This design comes from an exercise in tuning for small area and a short achievable clock period on the open sky130 flow, not from production work.
Where RTL was checked, it was by simulation tests only, not by an equivalence proof against the original.
Not every run is shown, and edits may drop behaviour that the tests do not exercise.
The RTL of runs 2 to 10 was laid out without a check of its function.
No activity file was given, so power comes from the tool's default toggle rates.

Fig. 1: run 1, cells colored by class
Scale: 2 px per µm. Fill, decap, tap and diode cells in gray.
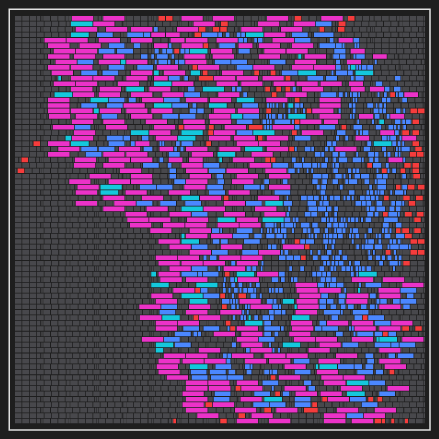
Fig. 2: run 1, clock distribution
Scale: 3 px per µm.
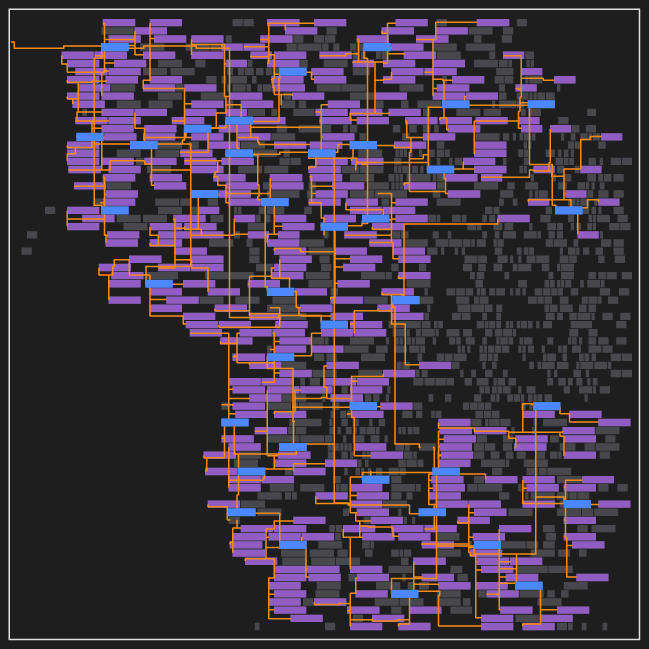
Fig. 3: run 1, PDN straps and rails
Scale: 2 px per µm. Pins as bars on the die edge. Tap cells in gray.
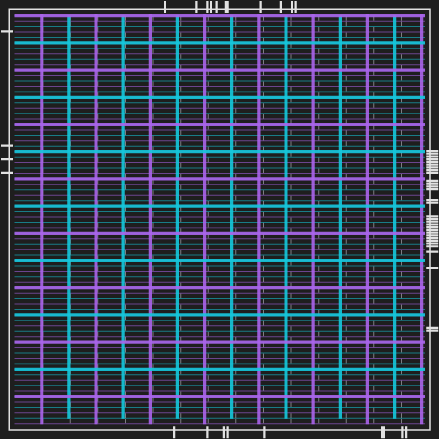
$ cat design/flow/config.mk
export PLATFORM = sky130hd
export DESIGN_NAME = RISCuva0
export DESIGN_NICKNAME = RISCuva0
export VERILOG_FILES = /design/flow/design.v
export SDC_FILE = /design/flow/constraint.sdc
export NUM_CORES = 4
export LEC_CHECK = 0
export CAP_MARGIN = 20
export CORE_MARGIN = 2
export CORE_UTILIZATION = 40
export SLEW_MARGIN = 20
$ cat design/flow/constraint.sdc
create_clock -name core_clock -period 7.0 [get_ports {clk}]
set_input_delay 1.4000 -clock core_clock [delete_from_list [all_inputs] [get_ports {clk}]]
set_output_delay 1.4000 -clock core_clock [all_outputs]
set_load 0.01 [all_outputs]
$ cat design/flow/design.v
`timescale 1ns / 1ps
module RISCuva0 ( clk, reset,
 				  progAddress, progData, progReset,
 				  dataIn, dataOut,
				  portAddress, portRead, portWrite,
 				  intReq, intAck );
	input 	clk, reset; 		 
	output [9:0] progAddress; 	 
	input [13:0] progData; 		 
	output progReset; 			 
	input [7:0] dataIn; 		 
	output [7:0] dataOut; 		 
	output [7:0] portAddress; 	 
	output portRead; 			 
	output portWrite; 			 
	input intReq; 				 
	output intAck; 				 
    logic [7:0] dataBus; 					 
	logic [2+9:0] stackValue; 				 
	logic zeroFlag, carryFlag; 				 
	logic [13:0] opCode; 	
	logic [1:0] opA; 
	logic [1:0] opB;
	logic [1:0] opC;
	logic [3:0] rM;
	logic [3:0] rN;
	logic [9:0] immAddr;
	logic [7:0] immData;
	logic [4:0] immPort;
	assign opCode = progData; 	 
	assign opA = opCode[13:12];  
	assign opB = opCode[11:10];  
	assign opC = opCode[ 9: 8];  
	assign rM = opCode[ 7: 4]; 	 
	assign rN = opCode[ 3: 0]; 	 
	assign immAddr = opCode[ 9:0];  
	assign immData = opCode[11:4];  
	assign immPort = opCode[ 8:4];  
    logic MISC, JP, LOAD, ALU, CALL, GOTO, RETS, MOVOUT, RETN, RETI;
	logic DI, EI, FLAG_Z, FLAG_NZ, FLAG_C, FLAG_NC, LOGIX, ARITH;
	logic SHIFT, MOVIN, MOV, XNOR, OR, AND, ADD, ADC, SUB, SBC, ASR;
	logic RRC, ROR, ROL, IND, SEQ, DIR; 
    assign MISC = (opA == 2'b00);
	assign JP = (opA == 2'b01);
	assign LOAD = (opA == 2'b10);
	assign ALU = (opA == 2'b11);
	assign CALL = (opB == 2'b00);
	assign GOTO = (opB == 2'b01);
	assign RETS = (opB == 2'b10);
	assign MOVOUT = (opB == 2'b11);
	assign RETN = (opC == 2'b00);
	assign RETI = (opC == 2'b01);
	assign DI = (opC == 2'b10);
	assign EI = (opC == 2'b11);
	assign FLAG_Z = (opB == 2'b00);
	assign FLAG_NZ = (opB == 2'b01);
	assign FLAG_C = (opB == 2'b10);
	assign FLAG_NC = (opB == 2'b11);
	assign LOGIX = (opB == 2'b00);
	assign ARITH = (opB == 2'b01);
	assign SHIFT = (opB == 2'b10);
	assign MOVIN = (opB == 2'b11);
	assign MOV = (opC == 2'b00);
	assign XNOR = (opC == 2'b01);
	assign OR = (opC == 2'b10);
	assign AND = (opC == 2'b11);
	assign ADD = (opC == 2'b00);
	assign ADC = (opC == 2'b01);
	assign SUB = (opC == 2'b10);
	assign SBC = (opC == 2'b11);
	assign ASR = (opC == 2'b00);
	assign RRC = (opC == 2'b01);
	assign ROR = (opC == 2'b10);
	assign ROL = (opC == 2'b11);
	assign IND = (opC == 2'b00);
	assign SEQ = (opC == 2'b01);
	assign DIR = (opC >= 2'b10); 	
	logic [7:0] registerFile[0:15]; 			 
	always@(posedge clk)
	begin
	    if (reset)
	    begin
	       registerFile[0] <= 0;
	       registerFile[1] <= 1;
	    end   
		else if (LOAD | ALU)
			registerFile[rN] <= dataBus; 	 
	end
	logic [7:0] busN;
	assign busN = registerFile[rN]; 	 
	logic [7:0] busM;
	assign busM = registerFile[rM]; 	 
	logic [7:0] nextPort;
	always@(posedge clk)
	begin
        if (reset)
            nextPort <= 0;
        else if (portRead | portWrite)
            nextPort <= portAddress + 1; 	 
    end
	assign dataOut = busN; 					 
	assign portRead = ALU & MOVIN; 			 
	assign portWrite = MISC & MOVOUT; 		 
	assign portAddress = IND ? busM : 		 
						 SEQ ? nextPort :	 
							   {3'b111,immPort};  
	logic logicCarry;
	assign logicCarry = AND ? 1'b1 : OR ? 1'b0 : carryFlag;
	logic [7:0] logicALU;
	assign logicALU = AND ? busN & busM :
						  OR ?  busN | busM :
						  XNOR ? busN ~^ busM :
									 	 busM ; 
	logic [7:0] arithALU, altM;
	logic arithCarry, x, y, z;
	assign x = ADD ? 1'b0 : ADC ? carryFlag :
			   SUB ? 1'b1 : ~carryFlag;
	assign altM = (SUB | SBC) ? ~busM : busM;
	assign {z, arithALU, y} = {busN, 1'b1} + {altM, x};
	assign arithCarry = (SUB | SBC) ? ~z : z; 
	logic [7:0] shiftALU;
	logic shiftCarry;
	assign {shiftALU, shiftCarry} =
						ASR ? {busN[7], busN} :
						RRC ? {carryFlag, busN} :
						ROR ? {busN[0], busN} :
							  {busN[6:0], busN[7], busN[7]};
	always_comb
	begin
        dataBus = 8'b0;
        dataBus = ((LOAD | MISC) == 1)          ? immData   : dataBus;
        dataBus = (((ALU | JP) & LOGIX) == 1)   ? logicALU  : dataBus;
        dataBus = (((ALU | JP) & ARITH) == 1)   ? arithALU  : dataBus;
        dataBus = (((ALU | JP) & SHIFT) == 1)   ? shiftALU  : dataBus;
        dataBus = (((ALU | JP) & MOVIN) == 1)   ? dataIn    : dataBus;         
	end
	logic userEI, callingIRQ, intAck;
	logic mayIRQ;
	assign mayIRQ = ! (MISC & RETS
				  | MISC & MOVOUT
				  | ALU & MOVIN);
	logic validIRQ;
	assign validIRQ = intReq & ~intAck & userEI & mayIRQ;
	logic [9:0] destIRQ;
	assign destIRQ = callingIRQ ? 10'h001 : 10'h000;
	always@(posedge clk)
	begin
		if (reset) 					 userEI <= 0;
		else if (MISC & RETS & DI)   userEI <= 0;
		else if (MISC & RETS & EI)   userEI <= 1;
		if (reset) 					 intAck <= 0;
		else if (validIRQ) 			 intAck <= 1;
		else if (MISC & RETS & RETI) intAck <= 0;
		if (reset) 					 callingIRQ <= 0;
		else 						 callingIRQ <= validIRQ;
	end
	always@(posedge clk)
	begin
		if (MISC & RETS & RETI) 	 
			{carryFlag,zeroFlag} <= stackValue[11:10];
		else begin
			if (LOAD | ALU)  
				zeroFlag <= (dataBus == 8'h00);
			if (ALU & ~MOVIN)  
				carryFlag <= LOGIX ? logicCarry :
							 SHIFT ? shiftCarry :
									 arithCarry ;
		end
	end
	logic [9:0] PC;
	logic [9:0] nextPC, incrPC;
    logic validFlag;
	assign validFlag = FLAG_Z ?   zeroFlag :
				 	 FLAG_NZ ? ~zeroFlag :
					 FLAG_C ?  carryFlag :
							  ~carryFlag ; 	
	logic onRet;
	assign onRet = MISC & RETS & (RETN | RETI);
	logic onJump;
	assign onJump = MISC & (GOTO | CALL) | JP & validFlag;
	assign incrPC = PC + (callingIRQ ? 0 : 1);
	always_comb
	begin
	   nextPC = 10'b0;
	   nextPC = (!(onRet == 1) | !(onJump == 1))      ? incrPC : nextPC;
	   nextPC = (onRet == 1)                          ? stackValue[9:0]    : nextPC;
       nextPC = (onJump == 1)                         ? immAddr | destIRQ : nextPC;
	end
	always@(posedge clk)
	begin
        if (reset)
            PC <= 0;
        else
            PC <= nextPC;
    end
	assign progAddress = nextPC;
	assign progReset = (reset == 1) ? 1 : validIRQ; 
	logic [3:0] SP;  
	always@(posedge clk)
	begin
		if (reset) 							SP <= 0;
		else if (MISC & CALL) 				SP <= SP + 1;
		else if (MISC & RETS & (RETN|RETI)) SP <= SP - 1;
	end
	logic [3:0] mySP;
	assign mySP = (CALL | GOTO) ? SP : SP - 1;
	logic [2+9:0] stackMem[0:15]; 		 
	always@(posedge clk)
	begin
		if (MISC & CALL)  
			stackMem [mySP] <= {carryFlag, zeroFlag, incrPC};
	end
	assign stackValue = stackMem[mySP]; 
endmodule 	 
$ cat design/flow/run.sh
#!/bin/bash
# synth_recipe.tcl (not shown) runs the flow's synth.tcl, then flattens the netlist and writes it again
# the make line also repeats each setting of config.mk as NAME=value (left out here)
make -C /OpenROAD-flow-scripts/flow DESIGN_CONFIG=/design/flow/config.mk WORK_HOME=/design/flow/orfs CLKGATE_MAP_FILE= SYNTH_SCRIPT=/design/flow/synth_recipe.tcl finish
==> flow_metrics.env, run 1 <==
export IMPL_numPortBuffers=54
export IMPL_synthFlopType="edfxtp_1"
export IMPL_register_area_um2=10200
export IMPL_synthMuxAreaShare=0.190
export IMPL_cts_buffer_depth=3
export IMPL_worst_slew_pin_slew_ps=1170
export IMPL_cp_required_ps=5600
export IMPL_nFillCells=3543
export IMPL_ys_seq_area_frac=0.602
export IMPL_synth_area_leaders="edfxtp_1 (57%), mux4_2 (15%), dfxtp_1 (3.0%)"
export IMPL_syn2layout_area_growth_pct=17.0
export IMPL_nets=1252
export IMPL_synth_edf_count=322
export IMPL_multi_input_gates=658
export IMPL_crit_buf_inv=3
export IMPL_worstPathArrival_ps=5230
export IMPL_start_util=0.404
export IMPL_layout_common_cells="edfxtp_1 (322), mux4_2 (114), nor2_1 (74)"
export IMPL_r2r_cells=14
export IMPL_power_leakage_uw=0.00668
export IMPL_final_setup_tns_ps=0
export IMPL_buf_share=0.0512
export IMPL_r2r_end="zeroFlag"
export IMPL_drtIter0Drc=1281
export IMPL_drc=0
export IMPL_skew_ps=34.1
export IMPL_min_path_cells=2
export IMPL_stdcell_count=1766
export IMPL_numCtsBuffers=38
export IMPL_die_w_um=210
export IMPL_swShare=0.244
export IMPL_grt_overflow=0
export IMPL_hold_path_class="reg2reg"
export IMPL_comb_power_share=0.133
export IMPL_hold_path_end="nextPort[0]"
export IMPL_firstDrtPassIters=5
export IMPL_finalHoldViolCount=0
export IMPL_power_total_uw=5270
export IMPL_max_stage_delay_ps=780
export IMPL_worst_r2r_setup_slack_ps=2540
export IMPL_cts_hold_buffers=0
export IMPL_antenna_left=0
export IMPL_dpl_worst_slack_ps=353
export IMPL_synth_top_area_frac=0.572
export IMPL_hp_start="nextPort[0]"
export IMPL_largest_class="registers"
export IMPL_num_rows=75
export IMPL_finalCritPeriodShare=0.947
export IMPL_synth_commonest_cells="edfxtp_1 (322), mux4_2 (114), nor2_1 (79)"
export IMPL_viasPerCell=5.96
export IMPL_nonClockBufferCount=114
export IMPL_vias=10500
export IMPL_worstReg2RegStart="registerFile[12][2]"
export IMPL_min_period_ps=6630
export IMPL_clock_sinks=347
export IMPL_grt_pass1_wl_um=69600
export IMPL_antenna_found_initial=0
export IMPL_synth_top_family_by_area="multiplexers"
export IMPL_sh_seq_area=0.514
export IMPL_p_per_area_nw_per_um2=267
export IMPL_synth_adder_area_share=0.0234
export IMPL_slowest_stage="xnor2_4"
export IMPL_setup_violations=0
export IMPL_yosysWarnings=1
export IMPL_synthCells=1103
export IMPL_clockPowerShare=0.422
export IMPL_routed_wl_um=46900
export IMPL_first_global_vias=10600
export IMPL_run_status="complete, no violations"
export IMPL_seq_cell_count=347
export IMPL_taps=539
export IMPL_max_freq_ghz=0.151
export IMPL_grt_setup_unrepaired="false"
export IMPL_criticalPathCategory="in2out"
export IMPL_insertion_delay_ps=560
export IMPL_endpoint_kind="primary output"
export IMPL_io_pins=55
export IMPL_fin_ws_ps=373
export IMPL_synth_xor_area_frac=0.0180
export IMPL_yosysMostFrequentCell="edfxtp_1"
export IMPL_multi_input_area_share=0.322
export IMPL_internal_power_uw=3980
export IMPL_placedCellCount=1694
export IMPL_cpLargestDelayFamily="buffers and inverters"
export IMPL_nClkBuffers=41
export IMPL_cts_repair_resized=0
export IMPL_multi_input_area_um2=6370
export IMPL_synth_seq_cells=347
export IMPL_cts_tree="yes"
export IMPL_cp_start_kind="input pin"
export IMPL_maxCapViolations=0
export IMPL_hpwl_um=31800
export IMPL_slew_violations=0
export IMPL_synth_async_reset_ratio=0
export IMPL_die_y_um=210
export IMPL_synth_fp_nets=1159
export IMPL_syn_area_um2=16900
export IMPL_placed_area_um2=18300
export IMPL_layout_commonest_cell="edfxtp_1"
export IMPL_drive_gt1_frac=0.234
export IMPL_path_clk_slew_ps=60
export IMPL_die_area_um2=43900
export IMPL_pwr_share_seq=0.445
export IMPL_synth_area_leader_cell="edfxtp_1"
export IMPL_syn_area_per_cell_um2=15.3
export IMPL_grt_use_total=0.217
export IMPL_ctsHtreeMaxLevel=2
export IMPL_fin_area_um2=19800
export IMPL_cts_setup_buffers=0
export IMPL_clkCellAreaFrac=0.0714
export IMPL_wl_per_cell_um=26.6
export IMPL_hold_worst_slack_ps=459
export IMPL_synth_compound_area_share=0.0617
export IMPL_gp_congestion=0.916
export IMPL_vdd_ir_drop_worst_uv=170
export IMPL_path_cells="clkdlybuf4s50_1 > xnor2_4 > buf_4 > mux4_2 > mux4_2 > mux2i_1 > mux2i_1 > clkdlybuf4s50_1"
export IMPL_ys_types=71
export IMPL_diodes=1
export IMPL_grt_max_degree=29
export IMPL_max_slew_margin=0.219
export IMPL_synth_simple_area_share=0.0773
export IMPL_path_max_fanout=21
export IMPL_num_nonclk_inverters=37
export IMPL_p_switching_uw=1290
export IMPL_core_region_area_um2=41900
export IMPL_cts_root_buf="clkbuf_16"
export IMPL_fin_util=0.473
-- Fig. 1 (at the start) --
| color | class | cells |
|---|---|---|
| cyan | clock drivers and dummy loads | 70 |
| red | remaining buffers and delay cells | 114 |
| magenta | registers | 347 |
| blue | remaining logic cells | 695 |

-- Fig. 2 (at the start) --
[orange] clock wires | length: 4240 µm
[blue] clock-net drivers | count: 38
[purple] flip-flops | count: 347
flops lie: spread over the die
routed clock nets: 39

-- Fig. 3 (at the start) --
| color | net |
|---|---|
| cyan | VDD |
| purple | VSS |
tap cells: 539
met1 rails: 76
signal pins: 55

run 1: layer usage:
metal	global-route usage	vias to the layer above	share of wire
met5	0	-	0
met4	0.0768	0	0.032
met3	0.0465	92	0.077
met2	0.344	476	0.47
met1	0.298	5395	0.42
li1	-	4569	-
run 1: worst max path at each step:
stage,from,end,slack [ps],depth (start not counted)
floorplan,progData[1],zeroFlag,1770,17
global placement,progData[11],progAddress[9],400,8
detailed placement,progData[11],progAddress[9],350,8
CTS,progData[11],progAddress[9],350,8
global route,progData[11],progAddress[9],170,8
finish,progData[11],progAddress[9],370,8
run 1: flip-flops by register name, indices dropped and copies added, names as in the netlist:
register and cells:
carryFlag 1, intAck 1, PC 10, registerFile 128, stackMem 192, callingIRQ 1, zeroFlag 1, nextPort 8
SP 4, userEI 1
run 1: power groups by stage:
stage | Combinational (µW) | Clock [µW] | Sequential [µW]
finish | 702 | 2220 | 2350
floorplan | 465 | 0 | 2380
detailed placement | 695 | 0 | 2390
global placement | 686 | 0 | 2390
CTS | 699 | 2260 | 2350
global route | 761 | 2330 | 2350
Fig. 4: run 1, logic cells by family
Scale: 2 px per µm.
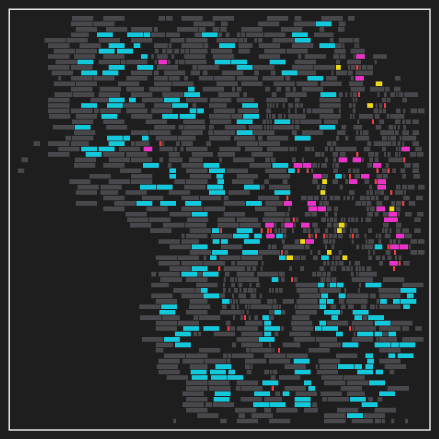

==> run 2: a larger rewrite; changed files in full <==
==> design/flow/design.v <==
`timescale 1ns / 1ps
module RISCuva0 ( clk, reset,
                  progAddress, progData, progReset,
                  dataIn, dataOut,
                  portAddress, portRead, portWrite,
                  intReq, intAck );
    input        clk, reset;
    output [9:0] progAddress;
    input [13:0] progData;
    output       progReset;
    input  [7:0] dataIn;
    output [7:0] dataOut;
    output [7:0] portAddress;
    output       portRead;
    output       portWrite;
    input        intReq;
    output       intAck;
    wire [1:0] opA = progData[13:12];
    wire [1:0] opB = progData[11:10];
    wire [1:0] opC = progData[9:8];
    wire [3:0] rM  = progData[7:4];
    wire [3:0] rN  = progData[3:0];
    wire [9:0] immAddr = progData[9:0];
    wire [7:0] immData = progData[11:4];
    wire MISC = (opA == 2'b00);
    wire JP   = (opA == 2'b01);
    wire LOAD = (opA == 2'b10);
    wire ALU  = (opA == 2'b11);
    wire rets    = MISC & (opB == 2'b10);
    wire onRet   = rets & ~opC[1];               
    wire isRETI  = rets & (opC == 2'b01);
    wire isDI    = rets & (opC == 2'b10);
    wire isEI    = rets & (opC == 2'b11);
    wire isCALL  = MISC & (opB == 2'b00);
    wire writeRF = opA[1];                       
    logic [7:0]  rf [0:15];
    logic [11:0] stackMem [0:15];
    logic [3:0]  SP;
    logic [9:0]  PC;
    logic [7:0]  nextPort;
    logic        zeroFlag, carryFlag;
    logic        userEI, intAckR, callingIRQ;
    wire [7:0] busN = rf[rN];
    wire [7:0] busM = rf[rM];
    assign portRead  = ALU & (opB == 2'b11);
    assign portWrite = MISC & (opB == 2'b11);
    assign dataOut   = busN;
    assign portAddress = (opC == 2'b00) ? busM :
                         (opC == 2'b01) ? nextPort : {3'b111, progData[8:4]};
    assign intAck = intAckR;
    logic [7:0] logicALU;
    logic       logicCarry;
    always_comb
        case (opC)
            2'b00: begin logicALU = busM;           logicCarry = carryFlag; end
            2'b01: begin logicALU = busN ~^ busM;   logicCarry = carryFlag; end
            2'b10: begin logicALU = busN | busM;    logicCarry = 1'b0;      end
            default: begin logicALU = busN & busM;  logicCarry = 1'b1;      end
        endcase
    wire       isSub = opC[1];
    wire [7:0] altM  = isSub ? ~busM : busM;
    wire       cin   = opC[0] ? (isSub ? ~carryFlag : carryFlag) : isSub;
    wire [8:0] sum   = {1'b0, busN} + {1'b0, altM} + {8'b0, cin};
    wire [7:0] arithALU   = sum[7:0];
    wire       arithCarry = isSub ? ~sum[8] : sum[8];
    wire [7:0] hx = busN ^ altM;
    wire [7:0] ho = busN | altM;
    wire       arithZero = ~(hx[0] ^ cin) & ((hx[7:1] ^ ho[6:0]) == 7'b0);
    logic [7:0] shiftALU;
    logic       shiftCarry;
    always_comb
        case (opC)
            2'b00: {shiftALU, shiftCarry} = {busN[7], busN};
            2'b01: {shiftALU, shiftCarry} = {carryFlag, busN};
            2'b10: {shiftALU, shiftCarry} = {busN[0], busN};
            default: {shiftALU, shiftCarry} = {busN[6:0], busN[7], busN[7]};
        endcase
    logic [7:0] aluRes;
    logic       aluZero;
    always_comb
        case (opB)
            2'b00: begin aluRes = logicALU; aluZero = (logicALU == 8'h00); end
            2'b01: begin aluRes = arithALU; aluZero = arithZero;            end
            2'b10: begin aluRes = shiftALU; aluZero = (shiftALU == 8'h00); end
            default: begin aluRes = dataIn; aluZero = (dataIn == 8'h00);    end
        endcase
    wire [7:0] dataBus  = opA[0] ? aluRes  : immData;
    wire       dataZero = opA[0] ? aluZero : (immData == 8'h00);
    always @(posedge clk)
        for (int i = 0; i < 16; i++)
            if (reset && i < 2)
                rf[i] <= (i == 1) ? 8'd1 : 8'd0;
            else if (~reset && writeRF && rN == i)
                rf[i] <= dataBus;
    always @(posedge clk)
        if (reset)
            nextPort <= 8'd0;
        else if (portRead | portWrite)
            nextPort <= portAddress + 8'd1;
    wire mayIRQ   = ~(rets | portWrite | portRead);
    wire validIRQ = intReq & ~intAckR & userEI & mayIRQ;
    always @(posedge clk) begin
        if (reset)     userEI <= 1'b0;
        else if (isDI) userEI <= 1'b0;
        else if (isEI) userEI <= 1'b1;
        if (reset)         intAckR <= 1'b0;
        else if (validIRQ) intAckR <= 1'b1;
        else if (isRETI)   intAckR <= 1'b0;
        if (reset) callingIRQ <= 1'b0;
        else       callingIRQ <= validIRQ;
    end
    wire [3:0]  SPm1     = SP - 4'd1;
    wire [11:0] stackTop = stackMem[SPm1];
    always @(posedge clk)
        if (isRETI)
            {carryFlag, zeroFlag} <= stackTop[11:10];
        else begin
            if (writeRF)
                zeroFlag <= dataZero;
            if (ALU & (opB != 2'b11))
                carryFlag <= (opB == 2'b00) ? logicCarry :
                             (opB == 2'b10) ? shiftCarry : arithCarry;
        end
    logic validFlag;
    always_comb
        case (opB)
            2'b00: validFlag =  zeroFlag;
            2'b01: validFlag = ~zeroFlag;
            2'b10: validFlag =  carryFlag;
            default: validFlag = ~carryFlag;
        endcase
    wire       onJump = (MISC & ~opB[1]) | (JP & validFlag);
    wire [9:0] incrPC = callingIRQ ? PC : PC + 10'd1;
    wire [9:0] nextPC = onJump ? {immAddr[9:1], immAddr[0] | callingIRQ} :
                        onRet  ? stackTop[9:0] : incrPC;
    always @(posedge clk)
        if (reset) PC <= 10'd0;
        else       PC <= nextPC;
    assign progAddress = nextPC;
    assign progReset   = reset | validIRQ;
    always @(posedge clk)
        if (reset)       SP <= 4'd0;
        else if (isCALL) SP <= SP + 4'd1;
        else if (onRet)  SP <= SPm1;
    always @(posedge clk)
        if (isCALL)
            stackMem[SP] <= {carryFlag, zeroFlag, incrPC};
endmodule
==> design/flow/config.mk <==
export PLATFORM = sky130hd
export DESIGN_NAME = RISCuva0
export DESIGN_NICKNAME = RISCuva0
export VERILOG_FILES = /design/flow/design.v
export SDC_FILE = /design/flow/constraint.sdc
export NUM_CORES = 4
export LEC_CHECK = 0
export CAP_MARGIN = 20
export CORE_MARGIN = 2
export CORE_UTILIZATION = 40
export SETUP_SLACK_MARGIN = 3.0
export SLEW_MARGIN = 20
Fig. 5: run 2, logic cells by family
Scale: 1.5 px per µm.
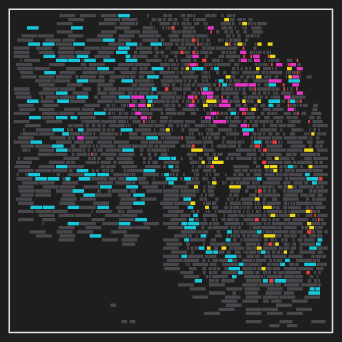
| color | family | cells |
|---|---|---|
| cyan | mux cells | 131 |
| magenta | fa/ha/maj cells | 36 |
| red | inv cells | 58 |
| yellow | non-inverting ao/oa cells | 51 |

Fig. 6: run 2, congestion heat map
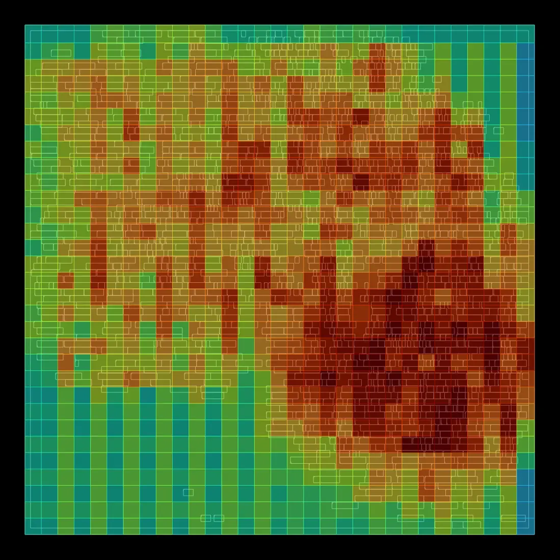
most used routing layer: met2
met2 Usage GRT: 0.446
DR WL/cell: 28.7 µm
GRT Overall Usage: 0.278
met3 Usage GRT: 0.0583

==> run 2 against run 1 <==
Effect of this change: sequential power hardly changed; register-to-register slack better by 350 ps; largest cell class unchanged; highest routed layer unchanged; cell area is 26% higher; critical endpoint is now rf[8][6]; synthesized area is 4.9% higher; clock skew is 3.6 ps higher; power is 5.1% higher.
==> flow_metrics.env, run 2 <==
export IMPL_run_status="complete, no violations"
export IMPL_cts_buffer_depth=3
export IMPL_largest_class="registers"
export IMPL_crit_buf_inv=5
export IMPL_cts_root_buf="clkbuf_16"
export IMPL_r2r_end="rf[8][6]"
export IMPL_reg_top3="stackMem x192, rf x128, PC x10"
export IMPL_synth_top_family_by_area="multiplexers"
export IMPL_synthFlopType="edfxtp_1"
export IMPL_ys_seq_area_frac=0.565
export IMPL_ctsHtreeMaxLevel=2
export IMPL_finalCritPeriodShare=0.666
export IMPL_sh_seq_area=0.401
export IMPL_hp_start="nextPort[1]"
export IMPL_max_freq_ghz=0.214
export IMPL_vdd_ir_drop_worst_uv=242
export IMPL_routed_wl_um=65800
export IMPL_buf_share=0.159
export IMPL_nonClockBufferCount=359
export IMPL_drc=0
export IMPL_synth_seq_cells=347
export IMPL_drive_gt1_frac=0.444
export IMPL_max_slew_margin=0.132
export IMPL_grt_max_degree=40
export IMPL_criticalPathCategory="in2reg"
export IMPL_syn_area_per_cell_um2=12.9
export IMPL_start_util=0.403
export IMPL_p_per_area_nw_per_um2=222
export IMPL_cts_tree="yes"
export IMPL_die_w_um=215
export IMPL_synthMuxAreaShare=0.124
export IMPL_diodes=0
export IMPL_die_area_um2=46000
export IMPL_synth_area_leader_cell="edfxtp_1"
export IMPL_synth_top_area_frac=0.518
export IMPL_cp_required_ps=7240
export IMPL_firstDrtPassIters=5
export IMPL_synth_async_reset_ratio=0
export IMPL_hold_worst_slack_ps=466
export IMPL_synth_commonest_cells="edfxtp_1 (306), nor2_1 (99), nand2_1 (75)"
export IMPL_clock_sinks=347
export IMPL_setup_violations=0
export IMPL_antenna_found_initial=0
export IMPL_die_y_um=215
export IMPL_synth_xor_area_frac=0.0205
export IMPL_nets=1737
export IMPL_max_stage_delay_ps=430
export IMPL_io_pins=55
export IMPL_grt_pass1_wl_um=94700
export IMPL_placed_area_um2=19400
export IMPL_gp_congestion=0.982
export IMPL_path_clk_slew_ps=60
export IMPL_drtIter0Drc=1703
export IMPL_endpoint_kind="flip-flop"
export IMPL_grt_overflow=0
export IMPL_path_max_fanout=7
export IMPL_synthCells=1369
export IMPL_synth_simple_area_share=0.110
export IMPL_multi_input_area_share=0.352
export IMPL_antenna_left=0
export IMPL_hold_path_class="reg2reg"
export IMPL_placedCellCount=1977
export IMPL_worstReg2RegStart="rf[2][0]"
export IMPL_numCtsBuffers=38
export IMPL_worst_r2r_setup_slack_ps=2890
export IMPL_stdcell_count=2294
export IMPL_layout_commonest_cell="edfxtp_1"
export IMPL_slew_violations=0
export IMPL_syn_area_um2=17700
export IMPL_fin_ws_ps=2340
export IMPL_clkCellAreaFrac=0.0470
export IMPL_final_setup_tns_ps=0
export IMPL_layout_common_cells="edfxtp_1 (306), buf_4 (196), nor2_1 (76)"
export IMPL_hpwl_um=37900
export IMPL_grt_setup_unrepaired="true"
export IMPL_cts_hold_buffers=0
export IMPL_nClkBuffers=46
export IMPL_slowest_stage="fa_2"
export IMPL_syn2layout_area_growth_pct=41.0
export IMPL_cpLargestDelayFamily="compound AO/OA/AOI/OAI gates"
export IMPL_yosysWarnings=2
export IMPL_core_region_area_um2=43900
export IMPL_first_global_vias=14400
export IMPL_nFillCells=3504
export IMPL_power_leakage_uw=0.00888
export IMPL_num_nonclk_inverters=58
export IMPL_num_rows=77
export IMPL_multi_input_gates=872
export IMPL_finalHoldViolCount=0
export IMPL_register_area_um2=10000
export IMPL_synth_area_leaders="edfxtp_1 (52%), mux4_2 (8.8%), dfxtp_1 (4.6%)"
export IMPL_worst_slew_pin_slew_ps=1300
export IMPL_multi_input_area_um2=8790
export IMPL_synth_adder_area_share=0.0263
export IMPL_hold_path_end="nextPort[1]"
export IMPL_dpl_worst_slack_ps=666
export IMPL_min_path_cells=2
export IMPL_yosysMostFrequentCell="edfxtp_1"
export IMPL_fin_area_um2=25000
export IMPL_r2r_cells=15
export IMPL_cp_start_kind="input pin"
export IMPL_synth_compound_area_share=0.116
export IMPL_vias=14300
export IMPL_maxCapViolations=0
export IMPL_worstPathArrival_ps=4910
export IMPL_largest_reg_flops=192
export IMPL_worst_path_most_repeated_cell="buf_6"
export IMPL_ys_types=100
Fig. 7: run 2, PDN straps and rails
Scale: 2 px per µm. Pins as bars on the die edge. Tap cells in gray.
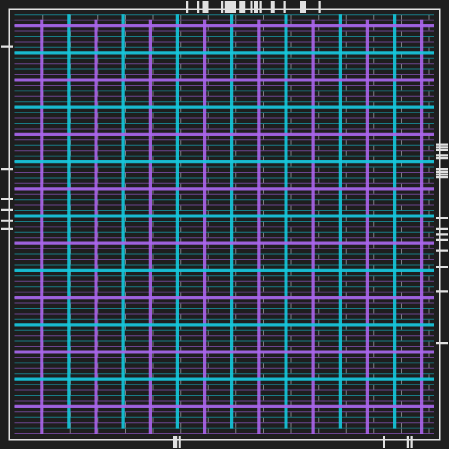
| color | net |
|---|---|
| purple | VSS |
| cyan | VDD |
met4 straps: 15
signal pins: 55
rows: 77
tap cells: 592

Fig. 8: run 2, clock distribution
Scale: 3 px per µm.
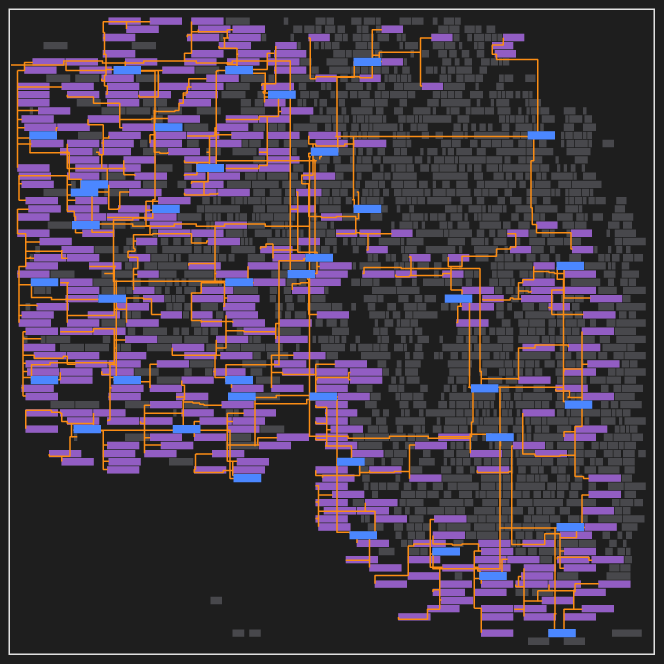
clock power share: 0.346
clk pwr: 1910 µW
Clock Latency Late Sink: 570 ps
clock skew: 37.7 ps

## run 2: worst max-delay path by stage
stage           startpoint        endpoint  cells after the start
5_1_grt        progData[6]        rf[8][6]                     17
2_1_floorplan  progData[4]       rf[10][6]                     16
3_5_place_dp   progData[2]       rf[15][6]                     15
4_1_cts        progData[4]  portAddress[3]                     10
3_3_place_gp   progData[2]       rf[10][6]                     15
6_report       progData[6]        rf[8][6]                     19
## run 2: metrics by stage
step | power [µW] | util
final | 5540 | 0.569
after CTS | 5450 | 0.552
after detailed placement | 3180 | 0.441
after floorplan | 2930 | -
after global routing | 5710 | 0.569
after global placement | 3180 | 0.440
## run 2: per-layer routing
layer,up-vias,track usage,wire (µm)
met4,0,0.173,4620
met3,280,0.0583,5500
met1,7245,0.346,25000
met2,856,0.446,30700
li1,5966,-,-
met5,-,0,0
## run 2: what timing repair did
action / 4_1_cts / 5_1_grt
buffers inserted: 185 / 41
pin swaps: 102 / 66
cloned: 24 / 1
gates resized for setup: 522 / 89
endpoints found under the setup margin: 162 / 155
## run 2: power breakdown
group	internal [µW]	switching (µW)	leakage, µW	total, µW
registers	2310	20.9	0.00311	2330
logic	620	671	0.00520	1290
clock network	1060	850	0.000573	1910
Fig. 9: run 2, cells colored by class
Scale: 1.5 px per µm. Fill, decap, tap and diode cells in gray.
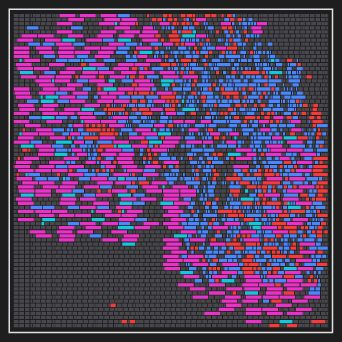

==> run 3, diff against run 2 <==
--- a/design/flow/config.mk
+++ b/design/flow/config.mk
@@ -9,4 +9,3 @@
 export CORE_MARGIN = 2
 export CORE_UTILIZATION = 40
-export SETUP_SLACK_MARGIN = 3.0
 export SLEW_MARGIN = 20
Fig. 10: run 3, cells colored by class
Scale: 1.5 px per µm. Fill, decap, tap and diode cells in gray.
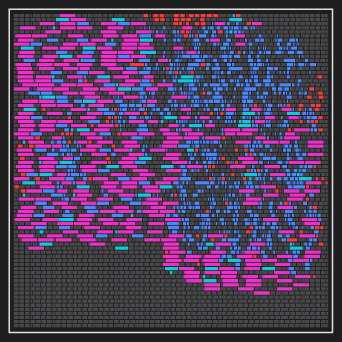
| color | class | cells |
|---|---|---|
| blue | remaining logic cells | 923 |
| red | remaining buffers and delay cells | 128 |
| cyan | clock drivers and dummy loads | 69 |
| magenta | registers | 347 |

Fig. 11: run 3, PDN straps and rails
Scale: 2 px per µm. Pins as bars on the die edge. Tap cells in gray.
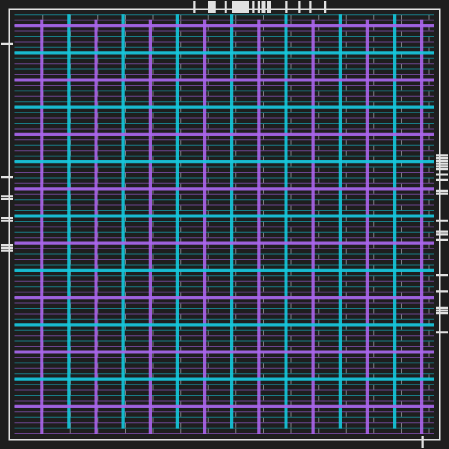
| color | net |
|---|---|
| purple | VSS |
| cyan | VDD |
tap cells: 592
signal pins: 55
met4 straps: 15
met1 rails: 78
rows: 77

Fig. 12: run 3, congestion heat map
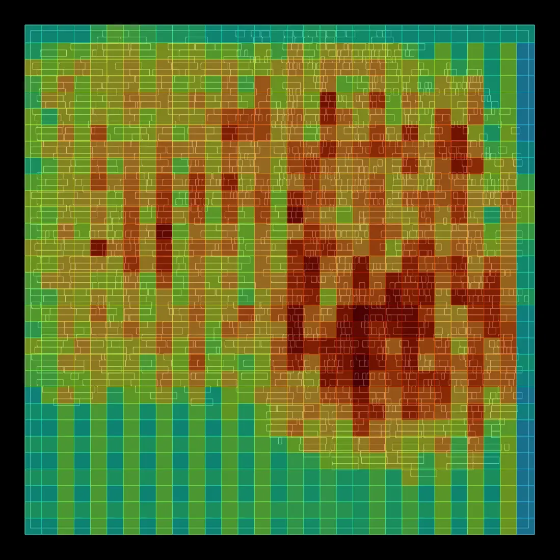
GRT Overall Usage: 0.237
met1 GRT Util: 0.318
fin util: 0.465
met2 Usage GRT: 0.374
met3 Usage GRT: 0.0394

Fig. 13: run 3, logic cells by family
Scale: 1.5 px per µm.
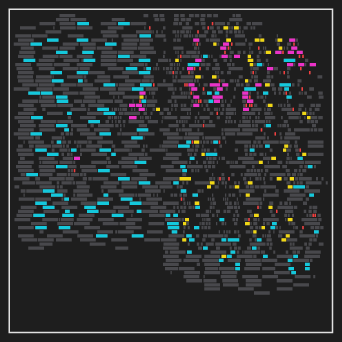
Finished Layout Cells: 2059
fraction of area in multi-input gates: 0.351
most common cell after layout, fill and taps aside: edfxtp_1

==> run 3 against run 2 <==
Effect of this change: still clean; die area did not move; hold slack got worse by 1.5 ps; flip-flop and latch count stayed put; utilization fell by 10 points; synthesized cell count unchanged; synthesized area unchanged; largest cell class unchanged; largest power group unchanged.
==> flow_metrics.env, run 3 <==
export IMPL_max_freq_ghz=0.169
export IMPL_fin_ws_ps=1080
export IMPL_num_rows=77
export IMPL_synth_area_leaders="edfxtp_1 (52%), mux4_2 (8.8%), dfxtp_1 (4.6%)"
export IMPL_crit_buf_inv=4
export IMPL_cts_tree="yes"
export IMPL_hold_worst_slack_ps=465
export IMPL_pwr_share_seq=0.459
export IMPL_slew_violations=0
export IMPL_cp_start_kind="input pin"
export IMPL_grt_overflow=0
export IMPL_finalHoldViolCount=0
export IMPL_run_status="complete, no violations"
export IMPL_largest_reg_flops=192
export IMPL_antenna_left=0
export IMPL_power_total_uw=5080
export IMPL_multi_input_gates=868
export IMPL_drive_gt1_frac=0.184
export IMPL_path_clk_slew_ps=60
export IMPL_firstDrtPassIters=5
export IMPL_drtIter0Drc=1557
export IMPL_internal_power_uw=3740
export IMPL_numPortBuffers=54
export IMPL_cts_hold_buffers=0
export IMPL_insertion_delay_ps=570
export IMPL_synth_edf_count=306
export IMPL_nets=1500
export IMPL_synthCells=1369
export IMPL_antenna_found_initial=0
export IMPL_gp_congestion=0.987
export IMPL_cpLargestDelayFamily="buffers and inverters"
export IMPL_path_max_fanout=20
export IMPL_cts_root_buf="clkbuf_16"
export IMPL_nonClockBufferCount=128
export IMPL_max_stage_delay_ps=580
export IMPL_syn_area_um2=17700
export IMPL_yosysMostFrequentCell="edfxtp_1"
export IMPL_criticalPathCategory="in2out"
export IMPL_ys_types=100
export IMPL_regMostFlops="stackMem"
export IMPL_reg_top3="stackMem x192, rf x128, PC x10"
export IMPL_synth_top_area_frac=0.518
export IMPL_wl_per_cell_um=26.7
export IMPL_slowest_stage="clkdlybuf4s50_1"
export IMPL_taps=592
export IMPL_ys_seq_area_frac=0.565
export IMPL_num_nonclk_inverters=55
export IMPL_worstPathArrival_ps=4520
export IMPL_endpoint_kind="primary output"
export IMPL_p_per_area_nw_per_um2=249
export IMPL_worst_slew_pin_slew_ps=1070
export IMPL_synthFlopType="edfxtp_1"
export IMPL_synth_commonest_cells="edfxtp_1 (306), nor2_1 (99), nand2_1 (75)"
export IMPL_ctsHtreeMaxLevel=2
export IMPL_nFillCells=3959
export IMPL_swShare=0.263
export IMPL_layout_common_cells="edfxtp_1 (306), nor2_1 (92), nand2_1 (75)"
export IMPL_synth_area_leader_cell="edfxtp_1"
export IMPL_p_switching_uw=1340
export IMPL_skew_ps=30.4
export IMPL_largest_class="registers"
export IMPL_power_leakage_uw=0.00694
export IMPL_min_period_ps=5920
export IMPL_placedCellCount=1989
export IMPL_seq_cell_count=347
export IMPL_cp_required_ps=5600
export IMPL_sh_seq_area=0.491
export IMPL_hpwl_um=37100
export IMPL_grt_max_degree=53
export IMPL_placed_area_um2=19100
export IMPL_diodes=0
export IMPL_viasPerCell=6.10
export IMPL_yosysWarnings=2
export IMPL_numCtsBuffers=39
export IMPL_syn_area_per_cell_um2=12.9
export IMPL_core_region_area_um2=43900
export IMPL_synth_async_reset_ratio=0
export IMPL_vdd_ir_drop_worst_uv=202
export IMPL_comb_power_share=0.156
export IMPL_synth_fp_nets=1430
export IMPL_maxCapViolations=0
export IMPL_setup_violations=0
export IMPL_die_area_um2=46000
export IMPL_final_setup_tns_ps=0
export IMPL_start_util=0.403
export IMPL_hold_path_class="reg2reg"
export IMPL_die_y_um=215
export IMPL_buf_share=0.0538
export IMPL_vias=12600
export IMPL_fin_area_um2=20400
export IMPL_dpl_worst_slack_ps=803
export IMPL_cts_repair_resized=0
export IMPL_routed_wl_um=54900
export IMPL_cts_setup_buffers=0
export IMPL_first_global_vias=12200
export IMPL_max_slew_margin=0.282
export IMPL_nClkBuffers=47
export IMPL_multi_input_area_um2=7160
export IMPL_io_pins=55
export IMPL_synth_seq_cells=347
export IMPL_die_w_um=215
export IMPL_grt_pass1_wl_um=80700
export IMPL_cts_buffer_depth=3
export IMPL_clock_sinks=347
export IMPL_drc=0
export IMPL_finalCritPeriodShare=0.845
export IMPL_clockPowerShare=0.384
export IMPL_grt_setup_unrepaired="false"
export IMPL_clkCellAreaFrac=0.0585
export IMPL_syn2layout_area_growth_pct=15.1
export IMPL_register_area_um2=10000
export IMPL_path_cells="buf_2 > buf_4 > or3b_2 > o22ai_1 > nor4_1 > a31o_2 > o21a_1 > inv_1 > clkdlybuf4s50_1"
## run 3: cells by family (layout without fill, tap and decap cells)
family,Yosys count,after routing,share of synthesized area
AOI/OAI and AO/OA,280,280,0.116
xor gates and xnor gates,39,39,0.0205
adders and majority gates,36,36,0.0263
buffers and inverters,154,252,0.0385
DFF,347,347,0.565
muxes,131,131,0.124
and+or+nand+nor,382,382,0.110
## run 3: routing by layer
metal	wire length [µm]	part of all wire	up-vias	global-route usage
li1	-	-	5456	-
met1	22600	0.41	6341	0.318
met2	25400	0.46	620	0.374
met3	4220	0.077	143	0.0394
met4	2690	0.049	0	0.114
met5	0	0	-	0
## run 3: path summary, 6_finish.rpt
path | slack, ps | startpoint | end | cells past startpoint
hold / removal | 460 | nextPort[1] | nextPort[1] | 2
setup / recovery | 1080 | progData[6] | portAddress[4] | 9
hold reg to reg | 460 | nextPort[1] | nextPort[1] | 2
setup reg to reg | 2440 | rf[13][1] | rf[5][7] | 15
## run 3: power groups by stage
stage	sequential (µW)	clock, µW	combinational (µW)
3_5_place_dp	2370	0	780
3_3_place_gp	2370	0	773
5_1_grt	2330	2070	855
4_1_cts	2330	1980	784
6_report	2330	1950	794
2_1_floorplan	2370	0	512
Fig. 14: run 3, layout detail
Region (39, 39) to (69, 69) µm. Cells in gray, sequential cells in the stronger gray; small squares are vias.
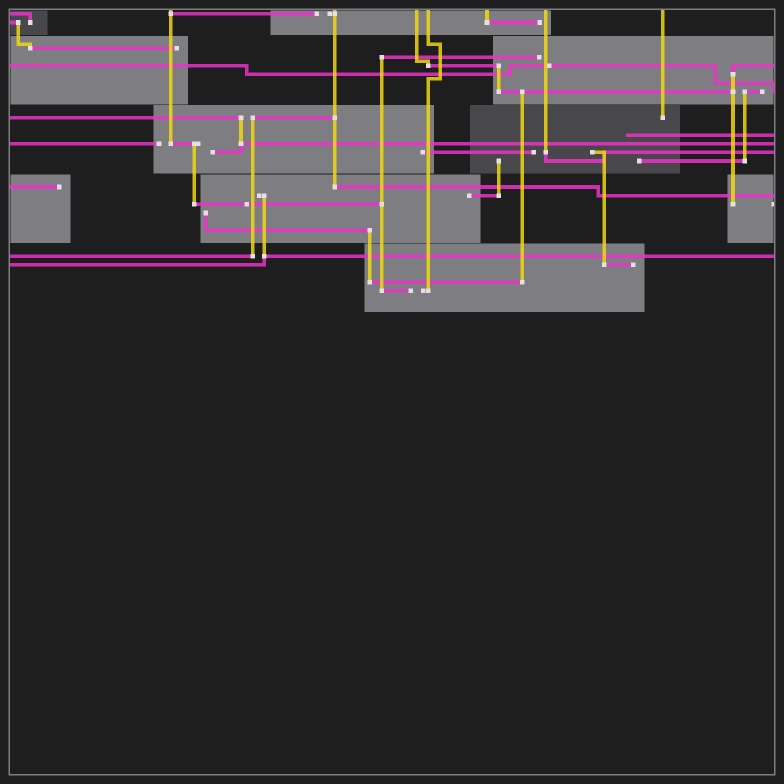

==> run 4, diff against run 3 <==
--- a/design/flow/design.v
+++ b/design/flow/design.v
@@ -61,9 +61,21 @@
     wire [7:0] altM  = isSub ? ~busM : busM;
     wire       cin   = opC[0] ? (isSub ? ~carryFlag : carryFlag) : isSub;
-    wire [8:0] sum   = {1'b0, busN} + {1'b0, altM} + {8'b0, cin};
-    wire [7:0] arithALU   = sum[7:0];
-    wire       arithCarry = isSub ? ~sum[8] : sum[8];
     wire [7:0] hx = busN ^ altM;
     wire [7:0] ho = busN | altM;
+    wire [7:0] g0 = busN & altM;
+    wire [7:0] p0 = hx;
+    wire [7:0] g1, p1, g2, p2, g3, p3;
+    assign g1[0] = g0[0];              assign p1[0] = p0[0];
+    assign g1[7:1] = g0[7:1] | (p0[7:1] & g0[6:0]);
+    assign p1[7:1] = p0[7:1] & p0[6:0];
+    assign g2[1:0] = g1[1:0];          assign p2[1:0] = p1[1:0];
+    assign g2[7:2] = g1[7:2] | (p1[7:2] & g1[5:0]);
+    assign p2[7:2] = p1[7:2] & p1[5:0];
+    assign g3[3:0] = g2[3:0];          assign p3[3:0] = p2[3:0];
+    assign g3[7:4] = g2[7:4] | (p2[7:4] & g2[3:0]);
+    assign p3[7:4] = p2[7:4] & p2[3:0];
+    wire [8:1] c = g3 | (p3 & {8{cin}});
+    wire [7:0] arithALU   = hx ^ {c[7:1], cin};
+    wire       arithCarry = isSub ? ~c[8] : c[8];
     wire       arithZero = ~(hx[0] ^ cin) & ((hx[7:1] ^ ho[6:0]) == 7'b0);
     logic [7:0] shiftALU;
@@ -110,6 +122,6 @@
         else       callingIRQ <= validIRQ;
     end
-    wire [3:0]  SPm1     = SP - 4'd1;
-    wire [11:0] stackTop = stackMem[SPm1];
+    wire [3:0]  SPp1     = SP + 4'd1;
+    wire [11:0] stackTop = stackMem[SP];
     always @(posedge clk)
         if (isRETI)
@@ -140,9 +152,9 @@
     assign progReset   = reset | validIRQ;
     always @(posedge clk)
-        if (reset)       SP <= 4'd0;
-        else if (isCALL) SP <= SP + 4'd1;
-        else if (onRet)  SP <= SPm1;
+        if (reset)       SP <= 4'd15;
+        else if (isCALL) SP <= SPp1;
+        else if (onRet)  SP <= SP - 4'd1;
     always @(posedge clk)
         if (isCALL)
-            stackMem[SP] <= {carryFlag, zeroFlag, incrPC};
+            stackMem[SPp1] <= {carryFlag, zeroFlag, incrPC};
 endmodule
--- a/design/flow/config.mk
+++ b/design/flow/config.mk
@@ -9,3 +9,4 @@
 export CORE_MARGIN = 2
 export CORE_UTILIZATION = 40
+export SETUP_SLACK_MARGIN = 2.6
 export SLEW_MARGIN = 20
Fig. 15: run 4, layout detail
Region (39, 39) to (69, 69) µm. Cells in gray, sequential cells in the stronger gray; small squares are vias.
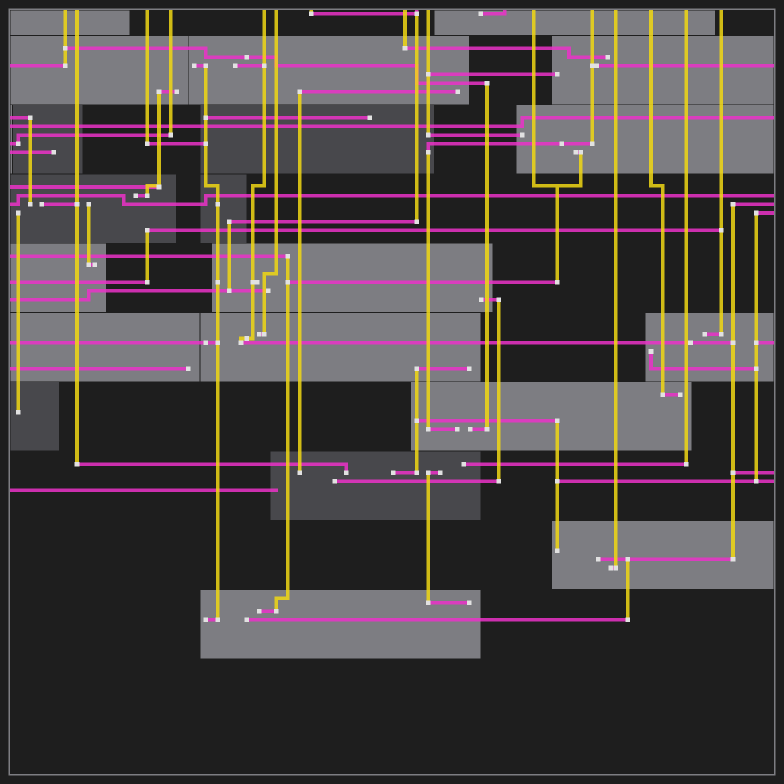
| color | layer |
|---|---|
| yellow | M2 |
| magenta | M1 |
most frequent: edfxtp_1 (10), mux4_2 (2), buf_4 (2)
netlist names of flops here include: `stackMem` (10)
cells with their middle in the window: 16
sequential cells in the window: 10

Fig. 16: run 4, congestion heat map
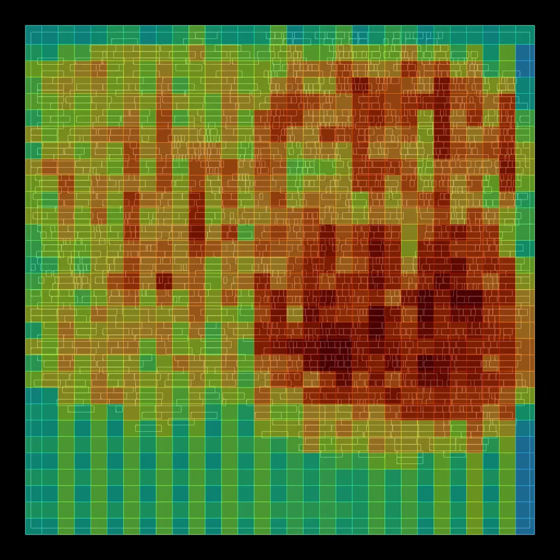
met1 GRT Util: 0.363
DR WL/cell: 28.7 µm
GRT Overall Usage: 0.264
met3 Usage GRT: 0.0459

Fig. 17: run 4, cells colored by class
Scale: 1.5 px per µm. Fill, decap, tap and diode cells in gray.
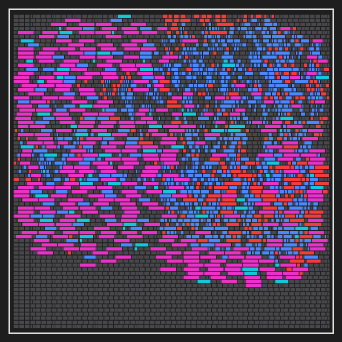
| color | class | cells |
|---|---|---|
| magenta | registers | 351 |
| red | remaining buffers and delay cells | 286 |
| blue | remaining logic cells | 962 |
| cyan | clock drivers and dummy loads | 71 |

Fig. 18: run 4, logic cells by family
Scale: 1.5 px per µm.
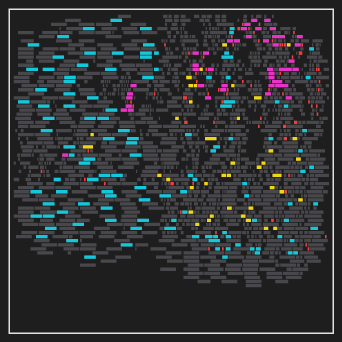
| color | family | cells |
|---|---|---|
| cyan | mux cells | 117 |
| yellow | non-inverting ao/oa cells | 40 |
| red | inv cells | 67 |
| magenta | fa/ha/maj cells | 41 |

==> run 4 against run 3 <==
Effect of this change: clock-buffer cell count unchanged; sequential power increased by 2%; non-clock buffer count increased by 158; critical path depth decreased by 1; critical path type unchanged.
==> flow_metrics.env, run 4 <==
export IMPL_layout_common_cells="edfxtp_1 (306), buf_4 (162), nand2_1 (78)"
export IMPL_vias=14300
export IMPL_cp_required_ps=5600
export IMPL_placedCellCount=2010
export IMPL_largest_reg_flops=192
export IMPL_synth_commonest_cells="edfxtp_1 (306), nor2_1 (98), nand2_1 (86)"
export IMPL_antenna_left=0
export IMPL_gp_congestion=0.972
export IMPL_finalCritPeriodShare=0.659
export IMPL_cpLargestDelayFamily="compound AO/OA/AOI/OAI gates"
export IMPL_ctsHtreeMaxLevel=2
export IMPL_path_clk_slew_ps=60
export IMPL_path_max_fanout=10
export IMPL_fin_util=0.544
export IMPL_synth_xor_area_frac=0.0202
export IMPL_wl_met3_um=6610
export IMPL_firstDrtPassIters=8
export IMPL_syn2layout_area_growth_pct=34.8
export IMPL_synth_area_leader_cell="edfxtp_1"
export IMPL_synth_adder_area_share=0.0292
export IMPL_layout_commonest_cell="edfxtp_1"
export IMPL_cts_root_buf="clkbuf_16"
export IMPL_worst_slew_pin_slew_ps=993
export IMPL_endpoint_kind="primary output"
export IMPL_synth_async_reset_ratio=0
export IMPL_syn_area_per_cell_um2=12.7
export IMPL_drc=0
export IMPL_grt_overflow=0
export IMPL_grt_pass1_wl_um=91100
export IMPL_drive_gt1_frac=0.368
export IMPL_run_status="complete, no violations"
export IMPL_finalHoldViolCount=0
export IMPL_synth_simple_area_share=0.122
export IMPL_nFillCells=3630
export IMPL_max_stage_delay_ps=370
export IMPL_hold_worst_slack_ps=475
export IMPL_die_w_um=215
export IMPL_fin_area_um2=24000
export IMPL_yosysMostFrequentCell="edfxtp_1"
export IMPL_numPortBuffers=54
export IMPL_wl_met1_um=25600
export IMPL_first_global_vias=13700
export IMPL_die_y_um=215
export IMPL_ys_types=84
export IMPL_cts_tree="yes"
export IMPL_ys_seq_area_frac=0.567
export IMPL_synthCells=1403
export IMPL_use_met2=0.409
export IMPL_core_region_area_um2=44100
export IMPL_slowest_stage="nor4_4"
export IMPL_criticalPathCategory="in2out"
export IMPL_min_period_ps=4620
export IMPL_cp_start_kind="input pin"
export IMPL_io_pins=55
export IMPL_die_area_um2=46200
export IMPL_max_slew_margin=0.337
export IMPL_power_leakage_uw=0.00878
export IMPL_hold_path_class="reg2reg"
export IMPL_reg_top3="stackMem x192, rf x128, PC x10"
export IMPL_max_freq_ghz=0.217
export IMPL_maxCapViolations=0
export IMPL_yosysWarnings=2
export IMPL_synth_compound_area_share=0.111
export IMPL_clock_sinks=351
export IMPL_grt_max_degree=38
export IMPL_synthMuxAreaShare=0.111
export IMPL_drtIter0Drc=2065
==> run 4: cell types whose count changed after synthesis, sizes merged, moves of 8 or more <==
cell,before,now
a21oi,55,45
a221oi,6,14
a31oi,20,29
and3,24,13
inv,51,63
mux2i,47,38
nand2,75,86
nand3,45,36
nand4b,3,11
nor2b,16,24
o211ai,6,15
o21ai,52,66
==> run 4: cell type report <==
type	count	area (µm²)	area share
clock buffers	47	1050	0.0436
clock inverters	24	213	0.00886
inverters	65	273	0.0114
multi-input cells	895	8340	0.348
flip-flops and latches	351	10100	0.421
well taps	592	741	0.0309
repair buffers	286	3280	0.136
repair inverters	2	15.0	0.000626
==> run 4: report_power, final <==
group	internal (µW)	total, µW	leakage, µW	switching (µW)
Sequential	2340	2370	0.00315	30.9
Clock	1130	2030	0.000622	902
Combinational	484	1080	0.00501	594
==> run 4: worst paths after layout <==
check | cells after the start | from | slack, ps | end
worst min register to register | 2 | intAckR | 480 | intAckR
worst min-delay path | 2 | intAckR | 480 | intAckR
worst max-delay path | 8 | progData[5] | 2380 | portAddress[2]
worst max register to register | 15 | rf[12][2] | 3090 | rf[0][4]
Fig. 19: run 4, PDN straps and rails
Scale: 2 px per µm. Pins as bars on the die edge. Tap cells in gray.
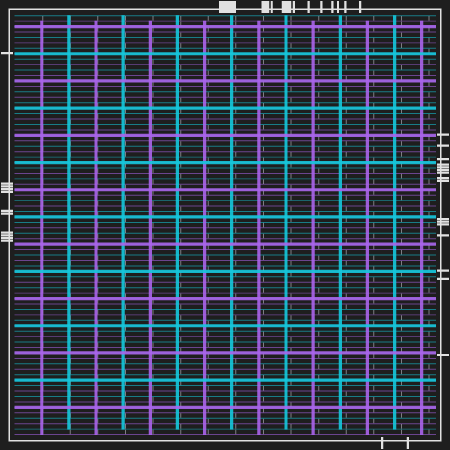

==> run 5, diff against run 4 <==
--- a/design/flow/config.mk
+++ b/design/flow/config.mk
@@ -9,4 +9,4 @@
 export CORE_MARGIN = 2
 export CORE_UTILIZATION = 40
-export SETUP_SLACK_MARGIN = 2.6
+export SETUP_SLACK_MARGIN = 2.0
 export SLEW_MARGIN = 20
Fig. 20: run 5, PDN straps and rails
Scale: 2 px per µm. Pins as bars on the die edge. Tap cells in gray.
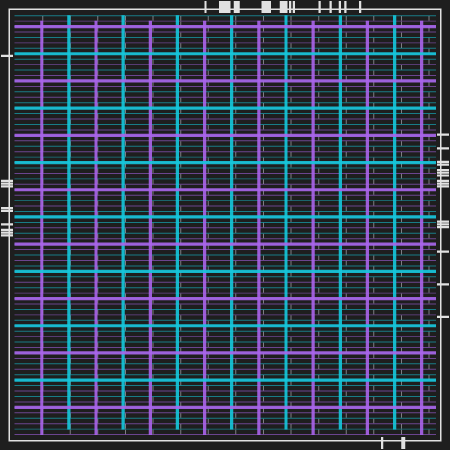
| color | net |
|---|---|
| purple | VSS |
| cyan | VDD |
rows: 77
met5 straps: 15
tap cells: 592
signal pins: 55
met4 straps: 15

Fig. 21: run 5, logic cells by family
Scale: 1.5 px per µm.
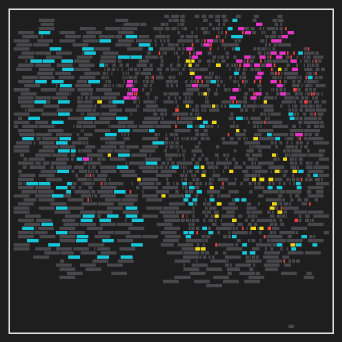
| color | family | cells |
|---|---|---|
| cyan | mux cells | 117 |
| yellow | non-inverting ao/oa cells | 40 |
| magenta | fa/ha/maj cells | 41 |
| red | inv cells | 65 |

==> run 5 against run 4 <==
Effect of this change: critical path type unchanged; critical endpoint is now portAddress[3]; maximum frequency down 7.7%; largest cell class unchanged; global-route usage is 2.1 points lower; sequential power about the same; clock skew down 12 ps; first-iteration DRC count shrank 34%; die area is the same; clock power barely moved; routed wire length decreased by 12%.
==> flow_metrics.env, run 5 <==
export IMPL_drtIter0Drc=1360
export IMPL_synth_compound_area_share=0.111
export IMPL_numPortBuffers=54
export IMPL_finalHoldViolCount=0
export IMPL_gp_congestion=0.988
export IMPL_clock_sinks=351
export IMPL_finalCritPeriodShare=0.715
export IMPL_firstDrtPassIters=5
export IMPL_grt_overflow=0
export IMPL_worst_r2r_setup_slack_ps=2790
export IMPL_reg_top3="stackMem x192, rf x128, PC x10"
export IMPL_synth_commonest_cells="edfxtp_1 (306), nor2_1 (98), nand2_1 (86)"
export IMPL_ctsHtreeMaxLevel=2
export IMPL_synth_area_leader_cell="edfxtp_1"
export IMPL_powerSeq_uw=2370
export IMPL_die_area_um2=46200
export IMPL_layout_common_cells="edfxtp_1 (306), buf_4 (97), nor2_1 (94)"
export IMPL_synth_xor_area_frac=0.0202
export IMPL_multi_input_area_um2=7420
export IMPL_first_global_vias=13000
export IMPL_yosysWarnings=2
export IMPL_p_switching_uw=1380
export IMPL_syn_area_per_cell_um2=12.7
export IMPL_comb_power_share=0.156
export IMPL_r2r_cells=15
export IMPL_hold_worst_slack_ps=475
export IMPL_min_path_cells=2
export IMPL_endpoint_kind="primary output"
export IMPL_max_slew_margin=0.355
export IMPL_power_leakage_uw=0.00763
export IMPL_layout_commonest_cell="edfxtp_1"
export IMPL_path_clk_slew_ps=50
export IMPL_placedCellCount=2026
export IMPL_cp_required_ps=5600
export IMPL_slowest_stage="clkdlybuf4s50_1"
export IMPL_startpoint="progData[5]"
export IMPL_run_status="complete, no violations"
export IMPL_die_y_um=215
export IMPL_r2r_end="rf[14][7]"
export IMPL_wl_met1_um=23900
export IMPL_clockPowerShare=0.389
export IMPL_register_area_um2=10100
export IMPL_path_max_fanout=20
export IMPL_drc=0
export IMPL_max_stage_delay_ps=550
export IMPL_io_pins=55
export IMPL_min_period_ps=5000
export IMPL_synthMuxAreaShare=0.111
export IMPL_cp_start_kind="input pin"
export IMPL_grt_max_degree=38
export IMPL_core_region_area_um2=44100
export IMPL_pwr_share_seq=0.455
export IMPL_ys_seq_area_frac=0.567
export IMPL_hp_start="userEI"
export IMPL_synth_simple_area_share=0.122
export IMPL_clock_net_power_uw=2030
export IMPL_nFillCells=3958
export IMPL_worst_slew_pin_slew_ps=966
export IMPL_synth_async_reset_ratio=0
export IMPL_criticalPathCategory="in2out"
export IMPL_internal_power_uw=3830
export IMPL_hold_path_class="reg2reg"
Fig. 22: run 5, congestion heat map
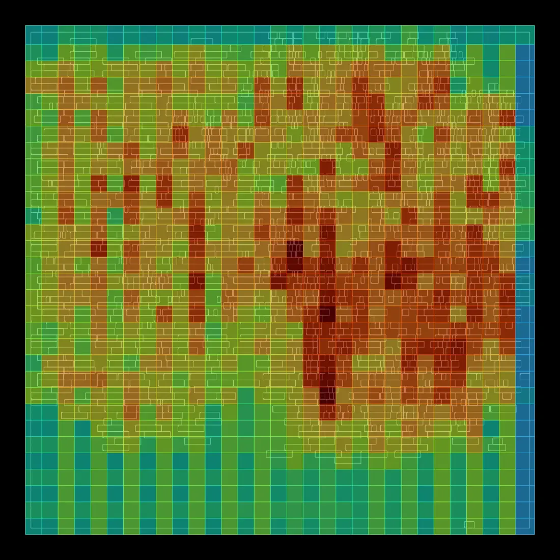
met2 Usage GRT: 0.396
DR WL/cell: 26.7 µm
GRT Overall Usage: 0.244
met3 Usage GRT: 0.0384
fin util: 0.485

Fig. 23: run 5, cells colored by class
Scale: 1.5 px per µm. Fill, decap, tap and diode cells in gray.
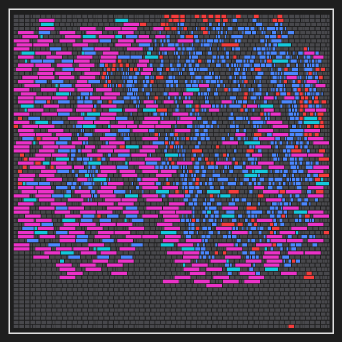
| color | class | cells |
|---|---|---|
| magenta | registers | 351 |
| cyan | clock drivers and dummy loads | 70 |
| blue | remaining logic cells | 960 |
| red | remaining buffers and delay cells | 170 |

==> run 5: critical path: cells and delay by family <==
| kind | cells | cell delay (ps) |
|---|---|---|
| compound gates | 4 | 840 |
| buf+inv | 4 | 960 |
| simple gates | 1 | 370 |
==> run 5: repair_timing <==
action,4_1_cts,5_1_grt
gates resized for setup,123,48
setup buffers,39,3
pin swaps,14,2
setup endpoints to repair,121,73
cloned,4,1
==> run 5: area by class of cell <==
| type | instances | share of cell area |
|---|---|---|
| clock inverter | 15 | 0.00947 |
| sequential | 351 | 0.472 |
| tap | 592 | 0.0346 |
| timing repair buffer | 170 | 0.0757 |
| inverter | 65 | 0.0124 |
| clock buffer | 55 | 0.0488 |
| multi-input combinational | 895 | 0.347 |
==> run 5: worst max-delay path by stage <==
stage	to	slack (ps)	cells past startpoint
after floorplan	rf[10][3]	2010	16
after global placement	rf[8][7]	750	15
after detailed placement	rf[14][7]	710	15
after CTS	dataOut[2]	1960	8
after global routing	nextPort[6]	1910	26
final	portAddress[3]	2000	9
==> run 5: metal layers <==
metal / vias to the layer above / global-route usage
li1: 5668 / -
met1: 6618 / 0.331
met2: 608 / 0.396
met3: 130 / 0.0384
met4: 2 / 0.0936
met5: - / 0
Fig. 24: run 5, layout detail
Region (39, 39) to (69, 69) µm. Cells in gray, sequential cells in the stronger gray; small squares are vias.
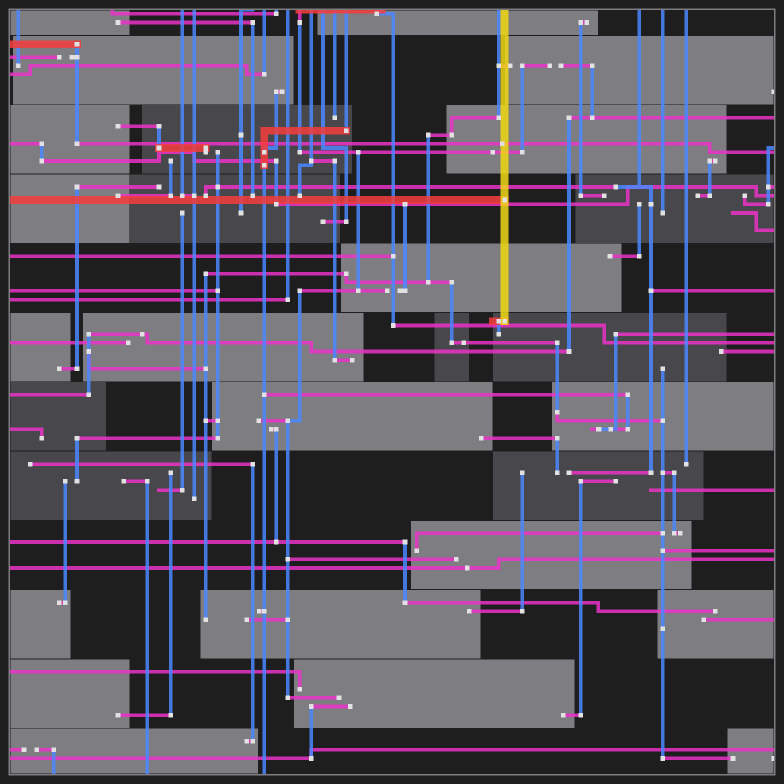

==> run 6, diff against run 5 <==
--- a/design/flow/config.mk
+++ b/design/flow/config.mk
@@ -6,4 +6,5 @@
 export NUM_CORES = 4
 export LEC_CHECK = 0
+export ABC_AREA = 1
 export CAP_MARGIN = 20
 export CORE_MARGIN = 2
Fig. 25: run 6, layout detail
Region (38, 38) to (68, 68) µm. Cells in gray, sequential cells in the stronger gray; small squares are vias.
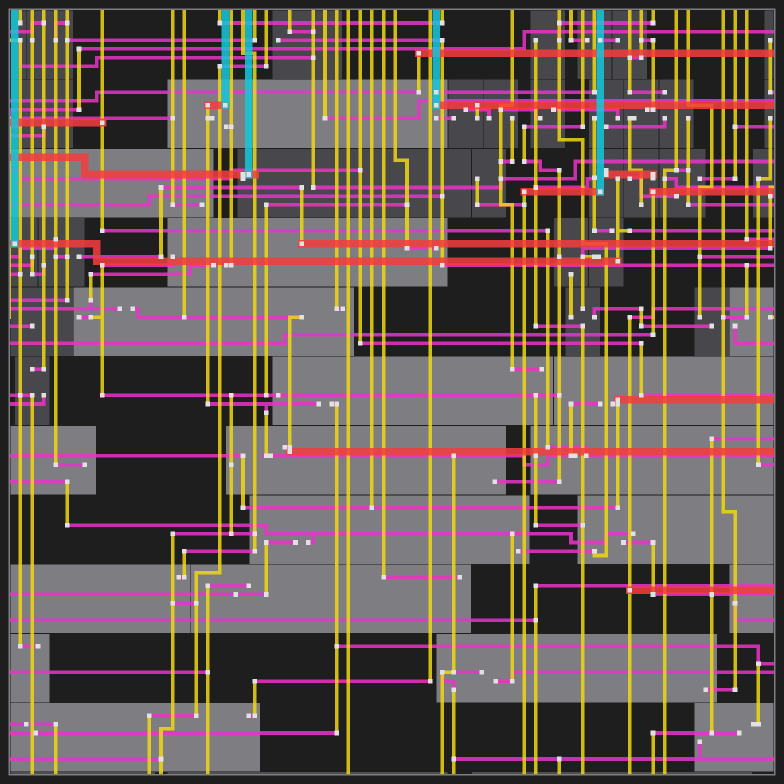

Fig. 26: run 6, logic cells by family
Scale: 2 px per µm.
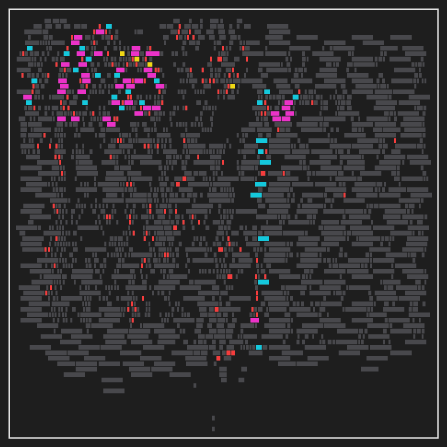
| color | family | cells |
|---|---|---|
| cyan | xor and xnor cells | 27 |
| red | inv cells | 149 |
| yellow | non-inverting ao/oa cells | 4 |
| magenta | fa/ha/maj cells | 41 |

Fig. 27: run 6, PDN straps and rails
Scale: 2 px per µm. Pins as bars on the die edge. Tap cells in gray.
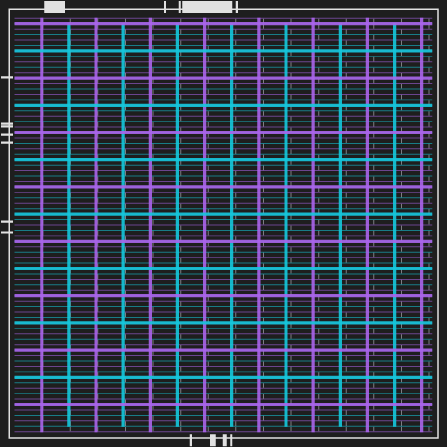
Core ar.: 43200 µm²
Die X: 214 µm
Max VDD drop: 169 µV
chip height: 214 µm

Fig. 28: run 6, congestion heat map
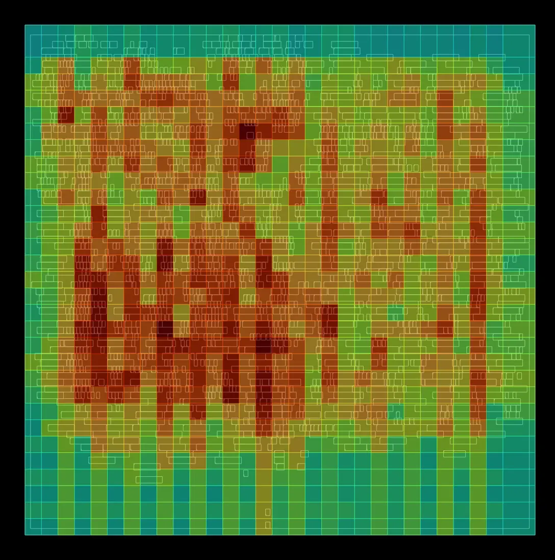
met1 GRT Util: 0.322
met3 Usage GRT: 0.0423
GRT Overall Usage: 0.253

==> run 6 against run 5 <==
Effect of this change: still clean on timing, DRC and antenna; sequential share of layout area increased by 1.1 points; maximum frequency is 0.77% higher; final cell count grew 23%; critical path depth rose by 4; clock power about the same; non-clock buffer count fell by 34; critical path type unchanged; critical endpoint is now dataOut[7]; highest routed layer is now met4.
==> flow_metrics.env, run 6 <==
export IMPL_ctsHtreeMaxLevel=2
export IMPL_p_per_area_nw_per_um2=243
export IMPL_synth_top_family_by_area="simple AND/OR/NAND/NOR gates"
export IMPL_dpl_worst_slack_ps=680
export IMPL_power_group_top="sequential cells"
export IMPL_largest_reg_flops=192
export IMPL_use_met2=0.422
export IMPL_register_area_um2=10100
export IMPL_clockPowerShare=0.395
export IMPL_p_switching_uw=1350
export IMPL_synthCells=1925
export IMPL_antenna_found_initial=0
export IMPL_wl_per_cell_um=21.7
export IMPL_drc=0
export IMPL_maxCapViolations=0
export IMPL_comb_power_uw=722
export IMPL_nets=2098
export IMPL_drtIter0Drc=1447
export IMPL_synth_area_leader_cell="edfxtp_1"
export IMPL_ys_seq_area_frac=0.574
export IMPL_internal_power_uw=3720
export IMPL_cts_tree="yes"
export IMPL_num_nonclk_inverters=149
export IMPL_clkCellAreaFrac=0.0595
export IMPL_run_status="complete, no violations"
export IMPL_seq_cell_count=351
export IMPL_crit_buf_inv=5
export IMPL_hpwl_um=39800
export IMPL_multi_input_area_share=0.340
export IMPL_synthMuxAreaShare=0
export IMPL_synthFlopType="edfxtp_1"
export IMPL_nFillCells=4126
export IMPL_grt_busiest_layer="met2"
export IMPL_fin_ws_ps=2040
export IMPL_yosysMostFrequentCell="nand2_1"
export IMPL_final_setup_tns_ps=0
export IMPL_vias=14500
export IMPL_hold_path_end="rf[0][7]"
export IMPL_cpLargestDelayFamily="simple AND/OR/NAND/NOR gates"
export IMPL_stdcell_count=2646
export IMPL_clock_sinks=351
export IMPL_cts_setup_buffers=29
export IMPL_num_rows=76
export IMPL_slowest_stage="clkdlybuf4s50_1"
export IMPL_worstPathArrival_ps=3560
export IMPL_powerSeq_uw=2350
export IMPL_pwr_share_seq=0.463
export IMPL_grt_overflow=0
export IMPL_min_path_cells=2
export IMPL_synth_commonest_cells="nand2_1 (540), edfxtp_1 (306), nor2_1 (241)"
export IMPL_routed_wl_um=57400
export IMPL_synth_seq_cells=351
export IMPL_endpoint_kind="primary output"
export IMPL_io_pins=55
export IMPL_synth_edf_count=306
export IMPL_sh_seq_area=0.483
export IMPL_cts_buffer_depth=3
export IMPL_firstDrtPassIters=7
export IMPL_swShare=0.267
export IMPL_antenna_left=0
export IMPL_synth_simple_area_share=0.238
export IMPL_hp_start="rf[0][7]"
export IMPL_synth_area_leaders="edfxtp_1 (52%), nand2_1 (12%), nor2_1 (5.1%)"
export IMPL_regMostFlops="stackMem"
export IMPL_worst_slew_pin_slew_ps=1180
export IMPL_synth_adder_area_share=0.0296
export IMPL_hold_path_class="reg2reg"
export IMPL_slew_violations=0
export IMPL_start_util=0.407
export IMPL_viasPerCell=5.49
export IMPL_yosysWarnings=2
export IMPL_max_stage_delay_ps=540
export IMPL_cp_required_ps=5600
export IMPL_skew_ps=12.8
export IMPL_max_freq_ghz=0.201
export IMPL_grt_max_degree=97
export IMPL_cts_hold_buffers=0
export IMPL_worstReg2RegStart="rf[9][1]"
export IMPL_numPortBuffers=54
export IMPL_finalCritPeriodShare=0.709
export IMPL_worst_path_most_repeated_cell="nand2_1"
export IMPL_drive_gt1_frac=0.136
export IMPL_ys_types=45
export IMPL_path_cells="buf_2 > inv_4 > nand2_2 > nor2_4 > nand2_1 > nand2_1 > nor2_1 > nand2_1 > inv_1 > nand2_1 > nand2_1 > inv_2 > clkdlybuf4s50_1"
export IMPL_syn_area_per_cell_um2=9.13
export IMPL_layout_common_cells="nand2_1 (522), edfxtp_1 (306), nor2_1 (221)"
export IMPL_synth_top_area_frac=0.523
export IMPL_cp_start_kind="input pin"
export IMPL_grt_setup_unrepaired="true"
export IMPL_path_max_fanout=6
export IMPL_first_global_vias=14100
export IMPL_nClkBuffers=45
export IMPL_fin_util=0.484
export IMPL_comb_power_share=0.142
export IMPL_min_period_ps=4960
export IMPL_synth_fp_nets=1991
export IMPL_cts_repair_resized=141
export IMPL_syn_area_um2=17600
export IMPL_criticalPathCategory="in2out"
export IMPL_diodes=0
export IMPL_reg_top3="stackMem x192, rf x128, PC x10"
export IMPL_max_slew_margin=0.209
export IMPL_worst_r2r_setup_slack_ps=3440
export IMPL_synth_xor_area_frac=0.0135
export IMPL_power_leakage_uw=0.00829
export IMPL_setup_violations=0
export IMPL_die_area_um2=45600
export IMPL_taps=585
export IMPL_nonClockBufferCount=136
export IMPL_finalHoldViolCount=0
export IMPL_synth_async_reset_ratio=0
export IMPL_numCtsBuffers=38
export IMPL_gp_congestion=1.02
export IMPL_insertion_delay_ps=540
export IMPL_placedCellCount=2537
export IMPL_multi_input_area_um2=7100
export IMPL_cts_root_buf="clkbuf_16"
export IMPL_grt_pass1_wl_um=86000
export IMPL_r2r_end="rf[2][4]"
export IMPL_buf_share=0.0536
export IMPL_syn2layout_area_growth_pct=18.8
export IMPL_clock_net_power_uw=2000
export IMPL_r2r_cells=16
export IMPL_layout_commonest_cell="nand2_1"
export IMPL_largest_class="registers"
export IMPL_multi_input_gates=1356
export IMPL_synth_compound_area_share=0.0952
export IMPL_path_clk_slew_ps=50
[run 6: cell count changes after synthesis, sizes merged, moves of 20 or more]
cell	before	now
a31oi	29	6
o221ai	5	25
nor2b	24	0
mux2i	38	0
nand2	86	551
o22ai	6	30
o21ai	66	147
nor2	98	265
xnor2	32	9
mux4	63	0
inv	63	147
nand3	36	141
buf	51	21
[run 6: how the worst max path moves through the flow]
stage                 start  cells past startpoint  slack (ps)             end
2_1_floorplan   progData[2]                     22        2740       rf[10][6]
3_3_place_gp   progData[11]                     12         710  progAddress[6]
3_5_place_dp   progData[11]                     12         680  progAddress[6]
4_1_cts         progData[7]                     12        1920  portAddress[4]
5_1_grt         progData[6]                     12        1970  portAddress[3]
6_report        progData[2]                     13        2040      dataOut[7]
[run 6: metrics by stage]
stage / cell area [µm²] / hold WS (ps) / power [µW]
2_1_floorplan: 17600 / 450 / 2820
3_3_place_gp: 18900 / 458 / 3060
3_5_place_dp: 18900 / 465 / 3070
4_1_cts: 20700 / 474 / 5080
5_1_grt: 20900 / 487 / 5260
6_report: 20900 / 473 / 5070
[run 6: metal layers]
layer	part of all wire	vias to the layer above
met3	0.068	163
met5	0	-
met2	0.48	571
met1	0.41	7005
li1	-	6795
met4	0.046	0
Fig. 29: run 6, cells colored by class
Scale: 2 px per µm. Fill, decap, tap and diode cells in gray.
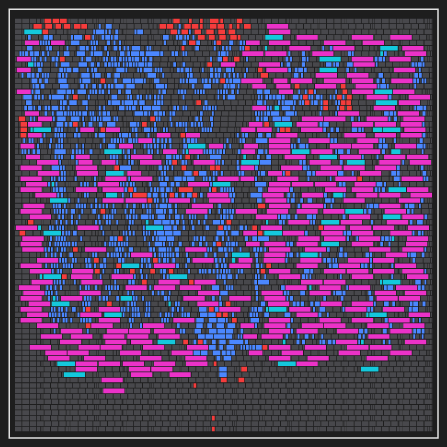

==> run 7, diff against run 6 <==
==> design/flow/flow/run.sh (new file) <==
#!/bin/bash
# Standard layout, with plain buffers on the ports instead of the delay cells
# buffer_ports picks by default.
set -euo pipefail
bash standard.sh "BUFFER_PORTS_ARGS=-buffer_cell sky130_fd_sc_hd__buf_1" finish > standard.log 2>&1
==> design/flow/standard.sh (new file) <==
#!/bin/bash
# synth_recipe.tcl (not shown) runs the flow's synth.tcl, then flattens the netlist and writes it again
# the make line also repeats each setting of config.mk as NAME=value (left out here)
make -C /OpenROAD-flow-scripts/flow DESIGN_CONFIG=/design/flow/config.mk WORK_HOME=/design/flow/orfs CLKGATE_MAP_FILE= SYNTH_SCRIPT=/design/flow/synth_recipe.tcl "${@:-finish}"
--- a/design/flow/config.mk
+++ b/design/flow/config.mk
@@ -9,5 +9,5 @@
 export CAP_MARGIN = 20
 export CORE_MARGIN = 2
-export CORE_UTILIZATION = 40
+export CORE_UTILIZATION = 50
 export SETUP_SLACK_MARGIN = 2.0
 export SLEW_MARGIN = 20
removed: design/flow/run.sh
Fig. 30: run 7, cells colored by class
Scale: 2 px per µm. Fill, decap, tap and diode cells in gray.
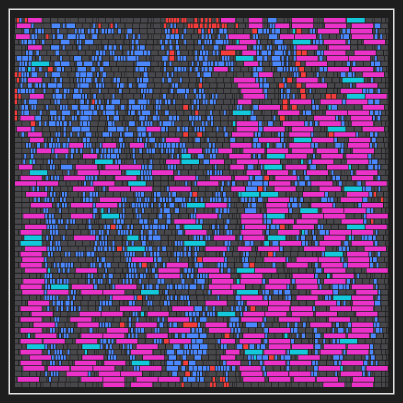
| color | class | cells |
|---|---|---|
| blue | remaining logic cells | 1506 |
| cyan | clock drivers and dummy loads | 68 |
| magenta | registers | 351 |
| red | remaining buffers and delay cells | 104 |

Fig. 31: run 7, layout detail
Region (33, 33) to (63, 63) µm. Cells in gray, sequential cells in the stronger gray; small squares are vias.
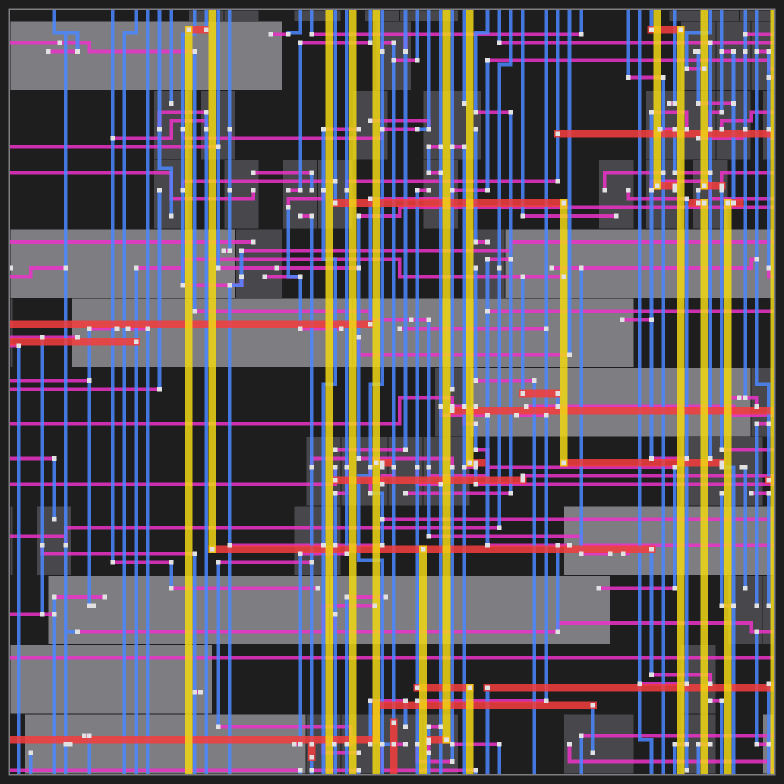
| color | layer |
|---|---|
| red | M3 |
| magenta | M1 |
| yellow | M4 |
| blue | M2 |
cells with their middle in the window: 50
most frequent: nand2_1 (25), edfxtp_1 (11), nand3_1 (6)
netlist names of flops here include: `rf` (11)
sequential cells in the window: 11

Fig. 32: run 7, PDN straps and rails
Scale: 2 px per µm. Pins as bars on the die edge. Tap cells in gray.
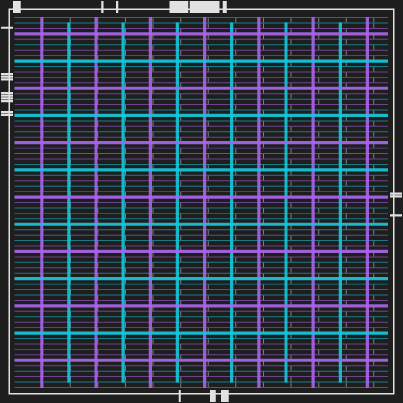
chip height: 191 µm
Max VDD drop: 290 µV
Die X: 191 µm
Core ar.: 34500 µm²

Fig. 33: run 7, congestion heat map
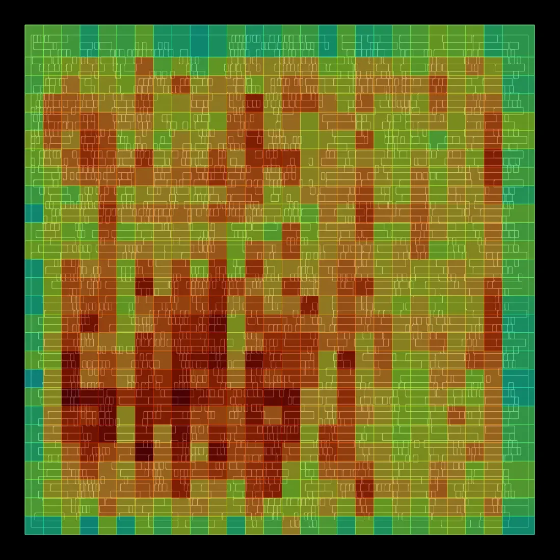
met2 Usage GRT: 0.536
GRT Overall Usage: 0.312
met3 Usage GRT: 0.0402
met1 GRT Util: 0.389
DR WL/cell: 23.1 µm

==> run 7 against run 6 <==
Effect of this change: still clean on timing, DRC and antenna; register-to-register slack better by 70 ps; synthesized cell count unchanged; utilization up 9.3 points; combinational power down 6.8%; power down 1.4%; worst setup slack worse by 140 ps; synthesized area unchanged; first-iteration DRC count down 2.2%; critical path type unchanged; largest cell class unchanged.
==> flow_metrics.env, run 7 <==
export IMPL_die_area_um2=36700
export IMPL_multi_input_area_share=0.344
export IMPL_synth_edf_count=306
export IMPL_sh_seq_area=0.507
export IMPL_worst_r2r_setup_slack_ps=3510
export IMPL_gp_congestion=1.02
export IMPL_r2r_end="rf[7][5]"
export IMPL_power_leakage_uw=0.00786
export IMPL_slew_violations=0
export IMPL_io_pins=55
export IMPL_worst_slew_pin_slew_ps=1080
export IMPL_cts_tree="yes"
export IMPL_yosysWarnings=2
export IMPL_grt_setup_unrepaired="true"
export IMPL_syn_area_um2=17600
export IMPL_final_setup_tns_ps=0
export IMPL_synth_top_area_frac=0.523
export IMPL_layout_commonest_cell="nand2_1"
export IMPL_dpl_worst_slack_ps=1130
export IMPL_synth_area_leaders="edfxtp_1 (52%), nand2_1 (12%), nor2_1 (5.1%)"
export IMPL_cp_required_ps=5600
export IMPL_grt_overflow=0
export IMPL_insertion_delay_ps=530
export IMPL_taps=455
export IMPL_nClkBuffers=47
export IMPL_layout_common_cells="nand2_1 (533), edfxtp_1 (306), nor2_1 (228)"
export IMPL_reg_top3="stackMem x192, rf x128, PC x10"
export IMPL_vias=14400
export IMPL_buf_share=0.0306
export IMPL_synthMuxAreaShare=0
export IMPL_skew_ps=13.7
export IMPL_ys_types=45
export IMPL_path_clk_slew_ps=60
export IMPL_path_cells="buf_1 > nand2_2 > nor2_2 > nand2_1 > nand2_1 > inv_1 > nand2_1 > nor2_1 > nand2_1 > nand2_1 > inv_1 > buf_1"
export IMPL_numCtsBuffers=37
export IMPL_grt_pass1_wl_um=83400
export IMPL_finalCritPeriodShare=0.729
export IMPL_path_max_fanout=9
export IMPL_antenna_found_initial=1
export IMPL_synth_async_reset_ratio=0
export IMPL_worstReg2RegStart="rf[8][2]"
export IMPL_grt_max_degree=54
export IMPL_nonClockBufferCount=104
export IMPL_cts_buffer_depth=3
export IMPL_synthCells=1925
export IMPL_synthFlopType="edfxtp_1"
export IMPL_fin_ws_ps=1900
export IMPL_power_total_uw=5000
export IMPL_hp_start="rf[0][1]"
export IMPL_antenna_left=0
export IMPL_synth_commonest_cells="nand2_1 (540), edfxtp_1 (306), nor2_1 (241)"
export IMPL_drive_gt1_frac=0.104
export IMPL_synth_top_family_by_area="simple AND/OR/NAND/NOR gates"
export IMPL_regMostFlops="stackMem"
export IMPL_endpoint_kind="primary output"
export IMPL_routed_wl_um=57300
export IMPL_multi_input_gates=1357
export IMPL_first_global_vias=13700
export IMPL_synth_xor_area_frac=0.0135
export IMPL_nFillCells=3121
export IMPL_synth_fp_nets=1991
export IMPL_cp_start_kind="input pin"
export IMPL_syn2layout_area_growth_pct=13.4
export IMPL_fin_util=0.577
export IMPL_finalHoldViolCount=0
export IMPL_synth_seq_cells=351
export IMPL_numPortBuffers=54
export IMPL_crit_cells=12
export IMPL_max_freq_ghz=0.196
export IMPL_syn_area_per_cell_um2=9.13
export IMPL_largest_reg_flops=192
export IMPL_criticalPathCategory="in2out"
export IMPL_diodes=0
export IMPL_r2r_cells=19
export IMPL_min_path_cells=2
export IMPL_worst_path_most_repeated_cell="nand2_1"
export IMPL_start_util=0.509
export IMPL_register_area_um2=10100
export IMPL_fin_area_um2=19900
export IMPL_seq_cell_count=351
export IMPL_firstDrtPassIters=6
export IMPL_drtIter0Drc=1415
export IMPL_synth_simple_area_share=0.238
export IMPL_synth_adder_area_share=0.0296
export IMPL_cts_root_buf="clkbuf_16"
export IMPL_hold_worst_slack_ps=472
export IMPL_multi_input_area_um2=6850
export IMPL_viasPerCell=5.81
export IMPL_clkCellAreaFrac=0.0611
export IMPL_hpwl_um=40000
export IMPL_placed_area_um2=18400
export IMPL_stdcell_count=2484
export IMPL_num_rows=68
export IMPL_synth_area_leader_cell="edfxtp_1"
export IMPL_synth_compound_area_share=0.0952
export IMPL_ys_seq_area_frac=0.574
export IMPL_placedCellCount=2404
export IMPL_run_status="complete, no violations"
export IMPL_drc=0
==> run 7: cell counts after synthesis <==
Identical to the previous run, type by type.
==> run 7: worst max-delay path by stage <==
stage,startpoint,endpoint,slack [ps]
after floorplan,progData[2],rf[10][6],2740
after global placement,progData[5],rf[4][5],1270
after detailed placement,progData[5],rf[10][5],1130
after CTS,progData[11],progAddress[5],1980
after global routing,progData[3],dataOut[7],1880
final,progData[1],dataOut[6],1900
==> run 7: report_power, final <==
part / internal [µW] / total, µW / leakage, µW / switching (µW)
Clock: 1160 / 1980 / 0.000592 / 820
Combinational: 191 / 673 / 0.00414 / 482
Sequential: 2330 / 2350 / 0.00313 / 21.0
Total: 3680 / 5000 / 0.00786 / 1320
==> run 7: metal layers <==
metal | GRT usage | vias to the layer above | part of all wire
li1 | - | 6709 | -
met1 | 0.389 | 6920 | 0.39
met2 | 0.536 | 643 | 0.49
met3 | 0.0402 | 165 | 0.068
met4 | 0.151 | 2 | 0.050
met5 | 0 | - | 0.00021
==> run 7: timing repair <==
item	4_1_cts	5_1_grt
gates cloned	1	0
pin swaps	1	0
setup buffers	3	8
endpoints found under the setup margin	101	131
gates resized for setup	22	21
Fig. 34: run 7, logic cells by family
Scale: 2 px per µm.
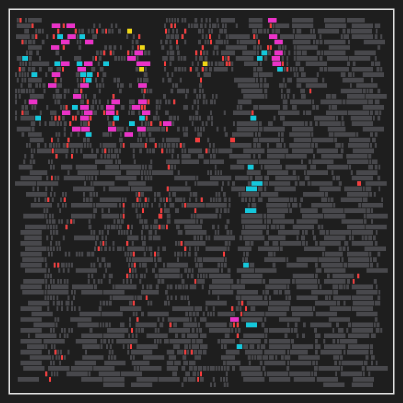

==> run 8, diff against run 7 <==
--- a/design/flow/config.mk
+++ b/design/flow/config.mk
@@ -10,4 +10,6 @@
 export CORE_MARGIN = 2
 export CORE_UTILIZATION = 50
+export CTS_BUF_LIST = sky130_fd_sc_hd__clkbuf_4 sky130_fd_sc_hd__clkbuf_8
+export CTS_CLUSTER_SIZE = 20
 export SETUP_SLACK_MARGIN = 2.0
 export SLEW_MARGIN = 20
Fig. 35: run 8, logic cells by family
Scale: 2 px per µm.
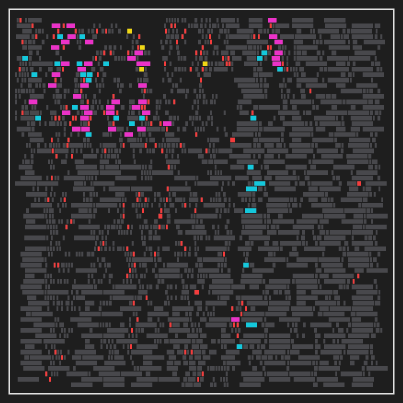
| color | family | cells |
|---|---|---|
| cyan | xor and xnor cells | 27 |
| red | inv cells | 149 |
| yellow | non-inverting ao/oa cells | 4 |
| magenta | fa/ha/maj cells | 41 |

Fig. 36: run 8, layout detail
Region (33, 33) to (63, 63) µm. Cells in gray, sequential cells in the stronger gray; small squares are vias.
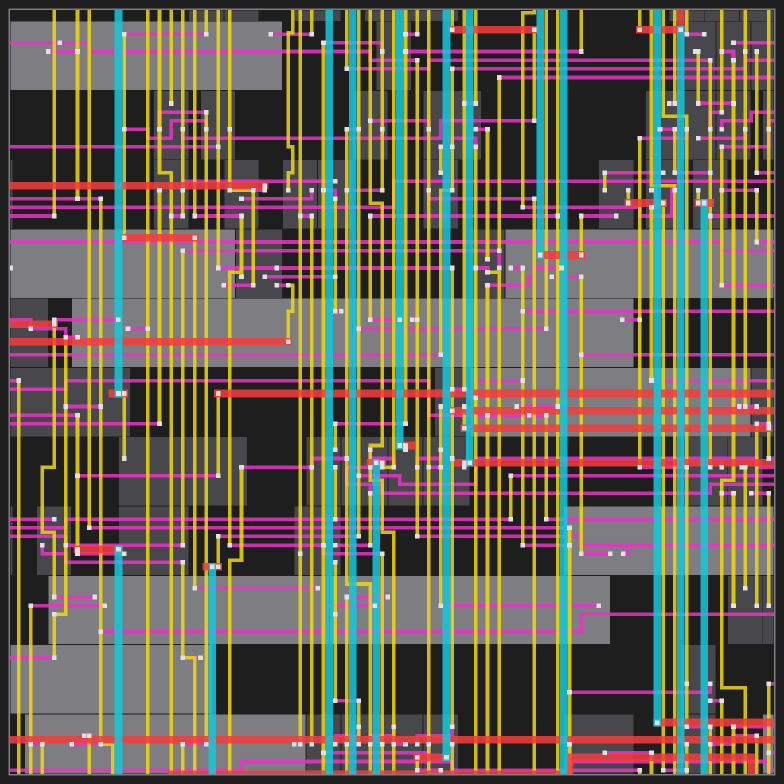
| color | layer |
|---|---|
| magenta | M1 |
| yellow | M2 |
| cyan | M4 |
| red | M3 |
most frequent: nand2_1 (25), edfxtp_1 (11), nand3_1 (6)
cells with their middle in the window: 54
sequential cells in the window: 11
netlist names of flops here include: `rf` (11)

Fig. 37: run 8, cells colored by class
Scale: 2 px per µm. Fill, decap, tap and diode cells in gray.
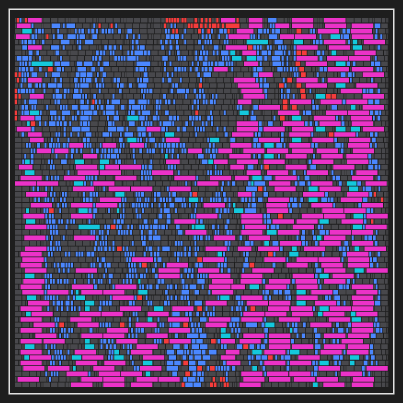
| color | class | cells |
|---|---|---|
| magenta | registers | 351 |
| red | remaining buffers and delay cells | 103 |
| blue | remaining logic cells | 1506 |
| cyan | clock drivers and dummy loads | 106 |

Fig. 38: run 8, congestion heat map
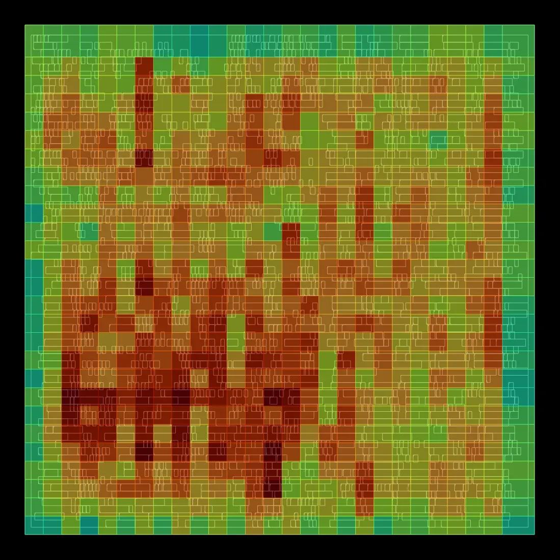
GRT Overall Usage: 0.316
met1 GRT Util: 0.385
met3 Usage GRT: 0.0498
DR WL/cell: 22.9 µm

==> run 8 against run 7 <==
Effect of this change: synthesized area did not move; non-clock buffer count fell by 1; routed wire length rose by 0.51%; sequential share of layout area fell by 0.16 points; hold slack improved by 5.6 ps; worst setup slack improved by 160 ps; first-iteration DRC count rose by 1.3%; maximum frequency rose by 3.3%; register-to-register slack got worse by 50 ps; sequential power barely moved; clock-buffer cell count rose by 43; global-route usage rose by 0.40 points; critical path type unchanged; largest power group unchanged.
==> flow_metrics.env, run 8 <==
export IMPL_vias=14600
export IMPL_syn_area_per_cell_um2=9.13
export IMPL_path_clk_slew_ps=60
export IMPL_placed_area_um2=18400
export IMPL_placedCellCount=2404
export IMPL_pwr_share_seq=0.475
export IMPL_synth_commonest_cells="nand2_1 (540), edfxtp_1 (306), nor2_1 (241)"
export IMPL_comb_power_share=0.136
export IMPL_synth_area_leaders="edfxtp_1 (52%), nand2_1 (12%), nor2_1 (5.1%)"
export IMPL_viasPerCell=5.78
export IMPL_grt_pass1_wl_um=83800
export IMPL_num_rows=68
export IMPL_sh_seq_area=0.505
export IMPL_core_region_area_um2=34500
export IMPL_multi_input_area_um2=6900
export IMPL_taps=455
export IMPL_clockPowerShare=0.389
export IMPL_dpl_worst_slack_ps=1130
export IMPL_vdd_ir_drop_worst_uv=164
export IMPL_power_total_uw=4950
export IMPL_fin_ws_ps=2060
export IMPL_stdcell_count=2522
export IMPL_antenna_left=0
export IMPL_buf_share=0.0297
export IMPL_endpoint_kind="primary output"
export IMPL_drtIter0Drc=1433
export IMPL_synth_edf_count=306
export IMPL_clkCellAreaFrac=0.0626
export IMPL_criticalPathCategory="in2out"
export IMPL_syn_area_um2=17600
export IMPL_yosysWarnings=2
export IMPL_start_util=0.509
export IMPL_grt_max_degree=54
export IMPL_synth_area_leader_cell="edfxtp_1"
export IMPL_max_freq_ghz=0.202
export IMPL_regMostFlops="stackMem"
export IMPL_routed_wl_um=57600
export IMPL_nClkBuffers=90
export IMPL_nonClockBufferCount=103
export IMPL_grt_overflow=0
export IMPL_power_group_top="sequential cells"
export IMPL_fin_util=0.578
export IMPL_nets=2085
export IMPL_grt_setup_unrepaired="false"
export IMPL_skew_ps=16.5
export IMPL_clock_net_power_uw=1920
export IMPL_power_leakage_uw=0.00796
export IMPL_maxCapViolations=0
export IMPL_synth_top_area_frac=0.523
export IMPL_layout_commonest_cell="nand2_1"
export IMPL_run_status="complete, no violations"
export IMPL_fin_area_um2=20000
export IMPL_r2r_cells=19
export IMPL_slew_violations=0
export IMPL_diodes=1
export IMPL_synth_seq_cells=351
export IMPL_finalHoldViolCount=0
export IMPL_comb_power_uw=673
export IMPL_largest_reg_flops=192
export IMPL_internal_power_uw=3610
export IMPL_cts_buffer_depth=3
export IMPL_synthFlopType="edfxtp_1"
export IMPL_ys_types=45
export IMPL_drive_gt1_frac=0.128
export IMPL_drc=0
export IMPL_io_pins=55
export IMPL_firstDrtPassIters=5
export IMPL_die_y_um=191
export IMPL_register_area_um2=10100
export IMPL_synthCells=1925
export IMPL_reg_top3="stackMem x192, rf x128, PC x10"
export IMPL_multi_input_gates=1357
export IMPL_layout_common_cells="nand2_1 (532), edfxtp_1 (306), nor2_1 (229)"
export IMPL_syn2layout_area_growth_pct=13.7
export IMPL_die_w_um=191
export IMPL_final_setup_tns_ps=0
export IMPL_hpwl_um=40000
export IMPL_cts_tree="yes"
export IMPL_seq_cell_count=351
export IMPL_insertion_delay_ps=650
export IMPL_synth_fp_nets=1991
export IMPL_nFillCells=3155
export IMPL_finalCritPeriodShare=0.706
export IMPL_cp_required_ps=5600
==> run 8: cell counts after synthesis <==
Identical to the previous run, type by type.
==> run 8: path summary, 6_finish.rpt <==
check	endpoint	from	slack, ps
max	dataOut[6]	progData[3]	2060
min reg2reg	rf[0][6]	rf[0][6]	480
max reg2reg	rf[4][5]	rf[8][2]	3460
min	rf[0][6]	rf[0][6]	480
==> run 8: routing by layer <==
metal	track usage	vias up	share of wire
met1	0.385	6982	0.39
li1	-	6766	-
met3	0.0498	173	0.071
met2	0.537	648	0.49
met4	0.173	0	0.057
met5	0	-	0
==> run 8: logic make-up (layout without fill, tap and decap cells) <==
kind of cell    count (synthesis)  after routing  share of synthesized area
simple gates                 1007           1008                      0.238
flops                         351            351                      0.574
compound gates                281            281                     0.0952
buf+inv                       218            358                     0.0491
fa+ha+maj                      41             41                     0.0296
xor+xnor                       27             27                     0.0135
other cells                     0              1                          0
==> run 8: worst max-delay path, cell delays in order <==
cell and delay [ps]:
buf_1 290, inv_2 150, nand2_2 200, nor2_2 120, nand2_1 150, nand2_1 70, inv_1 50, nand2_1 40
nor2_1 260, nand2_1 140, nand2_1 320, inv_1 170, buf_1 160
==> run 9, diff against run 8 <==
==> design/flow/flow/run.sh (replaced) <==
#!/bin/bash
# Standard layout, except that the ports get plain buffers of a chosen size
# (inputs and outputs separately) instead of the delay cells buffer_ports
# picks by default.
set -euo pipefail
here=$(pwd)
res=$here/orfs/results/sky130hd/RISCuva0/base
bash standard.sh synth floorplan > standard_floorplan.log 2>&1
cat > buffer_ports.tcl <<EOT
read_liberty \$::env(FLOW_HOME)/platforms/sky130hd/lib/sky130_fd_sc_hd__tt_025C_1v80.lib
read_db $res/2_floorplan.odb
read_sdc $res/2_floorplan.sdc
remove_buffers
buffer_ports -inputs -buffer_cell sky130_fd_sc_hd__buf_4
buffer_ports -outputs -buffer_cell sky130_fd_sc_hd__buf_2
write_db $res/2_floorplan.odb
EOT
openroad -no_init -exit buffer_ports.tcl > buffer_ports.log 2>&1
bash standard.sh DONT_BUFFER_PORTS=1 finish > standard_finish.log 2>&1
--- a/design/flow/config.mk
+++ b/design/flow/config.mk
@@ -10,6 +10,4 @@
 export CORE_MARGIN = 2
 export CORE_UTILIZATION = 50
-export CTS_BUF_LIST = sky130_fd_sc_hd__clkbuf_4 sky130_fd_sc_hd__clkbuf_8
-export CTS_CLUSTER_SIZE = 20
 export SETUP_SLACK_MARGIN = 2.0
 export SLEW_MARGIN = 20
Fig. 39: run 9, logic cells by family
Scale: 2 px per µm.
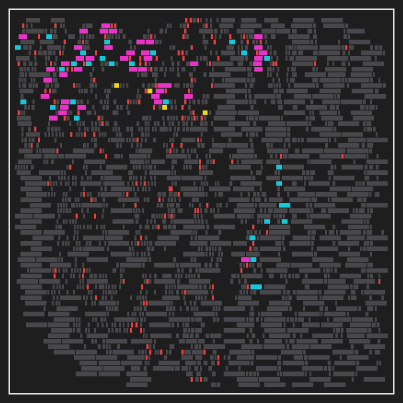
most common cell after layout, fill and taps aside: nand2_1
Finished Layout Cells: 2417
fraction of area in multi-input gates: 0.347

Fig. 40: run 9, PDN straps and rails
Scale: 2 px per µm. Pins as bars on the die edge. Tap cells in gray.
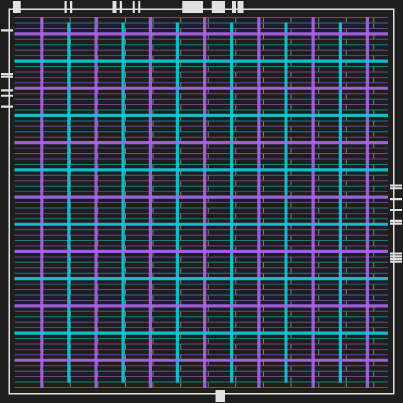
| color | net |
|---|---|
| purple | VSS |
| cyan | VDD |
met5 straps: 13
met1 rails: 69
tap cells: 455

Fig. 41: run 9, layout detail
Region (33, 33) to (63, 63) µm. Cells in gray, sequential cells in the stronger gray; small squares are vias.
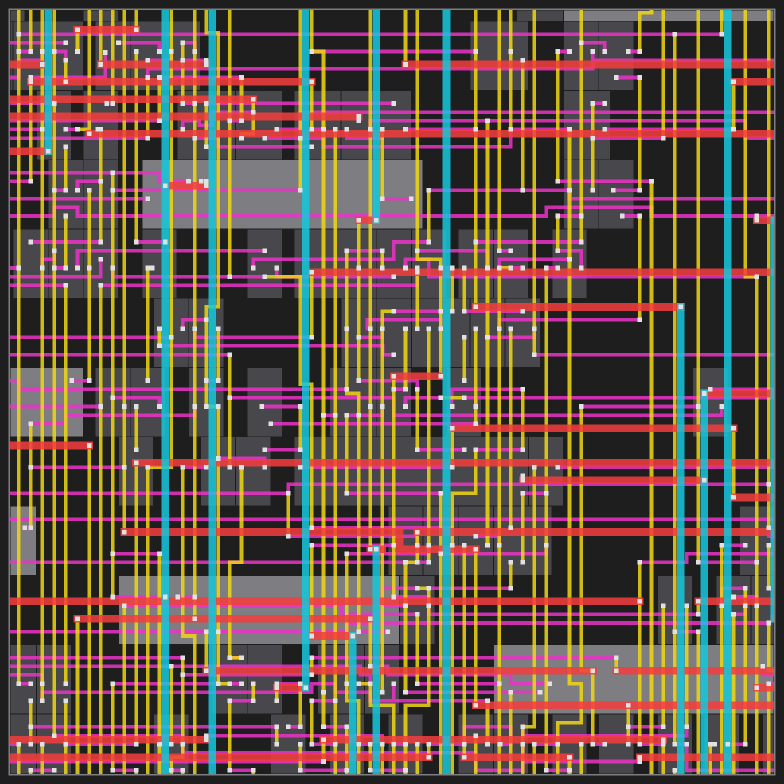

Fig. 42: run 9, cells colored by class
Scale: 2 px per µm. Fill, decap, tap and diode cells in gray.
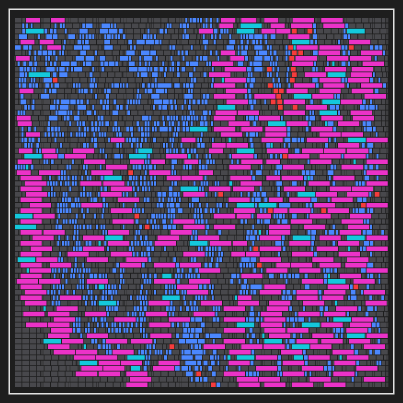
| color | class | cells |
|---|---|---|
| cyan | clock drivers and dummy loads | 70 |
| magenta | registers | 351 |
| blue | remaining logic cells | 1506 |
| red | remaining buffers and delay cells | 35 |

==> run 9 against run 8 <==
Effect of this change: utilization is 1.5 points lower; register-to-register slack got worse by 310 ps; critical path depth fell by 5; hold slack worse by 2.1 ps; cell area is 2.6% lower; via count shrank 3.0%; combinational power fell by 6.1%; clock skew increased by 5.4 ps; non-clock buffer count shrank 68.
==> flow_metrics.env, run 9 <==
export IMPL_run_status="complete, no violations"
export IMPL_ys_seq_area_frac=0.574
export IMPL_finalHoldViolCount=0
export IMPL_grt_busiest_layer="met2"
export IMPL_firstDrtPassIters=7
export IMPL_largest_reg_flops=192
export IMPL_drtIter0Drc=1472
export IMPL_final_setup_tns_ps=0
export IMPL_hpwl_um=39000
export IMPL_max_stage_delay_ps=570
export IMPL_vias=14100
export IMPL_grt_overflow=0
export IMPL_register_area_um2=10100
export IMPL_startpoint="progData[11]"
export IMPL_cts_buffer_depth=3
export IMPL_synthCells=1925
export IMPL_slew_violations=0
export IMPL_hp_start="userEI"
export IMPL_nFillCells=3139
export IMPL_synth_top_area_frac=0.523
export IMPL_start_util=0.509
export IMPL_path_clk_slew_ps=60
export IMPL_drive_gt1_frac=0.0851
export IMPL_die_y_um=191
export IMPL_multi_input_area_um2=6750
export IMPL_drc=0
export IMPL_met2RoutedLength_um=26700
export IMPL_grt_pass1_wl_um=83700
export IMPL_viasPerCell=5.85
export IMPL_skew_ps=22.0
export IMPL_cp_start_kind="input pin"
export IMPL_fin_area_um2=19500
export IMPL_grt_use_met3=0.0643
export IMPL_cts_tree="yes"
export IMPL_worstReg2RegStart="rf[8][3]"
export IMPL_use_met2=0.515
export IMPL_worst_path_most_repeated_cell="inv_1"
export IMPL_synth_area_leader_cell="edfxtp_1"
export IMPL_use_met1=0.396
export IMPL_power_leakage_uw=0.00773
export IMPL_syn_area_um2=17600
export IMPL_diodes=0
export IMPL_slowest_stage="nor2_2"
export IMPL_io_pins=55
export IMPL_endpoint_kind="primary output"
export IMPL_highest_layer="met4"
export IMPL_crit_cells=8
export IMPL_layout_common_cells="nand2_1 (540), edfxtp_1 (306), nor2_1 (239)"
export IMPL_grt_max_degree=65
export IMPL_reg_top3="stackMem x192, rf x128, PC x10"
export IMPL_synth_commonest_cells="nand2_1 (540), edfxtp_1 (306), nor2_1 (241)"
export IMPL_vdd_ir_drop_worst_uv=236
export IMPL_grt_use_total=0.313
export IMPL_cp_required_ps=5600
export IMPL_crit_buf_inv=3
export IMPL_wl_met3_um=5120
export IMPL_synth_seq_cells=351
export IMPL_grt_setup_unrepaired="false"
export IMPL_synth_edf_count=306
export IMPL_placedCellCount=2344
export IMPL_finalCritPeriodShare=0.705
export IMPL_yosysWarnings=2
export IMPL_synth_fp_nets=1991
export IMPL_maxCapViolations=0
export IMPL_core_region_area_um2=34500
export IMPL_placed_area_um2=18200
export IMPL_routed_wl_um=57300
export IMPL_power_total_uw=4980
export IMPL_ys_types=45
export IMPL_wl_per_cell_um=23.7
export IMPL_max_freq_ghz=0.203
export IMPL_antenna_left=0
export IMPL_criticalPathCategory="in2out"
export IMPL_insertion_delay_ps=570
export IMPL_syn2layout_area_growth_pct=10.8
export IMPL_synth_area_leaders="edfxtp_1 (52%), nand2_1 (12%), nor2_1 (5.1%)"
export IMPL_syn_area_per_cell_um2=9.13
export IMPL_regMostFlops="stackMem"
export IMPL_nets=1998
export IMPL_r2r_cells=15
export IMPL_path_cells="inv_1 > nor2_2 > inv_1 > nor2_1 > inv_1 > nor2_2 > o211ai_1 > nand2_1"
export IMPL_cts_root_buf="clkbuf_16"
export IMPL_cpLargestDelayFamily="simple AND/OR/NAND/NOR gates"
export IMPL_die_w_um=191
export IMPL_wl_met1_um=22600
export IMPL_synthFlopType="edfxtp_1"
export IMPL_num_rows=68
export IMPL_fin_util=0.563
==> run 9: where the power goes <==
part,leakage [µW],switching (µW),internal (µW)
clock,0.000599,824,1170
sequential,0.00313,20.5,2330
combinational,0.00400,458,174
==> run 9: final timing paths <==
| path | end | slack (ps) |
|---|---|---|
| setup / recovery | progAddress[1] | 2070 |
| hold / removal | userEI | 480 |
| setup reg to reg | rf[15][4] | 3150 |
| hold reg to reg | userEI | 480 |
==> run 9: metrics by stage <==
| step | hold slack, ps | setup WS, ps |
|---|---|---|
| 2_1_floorplan | 450 | 2740 |
| 3_3_place_gp | 460 | 1730 |
| 3_5_place_dp | 465 | 1760 |
| 4_1_cts | 476 | 2180 |
| 5_1_grt | 498 | 2020 |
| 6_report | 476 | 2070 |
==> run 9: kinds of logic after synthesis <==
group	after synthesis	share of synthesized area
AOI/OAI and AO/OA	281	0.0952
and+or+nand+nor	1007	0.238
DFF	351	0.574
adders and majority gates	41	0.0296
xor gates and xnor gates	27	0.0135
buffers and inverters	218	0.0491
==> run 9: area by class of cell <==
class                      instances  area share
sequential                       351       0.519
clock inverter                    15     0.00829
multi-input combinational       1357       0.347
tap                              455      0.0293
clock buffer                      55      0.0548
timing repair buffer              35      0.0135
inverter                         149      0.0289
Fig. 43: run 9, congestion heat map
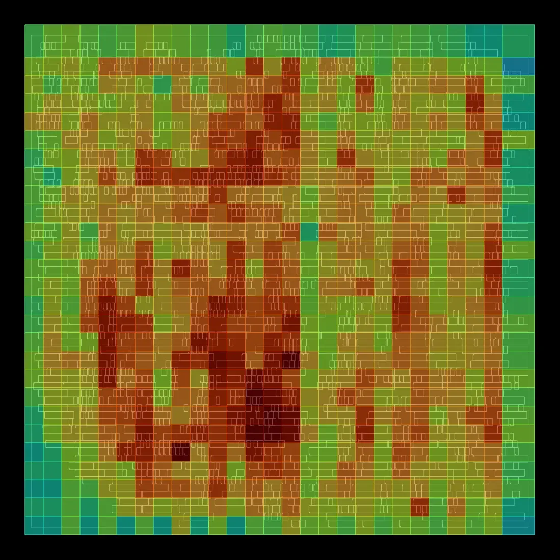

==> run 10, diff against run 9 <==
--- a/design/flow/config.mk
+++ b/design/flow/config.mk
@@ -10,4 +10,7 @@
 export CORE_MARGIN = 2
 export CORE_UTILIZATION = 50
+export CTS_BUF_LIST = sky130_fd_sc_hd__clkbuf_8
+export CTS_CLUSTER_DIAMETER = 50
+export CTS_CLUSTER_SIZE = 16
 export SETUP_SLACK_MARGIN = 2.0
 export SLEW_MARGIN = 20
Fig. 44: run 10, congestion heat map
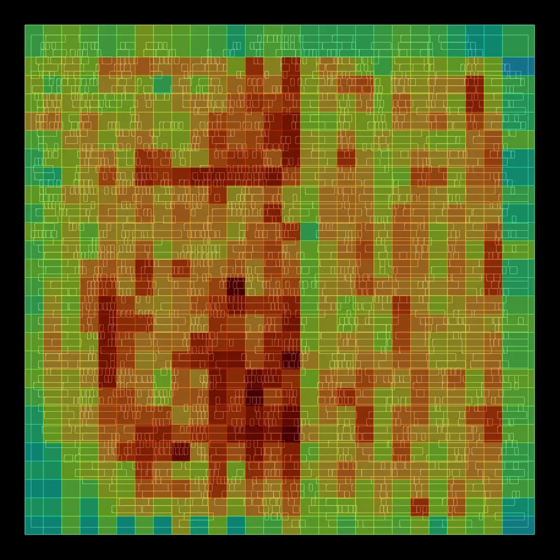
met3 Usage GRT: 0.0571
DR WL/cell: 23.8 µm
fin util: 0.551
GRT Overall Usage: 0.312
met2 Usage GRT: 0.517

Fig. 45: run 10, logic cells by family
Scale: 2 px per µm.
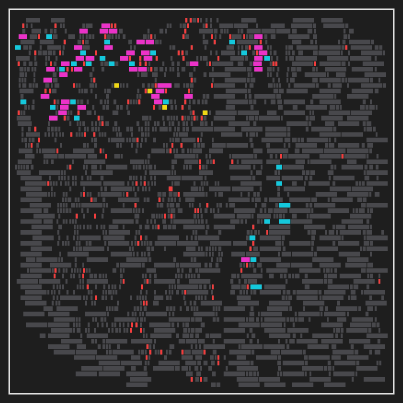
| color | family | cells |
|---|---|---|
| red | inv cells | 149 |
| magenta | fa/ha/maj cells | 41 |
| cyan | xor and xnor cells | 27 |
| yellow | non-inverting ao/oa cells | 4 |

==> run 10 against run 9 <==
Effect of this change: clock-buffer cell count fell by 20; critical endpoint unchanged; synthesized cell count did not move; sequential power barely moved; synthesized area did not move; final cell count fell by 0.41%; power fell by 9.9%; maximum frequency rose by 0.42%.
==> flow_metrics.env, run 10 <==
export IMPL_die_y_um=191
export IMPL_reg_top3="stackMem x192, rf x128, PC x10"
export IMPL_clock_net_power_uw=1510
export IMPL_grt_max_degree=65
export IMPL_insertion_delay_ps=590
export IMPL_grt_pass1_wl_um=83400
export IMPL_largest_reg_flops=192
export IMPL_layout_common_cells="nand2_1 (540), edfxtp_1 (306), nor2_1 (240)"
export IMPL_die_w_um=191
export IMPL_diodes=0
export IMPL_io_pins=55
export IMPL_worst_r2r_setup_slack_ps=3130
export IMPL_comb_power_uw=630
export IMPL_grt_setup_unrepaired="false"
export IMPL_synth_top_area_frac=0.523
export IMPL_run_status="complete, no violations"
export IMPL_clockPowerShare=0.337
export IMPL_syn_area_per_cell_um2=9.13
export IMPL_viasPerCell=5.85
export IMPL_syn2layout_area_growth_pct=8.41
export IMPL_internal_power_uw=3250
export IMPL_nets=1993
export IMPL_swShare=0.277
export IMPL_synth_edf_count=306
export IMPL_synth_fp_nets=1991
export IMPL_r2r_end="rf[15][4]"
export IMPL_fin_ws_ps=2090
export IMPL_fin_area_um2=19000
export IMPL_cts_root_buf="clkbuf_8"
export IMPL_placedCellCount=2344
export IMPL_cpLargestDelayFamily="simple AND/OR/NAND/NOR gates"
export IMPL_synth_seq_cells=351
export IMPL_crit_buf_inv=3
export IMPL_cts_buffer_depth=3
export IMPL_syn_area_um2=17600
export IMPL_slowest_stage="nor2_2"
export IMPL_ys_types=45
export IMPL_startpoint="progData[11]"
export IMPL_finalHoldViolCount=0
export IMPL_synthCells=1925
export IMPL_hpwl_um=39000
export IMPL_hold_path_end="userEI"
export IMPL_drc=0
export IMPL_max_freq_ghz=0.204
export IMPL_powerSeq_uw=2340
export IMPL_regMostFlops="stackMem"
export IMPL_criticalPathCategory="in2out"
export IMPL_power_total_uw=4490
export IMPL_core_region_area_um2=34500
export IMPL_firstDrtPassIters=6
export IMPL_endpoint_kind="primary output"
export IMPL_max_stage_delay_ps=580
export IMPL_vdd_ir_drop_worst_uv=206
export IMPL_drive_gt1_frac=0.0871
export IMPL_r2r_cells=15
export IMPL_maxCapViolations=0
export IMPL_hp_start="userEI"
export IMPL_ys_seq_area_frac=0.574
export IMPL_synth_area_leaders="edfxtp_1 (52%), nand2_1 (12%), nor2_1 (5.1%)"
export IMPL_num_rows=68
export IMPL_stdcell_count=2407
export IMPL_dpl_worst_slack_ps=1760
export IMPL_skew_ps=38.4
export IMPL_antenna_left=0
export IMPL_synth_commonest_cells="nand2_1 (540), edfxtp_1 (306), nor2_1 (241)"
export IMPL_p_switching_uw=1240
export IMPL_vias=14100
export IMPL_path_clk_slew_ps=80
export IMPL_slew_violations=0
export IMPL_yosysWarnings=2
export IMPL_power_group_top="sequential cells"
export IMPL_layout_commonest_cell="nand2_1"
export IMPL_comb_power_share=0.140
export IMPL_worstReg2RegStart="rf[8][3]"
export IMPL_cp_required_ps=5600
export IMPL_pwr_share_seq=0.522
export IMPL_start_util=0.509
export IMPL_synth_area_leader_cell="edfxtp_1"
export IMPL_finalCritPeriodShare=0.702
export IMPL_worst_path_most_repeated_cell="inv_1"
export IMPL_crit_path_end="progAddress[1]"
export IMPL_synthFlopType="edfxtp_1"
Fig. 46: run 10, cells colored by class
Scale: 2 px per µm. Fill, decap, tap and diode cells in gray.
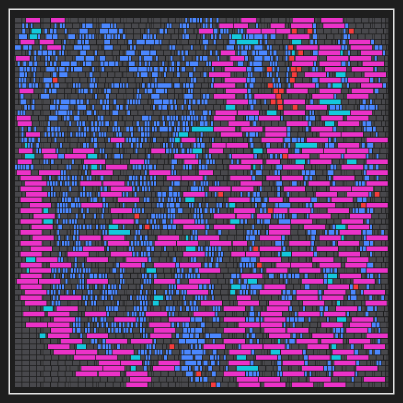
| color | class | cells |
|---|---|---|
| cyan | clock drivers and dummy loads | 62 |
| magenta | registers | 351 |
| red | remaining buffers and delay cells | 33 |
| blue | remaining logic cells | 1506 |

Fig. 47: run 10, layout detail
Region (33, 33) to (63, 63) µm. Cells in gray, sequential cells in the stronger gray; small squares are vias.
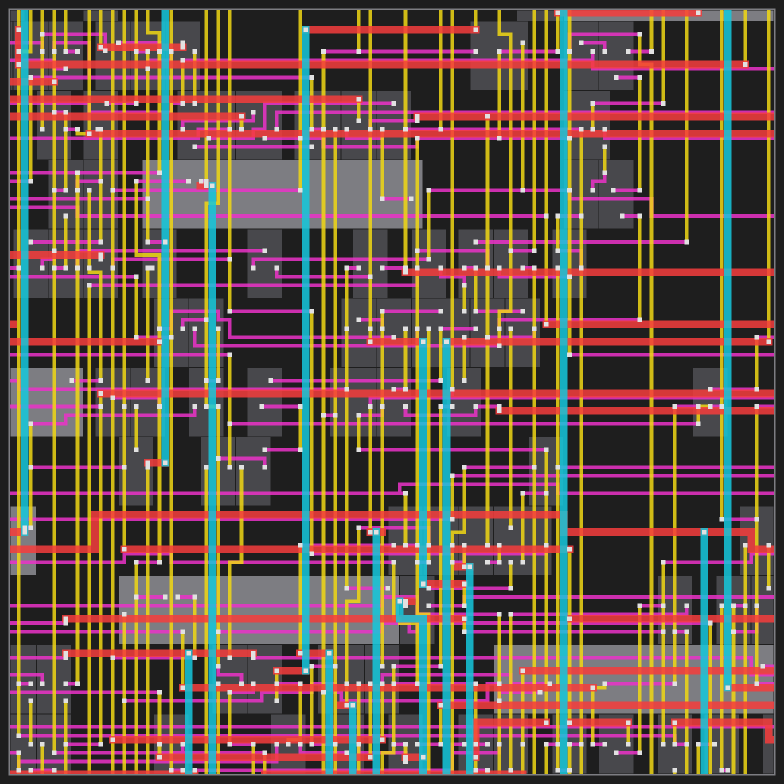
| color | layer |
|---|---|
| cyan | M4 |
| red | M3 |
| magenta | M1 |
| yellow | M2 |
cells with their middle in the window: 79
sequential cells in the window: 3
netlist names of flops here include: `rf` (3)
most frequent: nand2_1 (53), nor2_1 (8), inv_1 (6)

run 10: metal layers:
layer  routed length, µm  global-route usage  vias to the layer above
met1               22600               0.398                     6717
met2               27000               0.517                      671
met3                4890              0.0571                      147
li1                    -                   -                     6546
met5                   0                   0                        -
met4                2730               0.140                        0
run 10: kinds of logic (layout without fill, tap and decap cells):
| group | Yosys count | count (layout) | synth area share |
|---|---|---|---|
| fa+ha+maj | 41 | 41 | 0.0296 |
| compound gates | 281 | 281 | 0.0952 |
| simple gates | 1007 | 1008 | 0.238 |
| xor+xnor | 27 | 27 | 0.0135 |
| buf+inv | 218 | 244 | 0.0491 |
| flops | 351 | 351 | 0.574 |
run 10: area by class of cell:
type | count | area [µm²]
clock buffers | 35 | 482
well taps | 455 | 569
fillers | 3196 | 15500
clock inverters | 27 | 338
inverters | 149 | 562
repair buffers | 33 | 248
multi-input cells | 1357 | 6760
flip-flops and latches | 351 | 10100
run 10: what timing repair did:
| action | 4_1_cts | 5_1_grt |
|---|---|---|
| pin swaps | 0 | 1 |
| setup endpoints to repair | 8 | 2 |
| gates resized for setup | 1 | 0 |
| cloned | 0 | 1 |

==> separate check: timing with driven ports <==
The flow's constraints put no driver on any port. The routed layouts listed below were extracted and timed again, unchanged, in two steps. Step 1 assumes that a clkbuf_16 drives the clock port and a buf_2 every other input. Step 2 moves the port delays by t, midway between the first and last clock arrival at a register: inputs arrive t later, outputs are due t later. That takes back most of the time a late clock gives input paths. Three values: ideal, step 1, step 2; two values: the first two.
run	t, ns	setup slack, ns	slew at the worst register clock pin (ns)
run 1	0.599	0.373 / 0.342 / 0.342	0.07 / 0.07
run 2	0.607	2.335 / 2.106 / 1.499	0.07 / 0.07
run 3	0.608	1.082 / 1.062 / 0.659	0.07 / 0.07
run 4	0.607	2.385 / 2.108 / 1.684	0.07 / 0.07
run 5	0.603	1.998 / 1.949 / 1.438	0.07 / 0.07
run 6	0.590	2.036 / 2.012 / 1.783	0.06 / 0.06
run 7	0.581	1.898 / 1.875 / 1.627	0.07 / 0.07
run 8	0.698	2.061 / 2.037 / 1.710	0.07 / 0.07
run 9	0.612	2.067 / 1.837 / 1.492	0.06 / 0.06
run 10	0.615	2.088 / 1.855 / 1.529	0.10 / 0.10
After both steps every run listed still meets setup and hold. For run 2, which loses most, drivers alone change the setup slack by -0.229 ns; drivers and shift together by -0.836 ns.
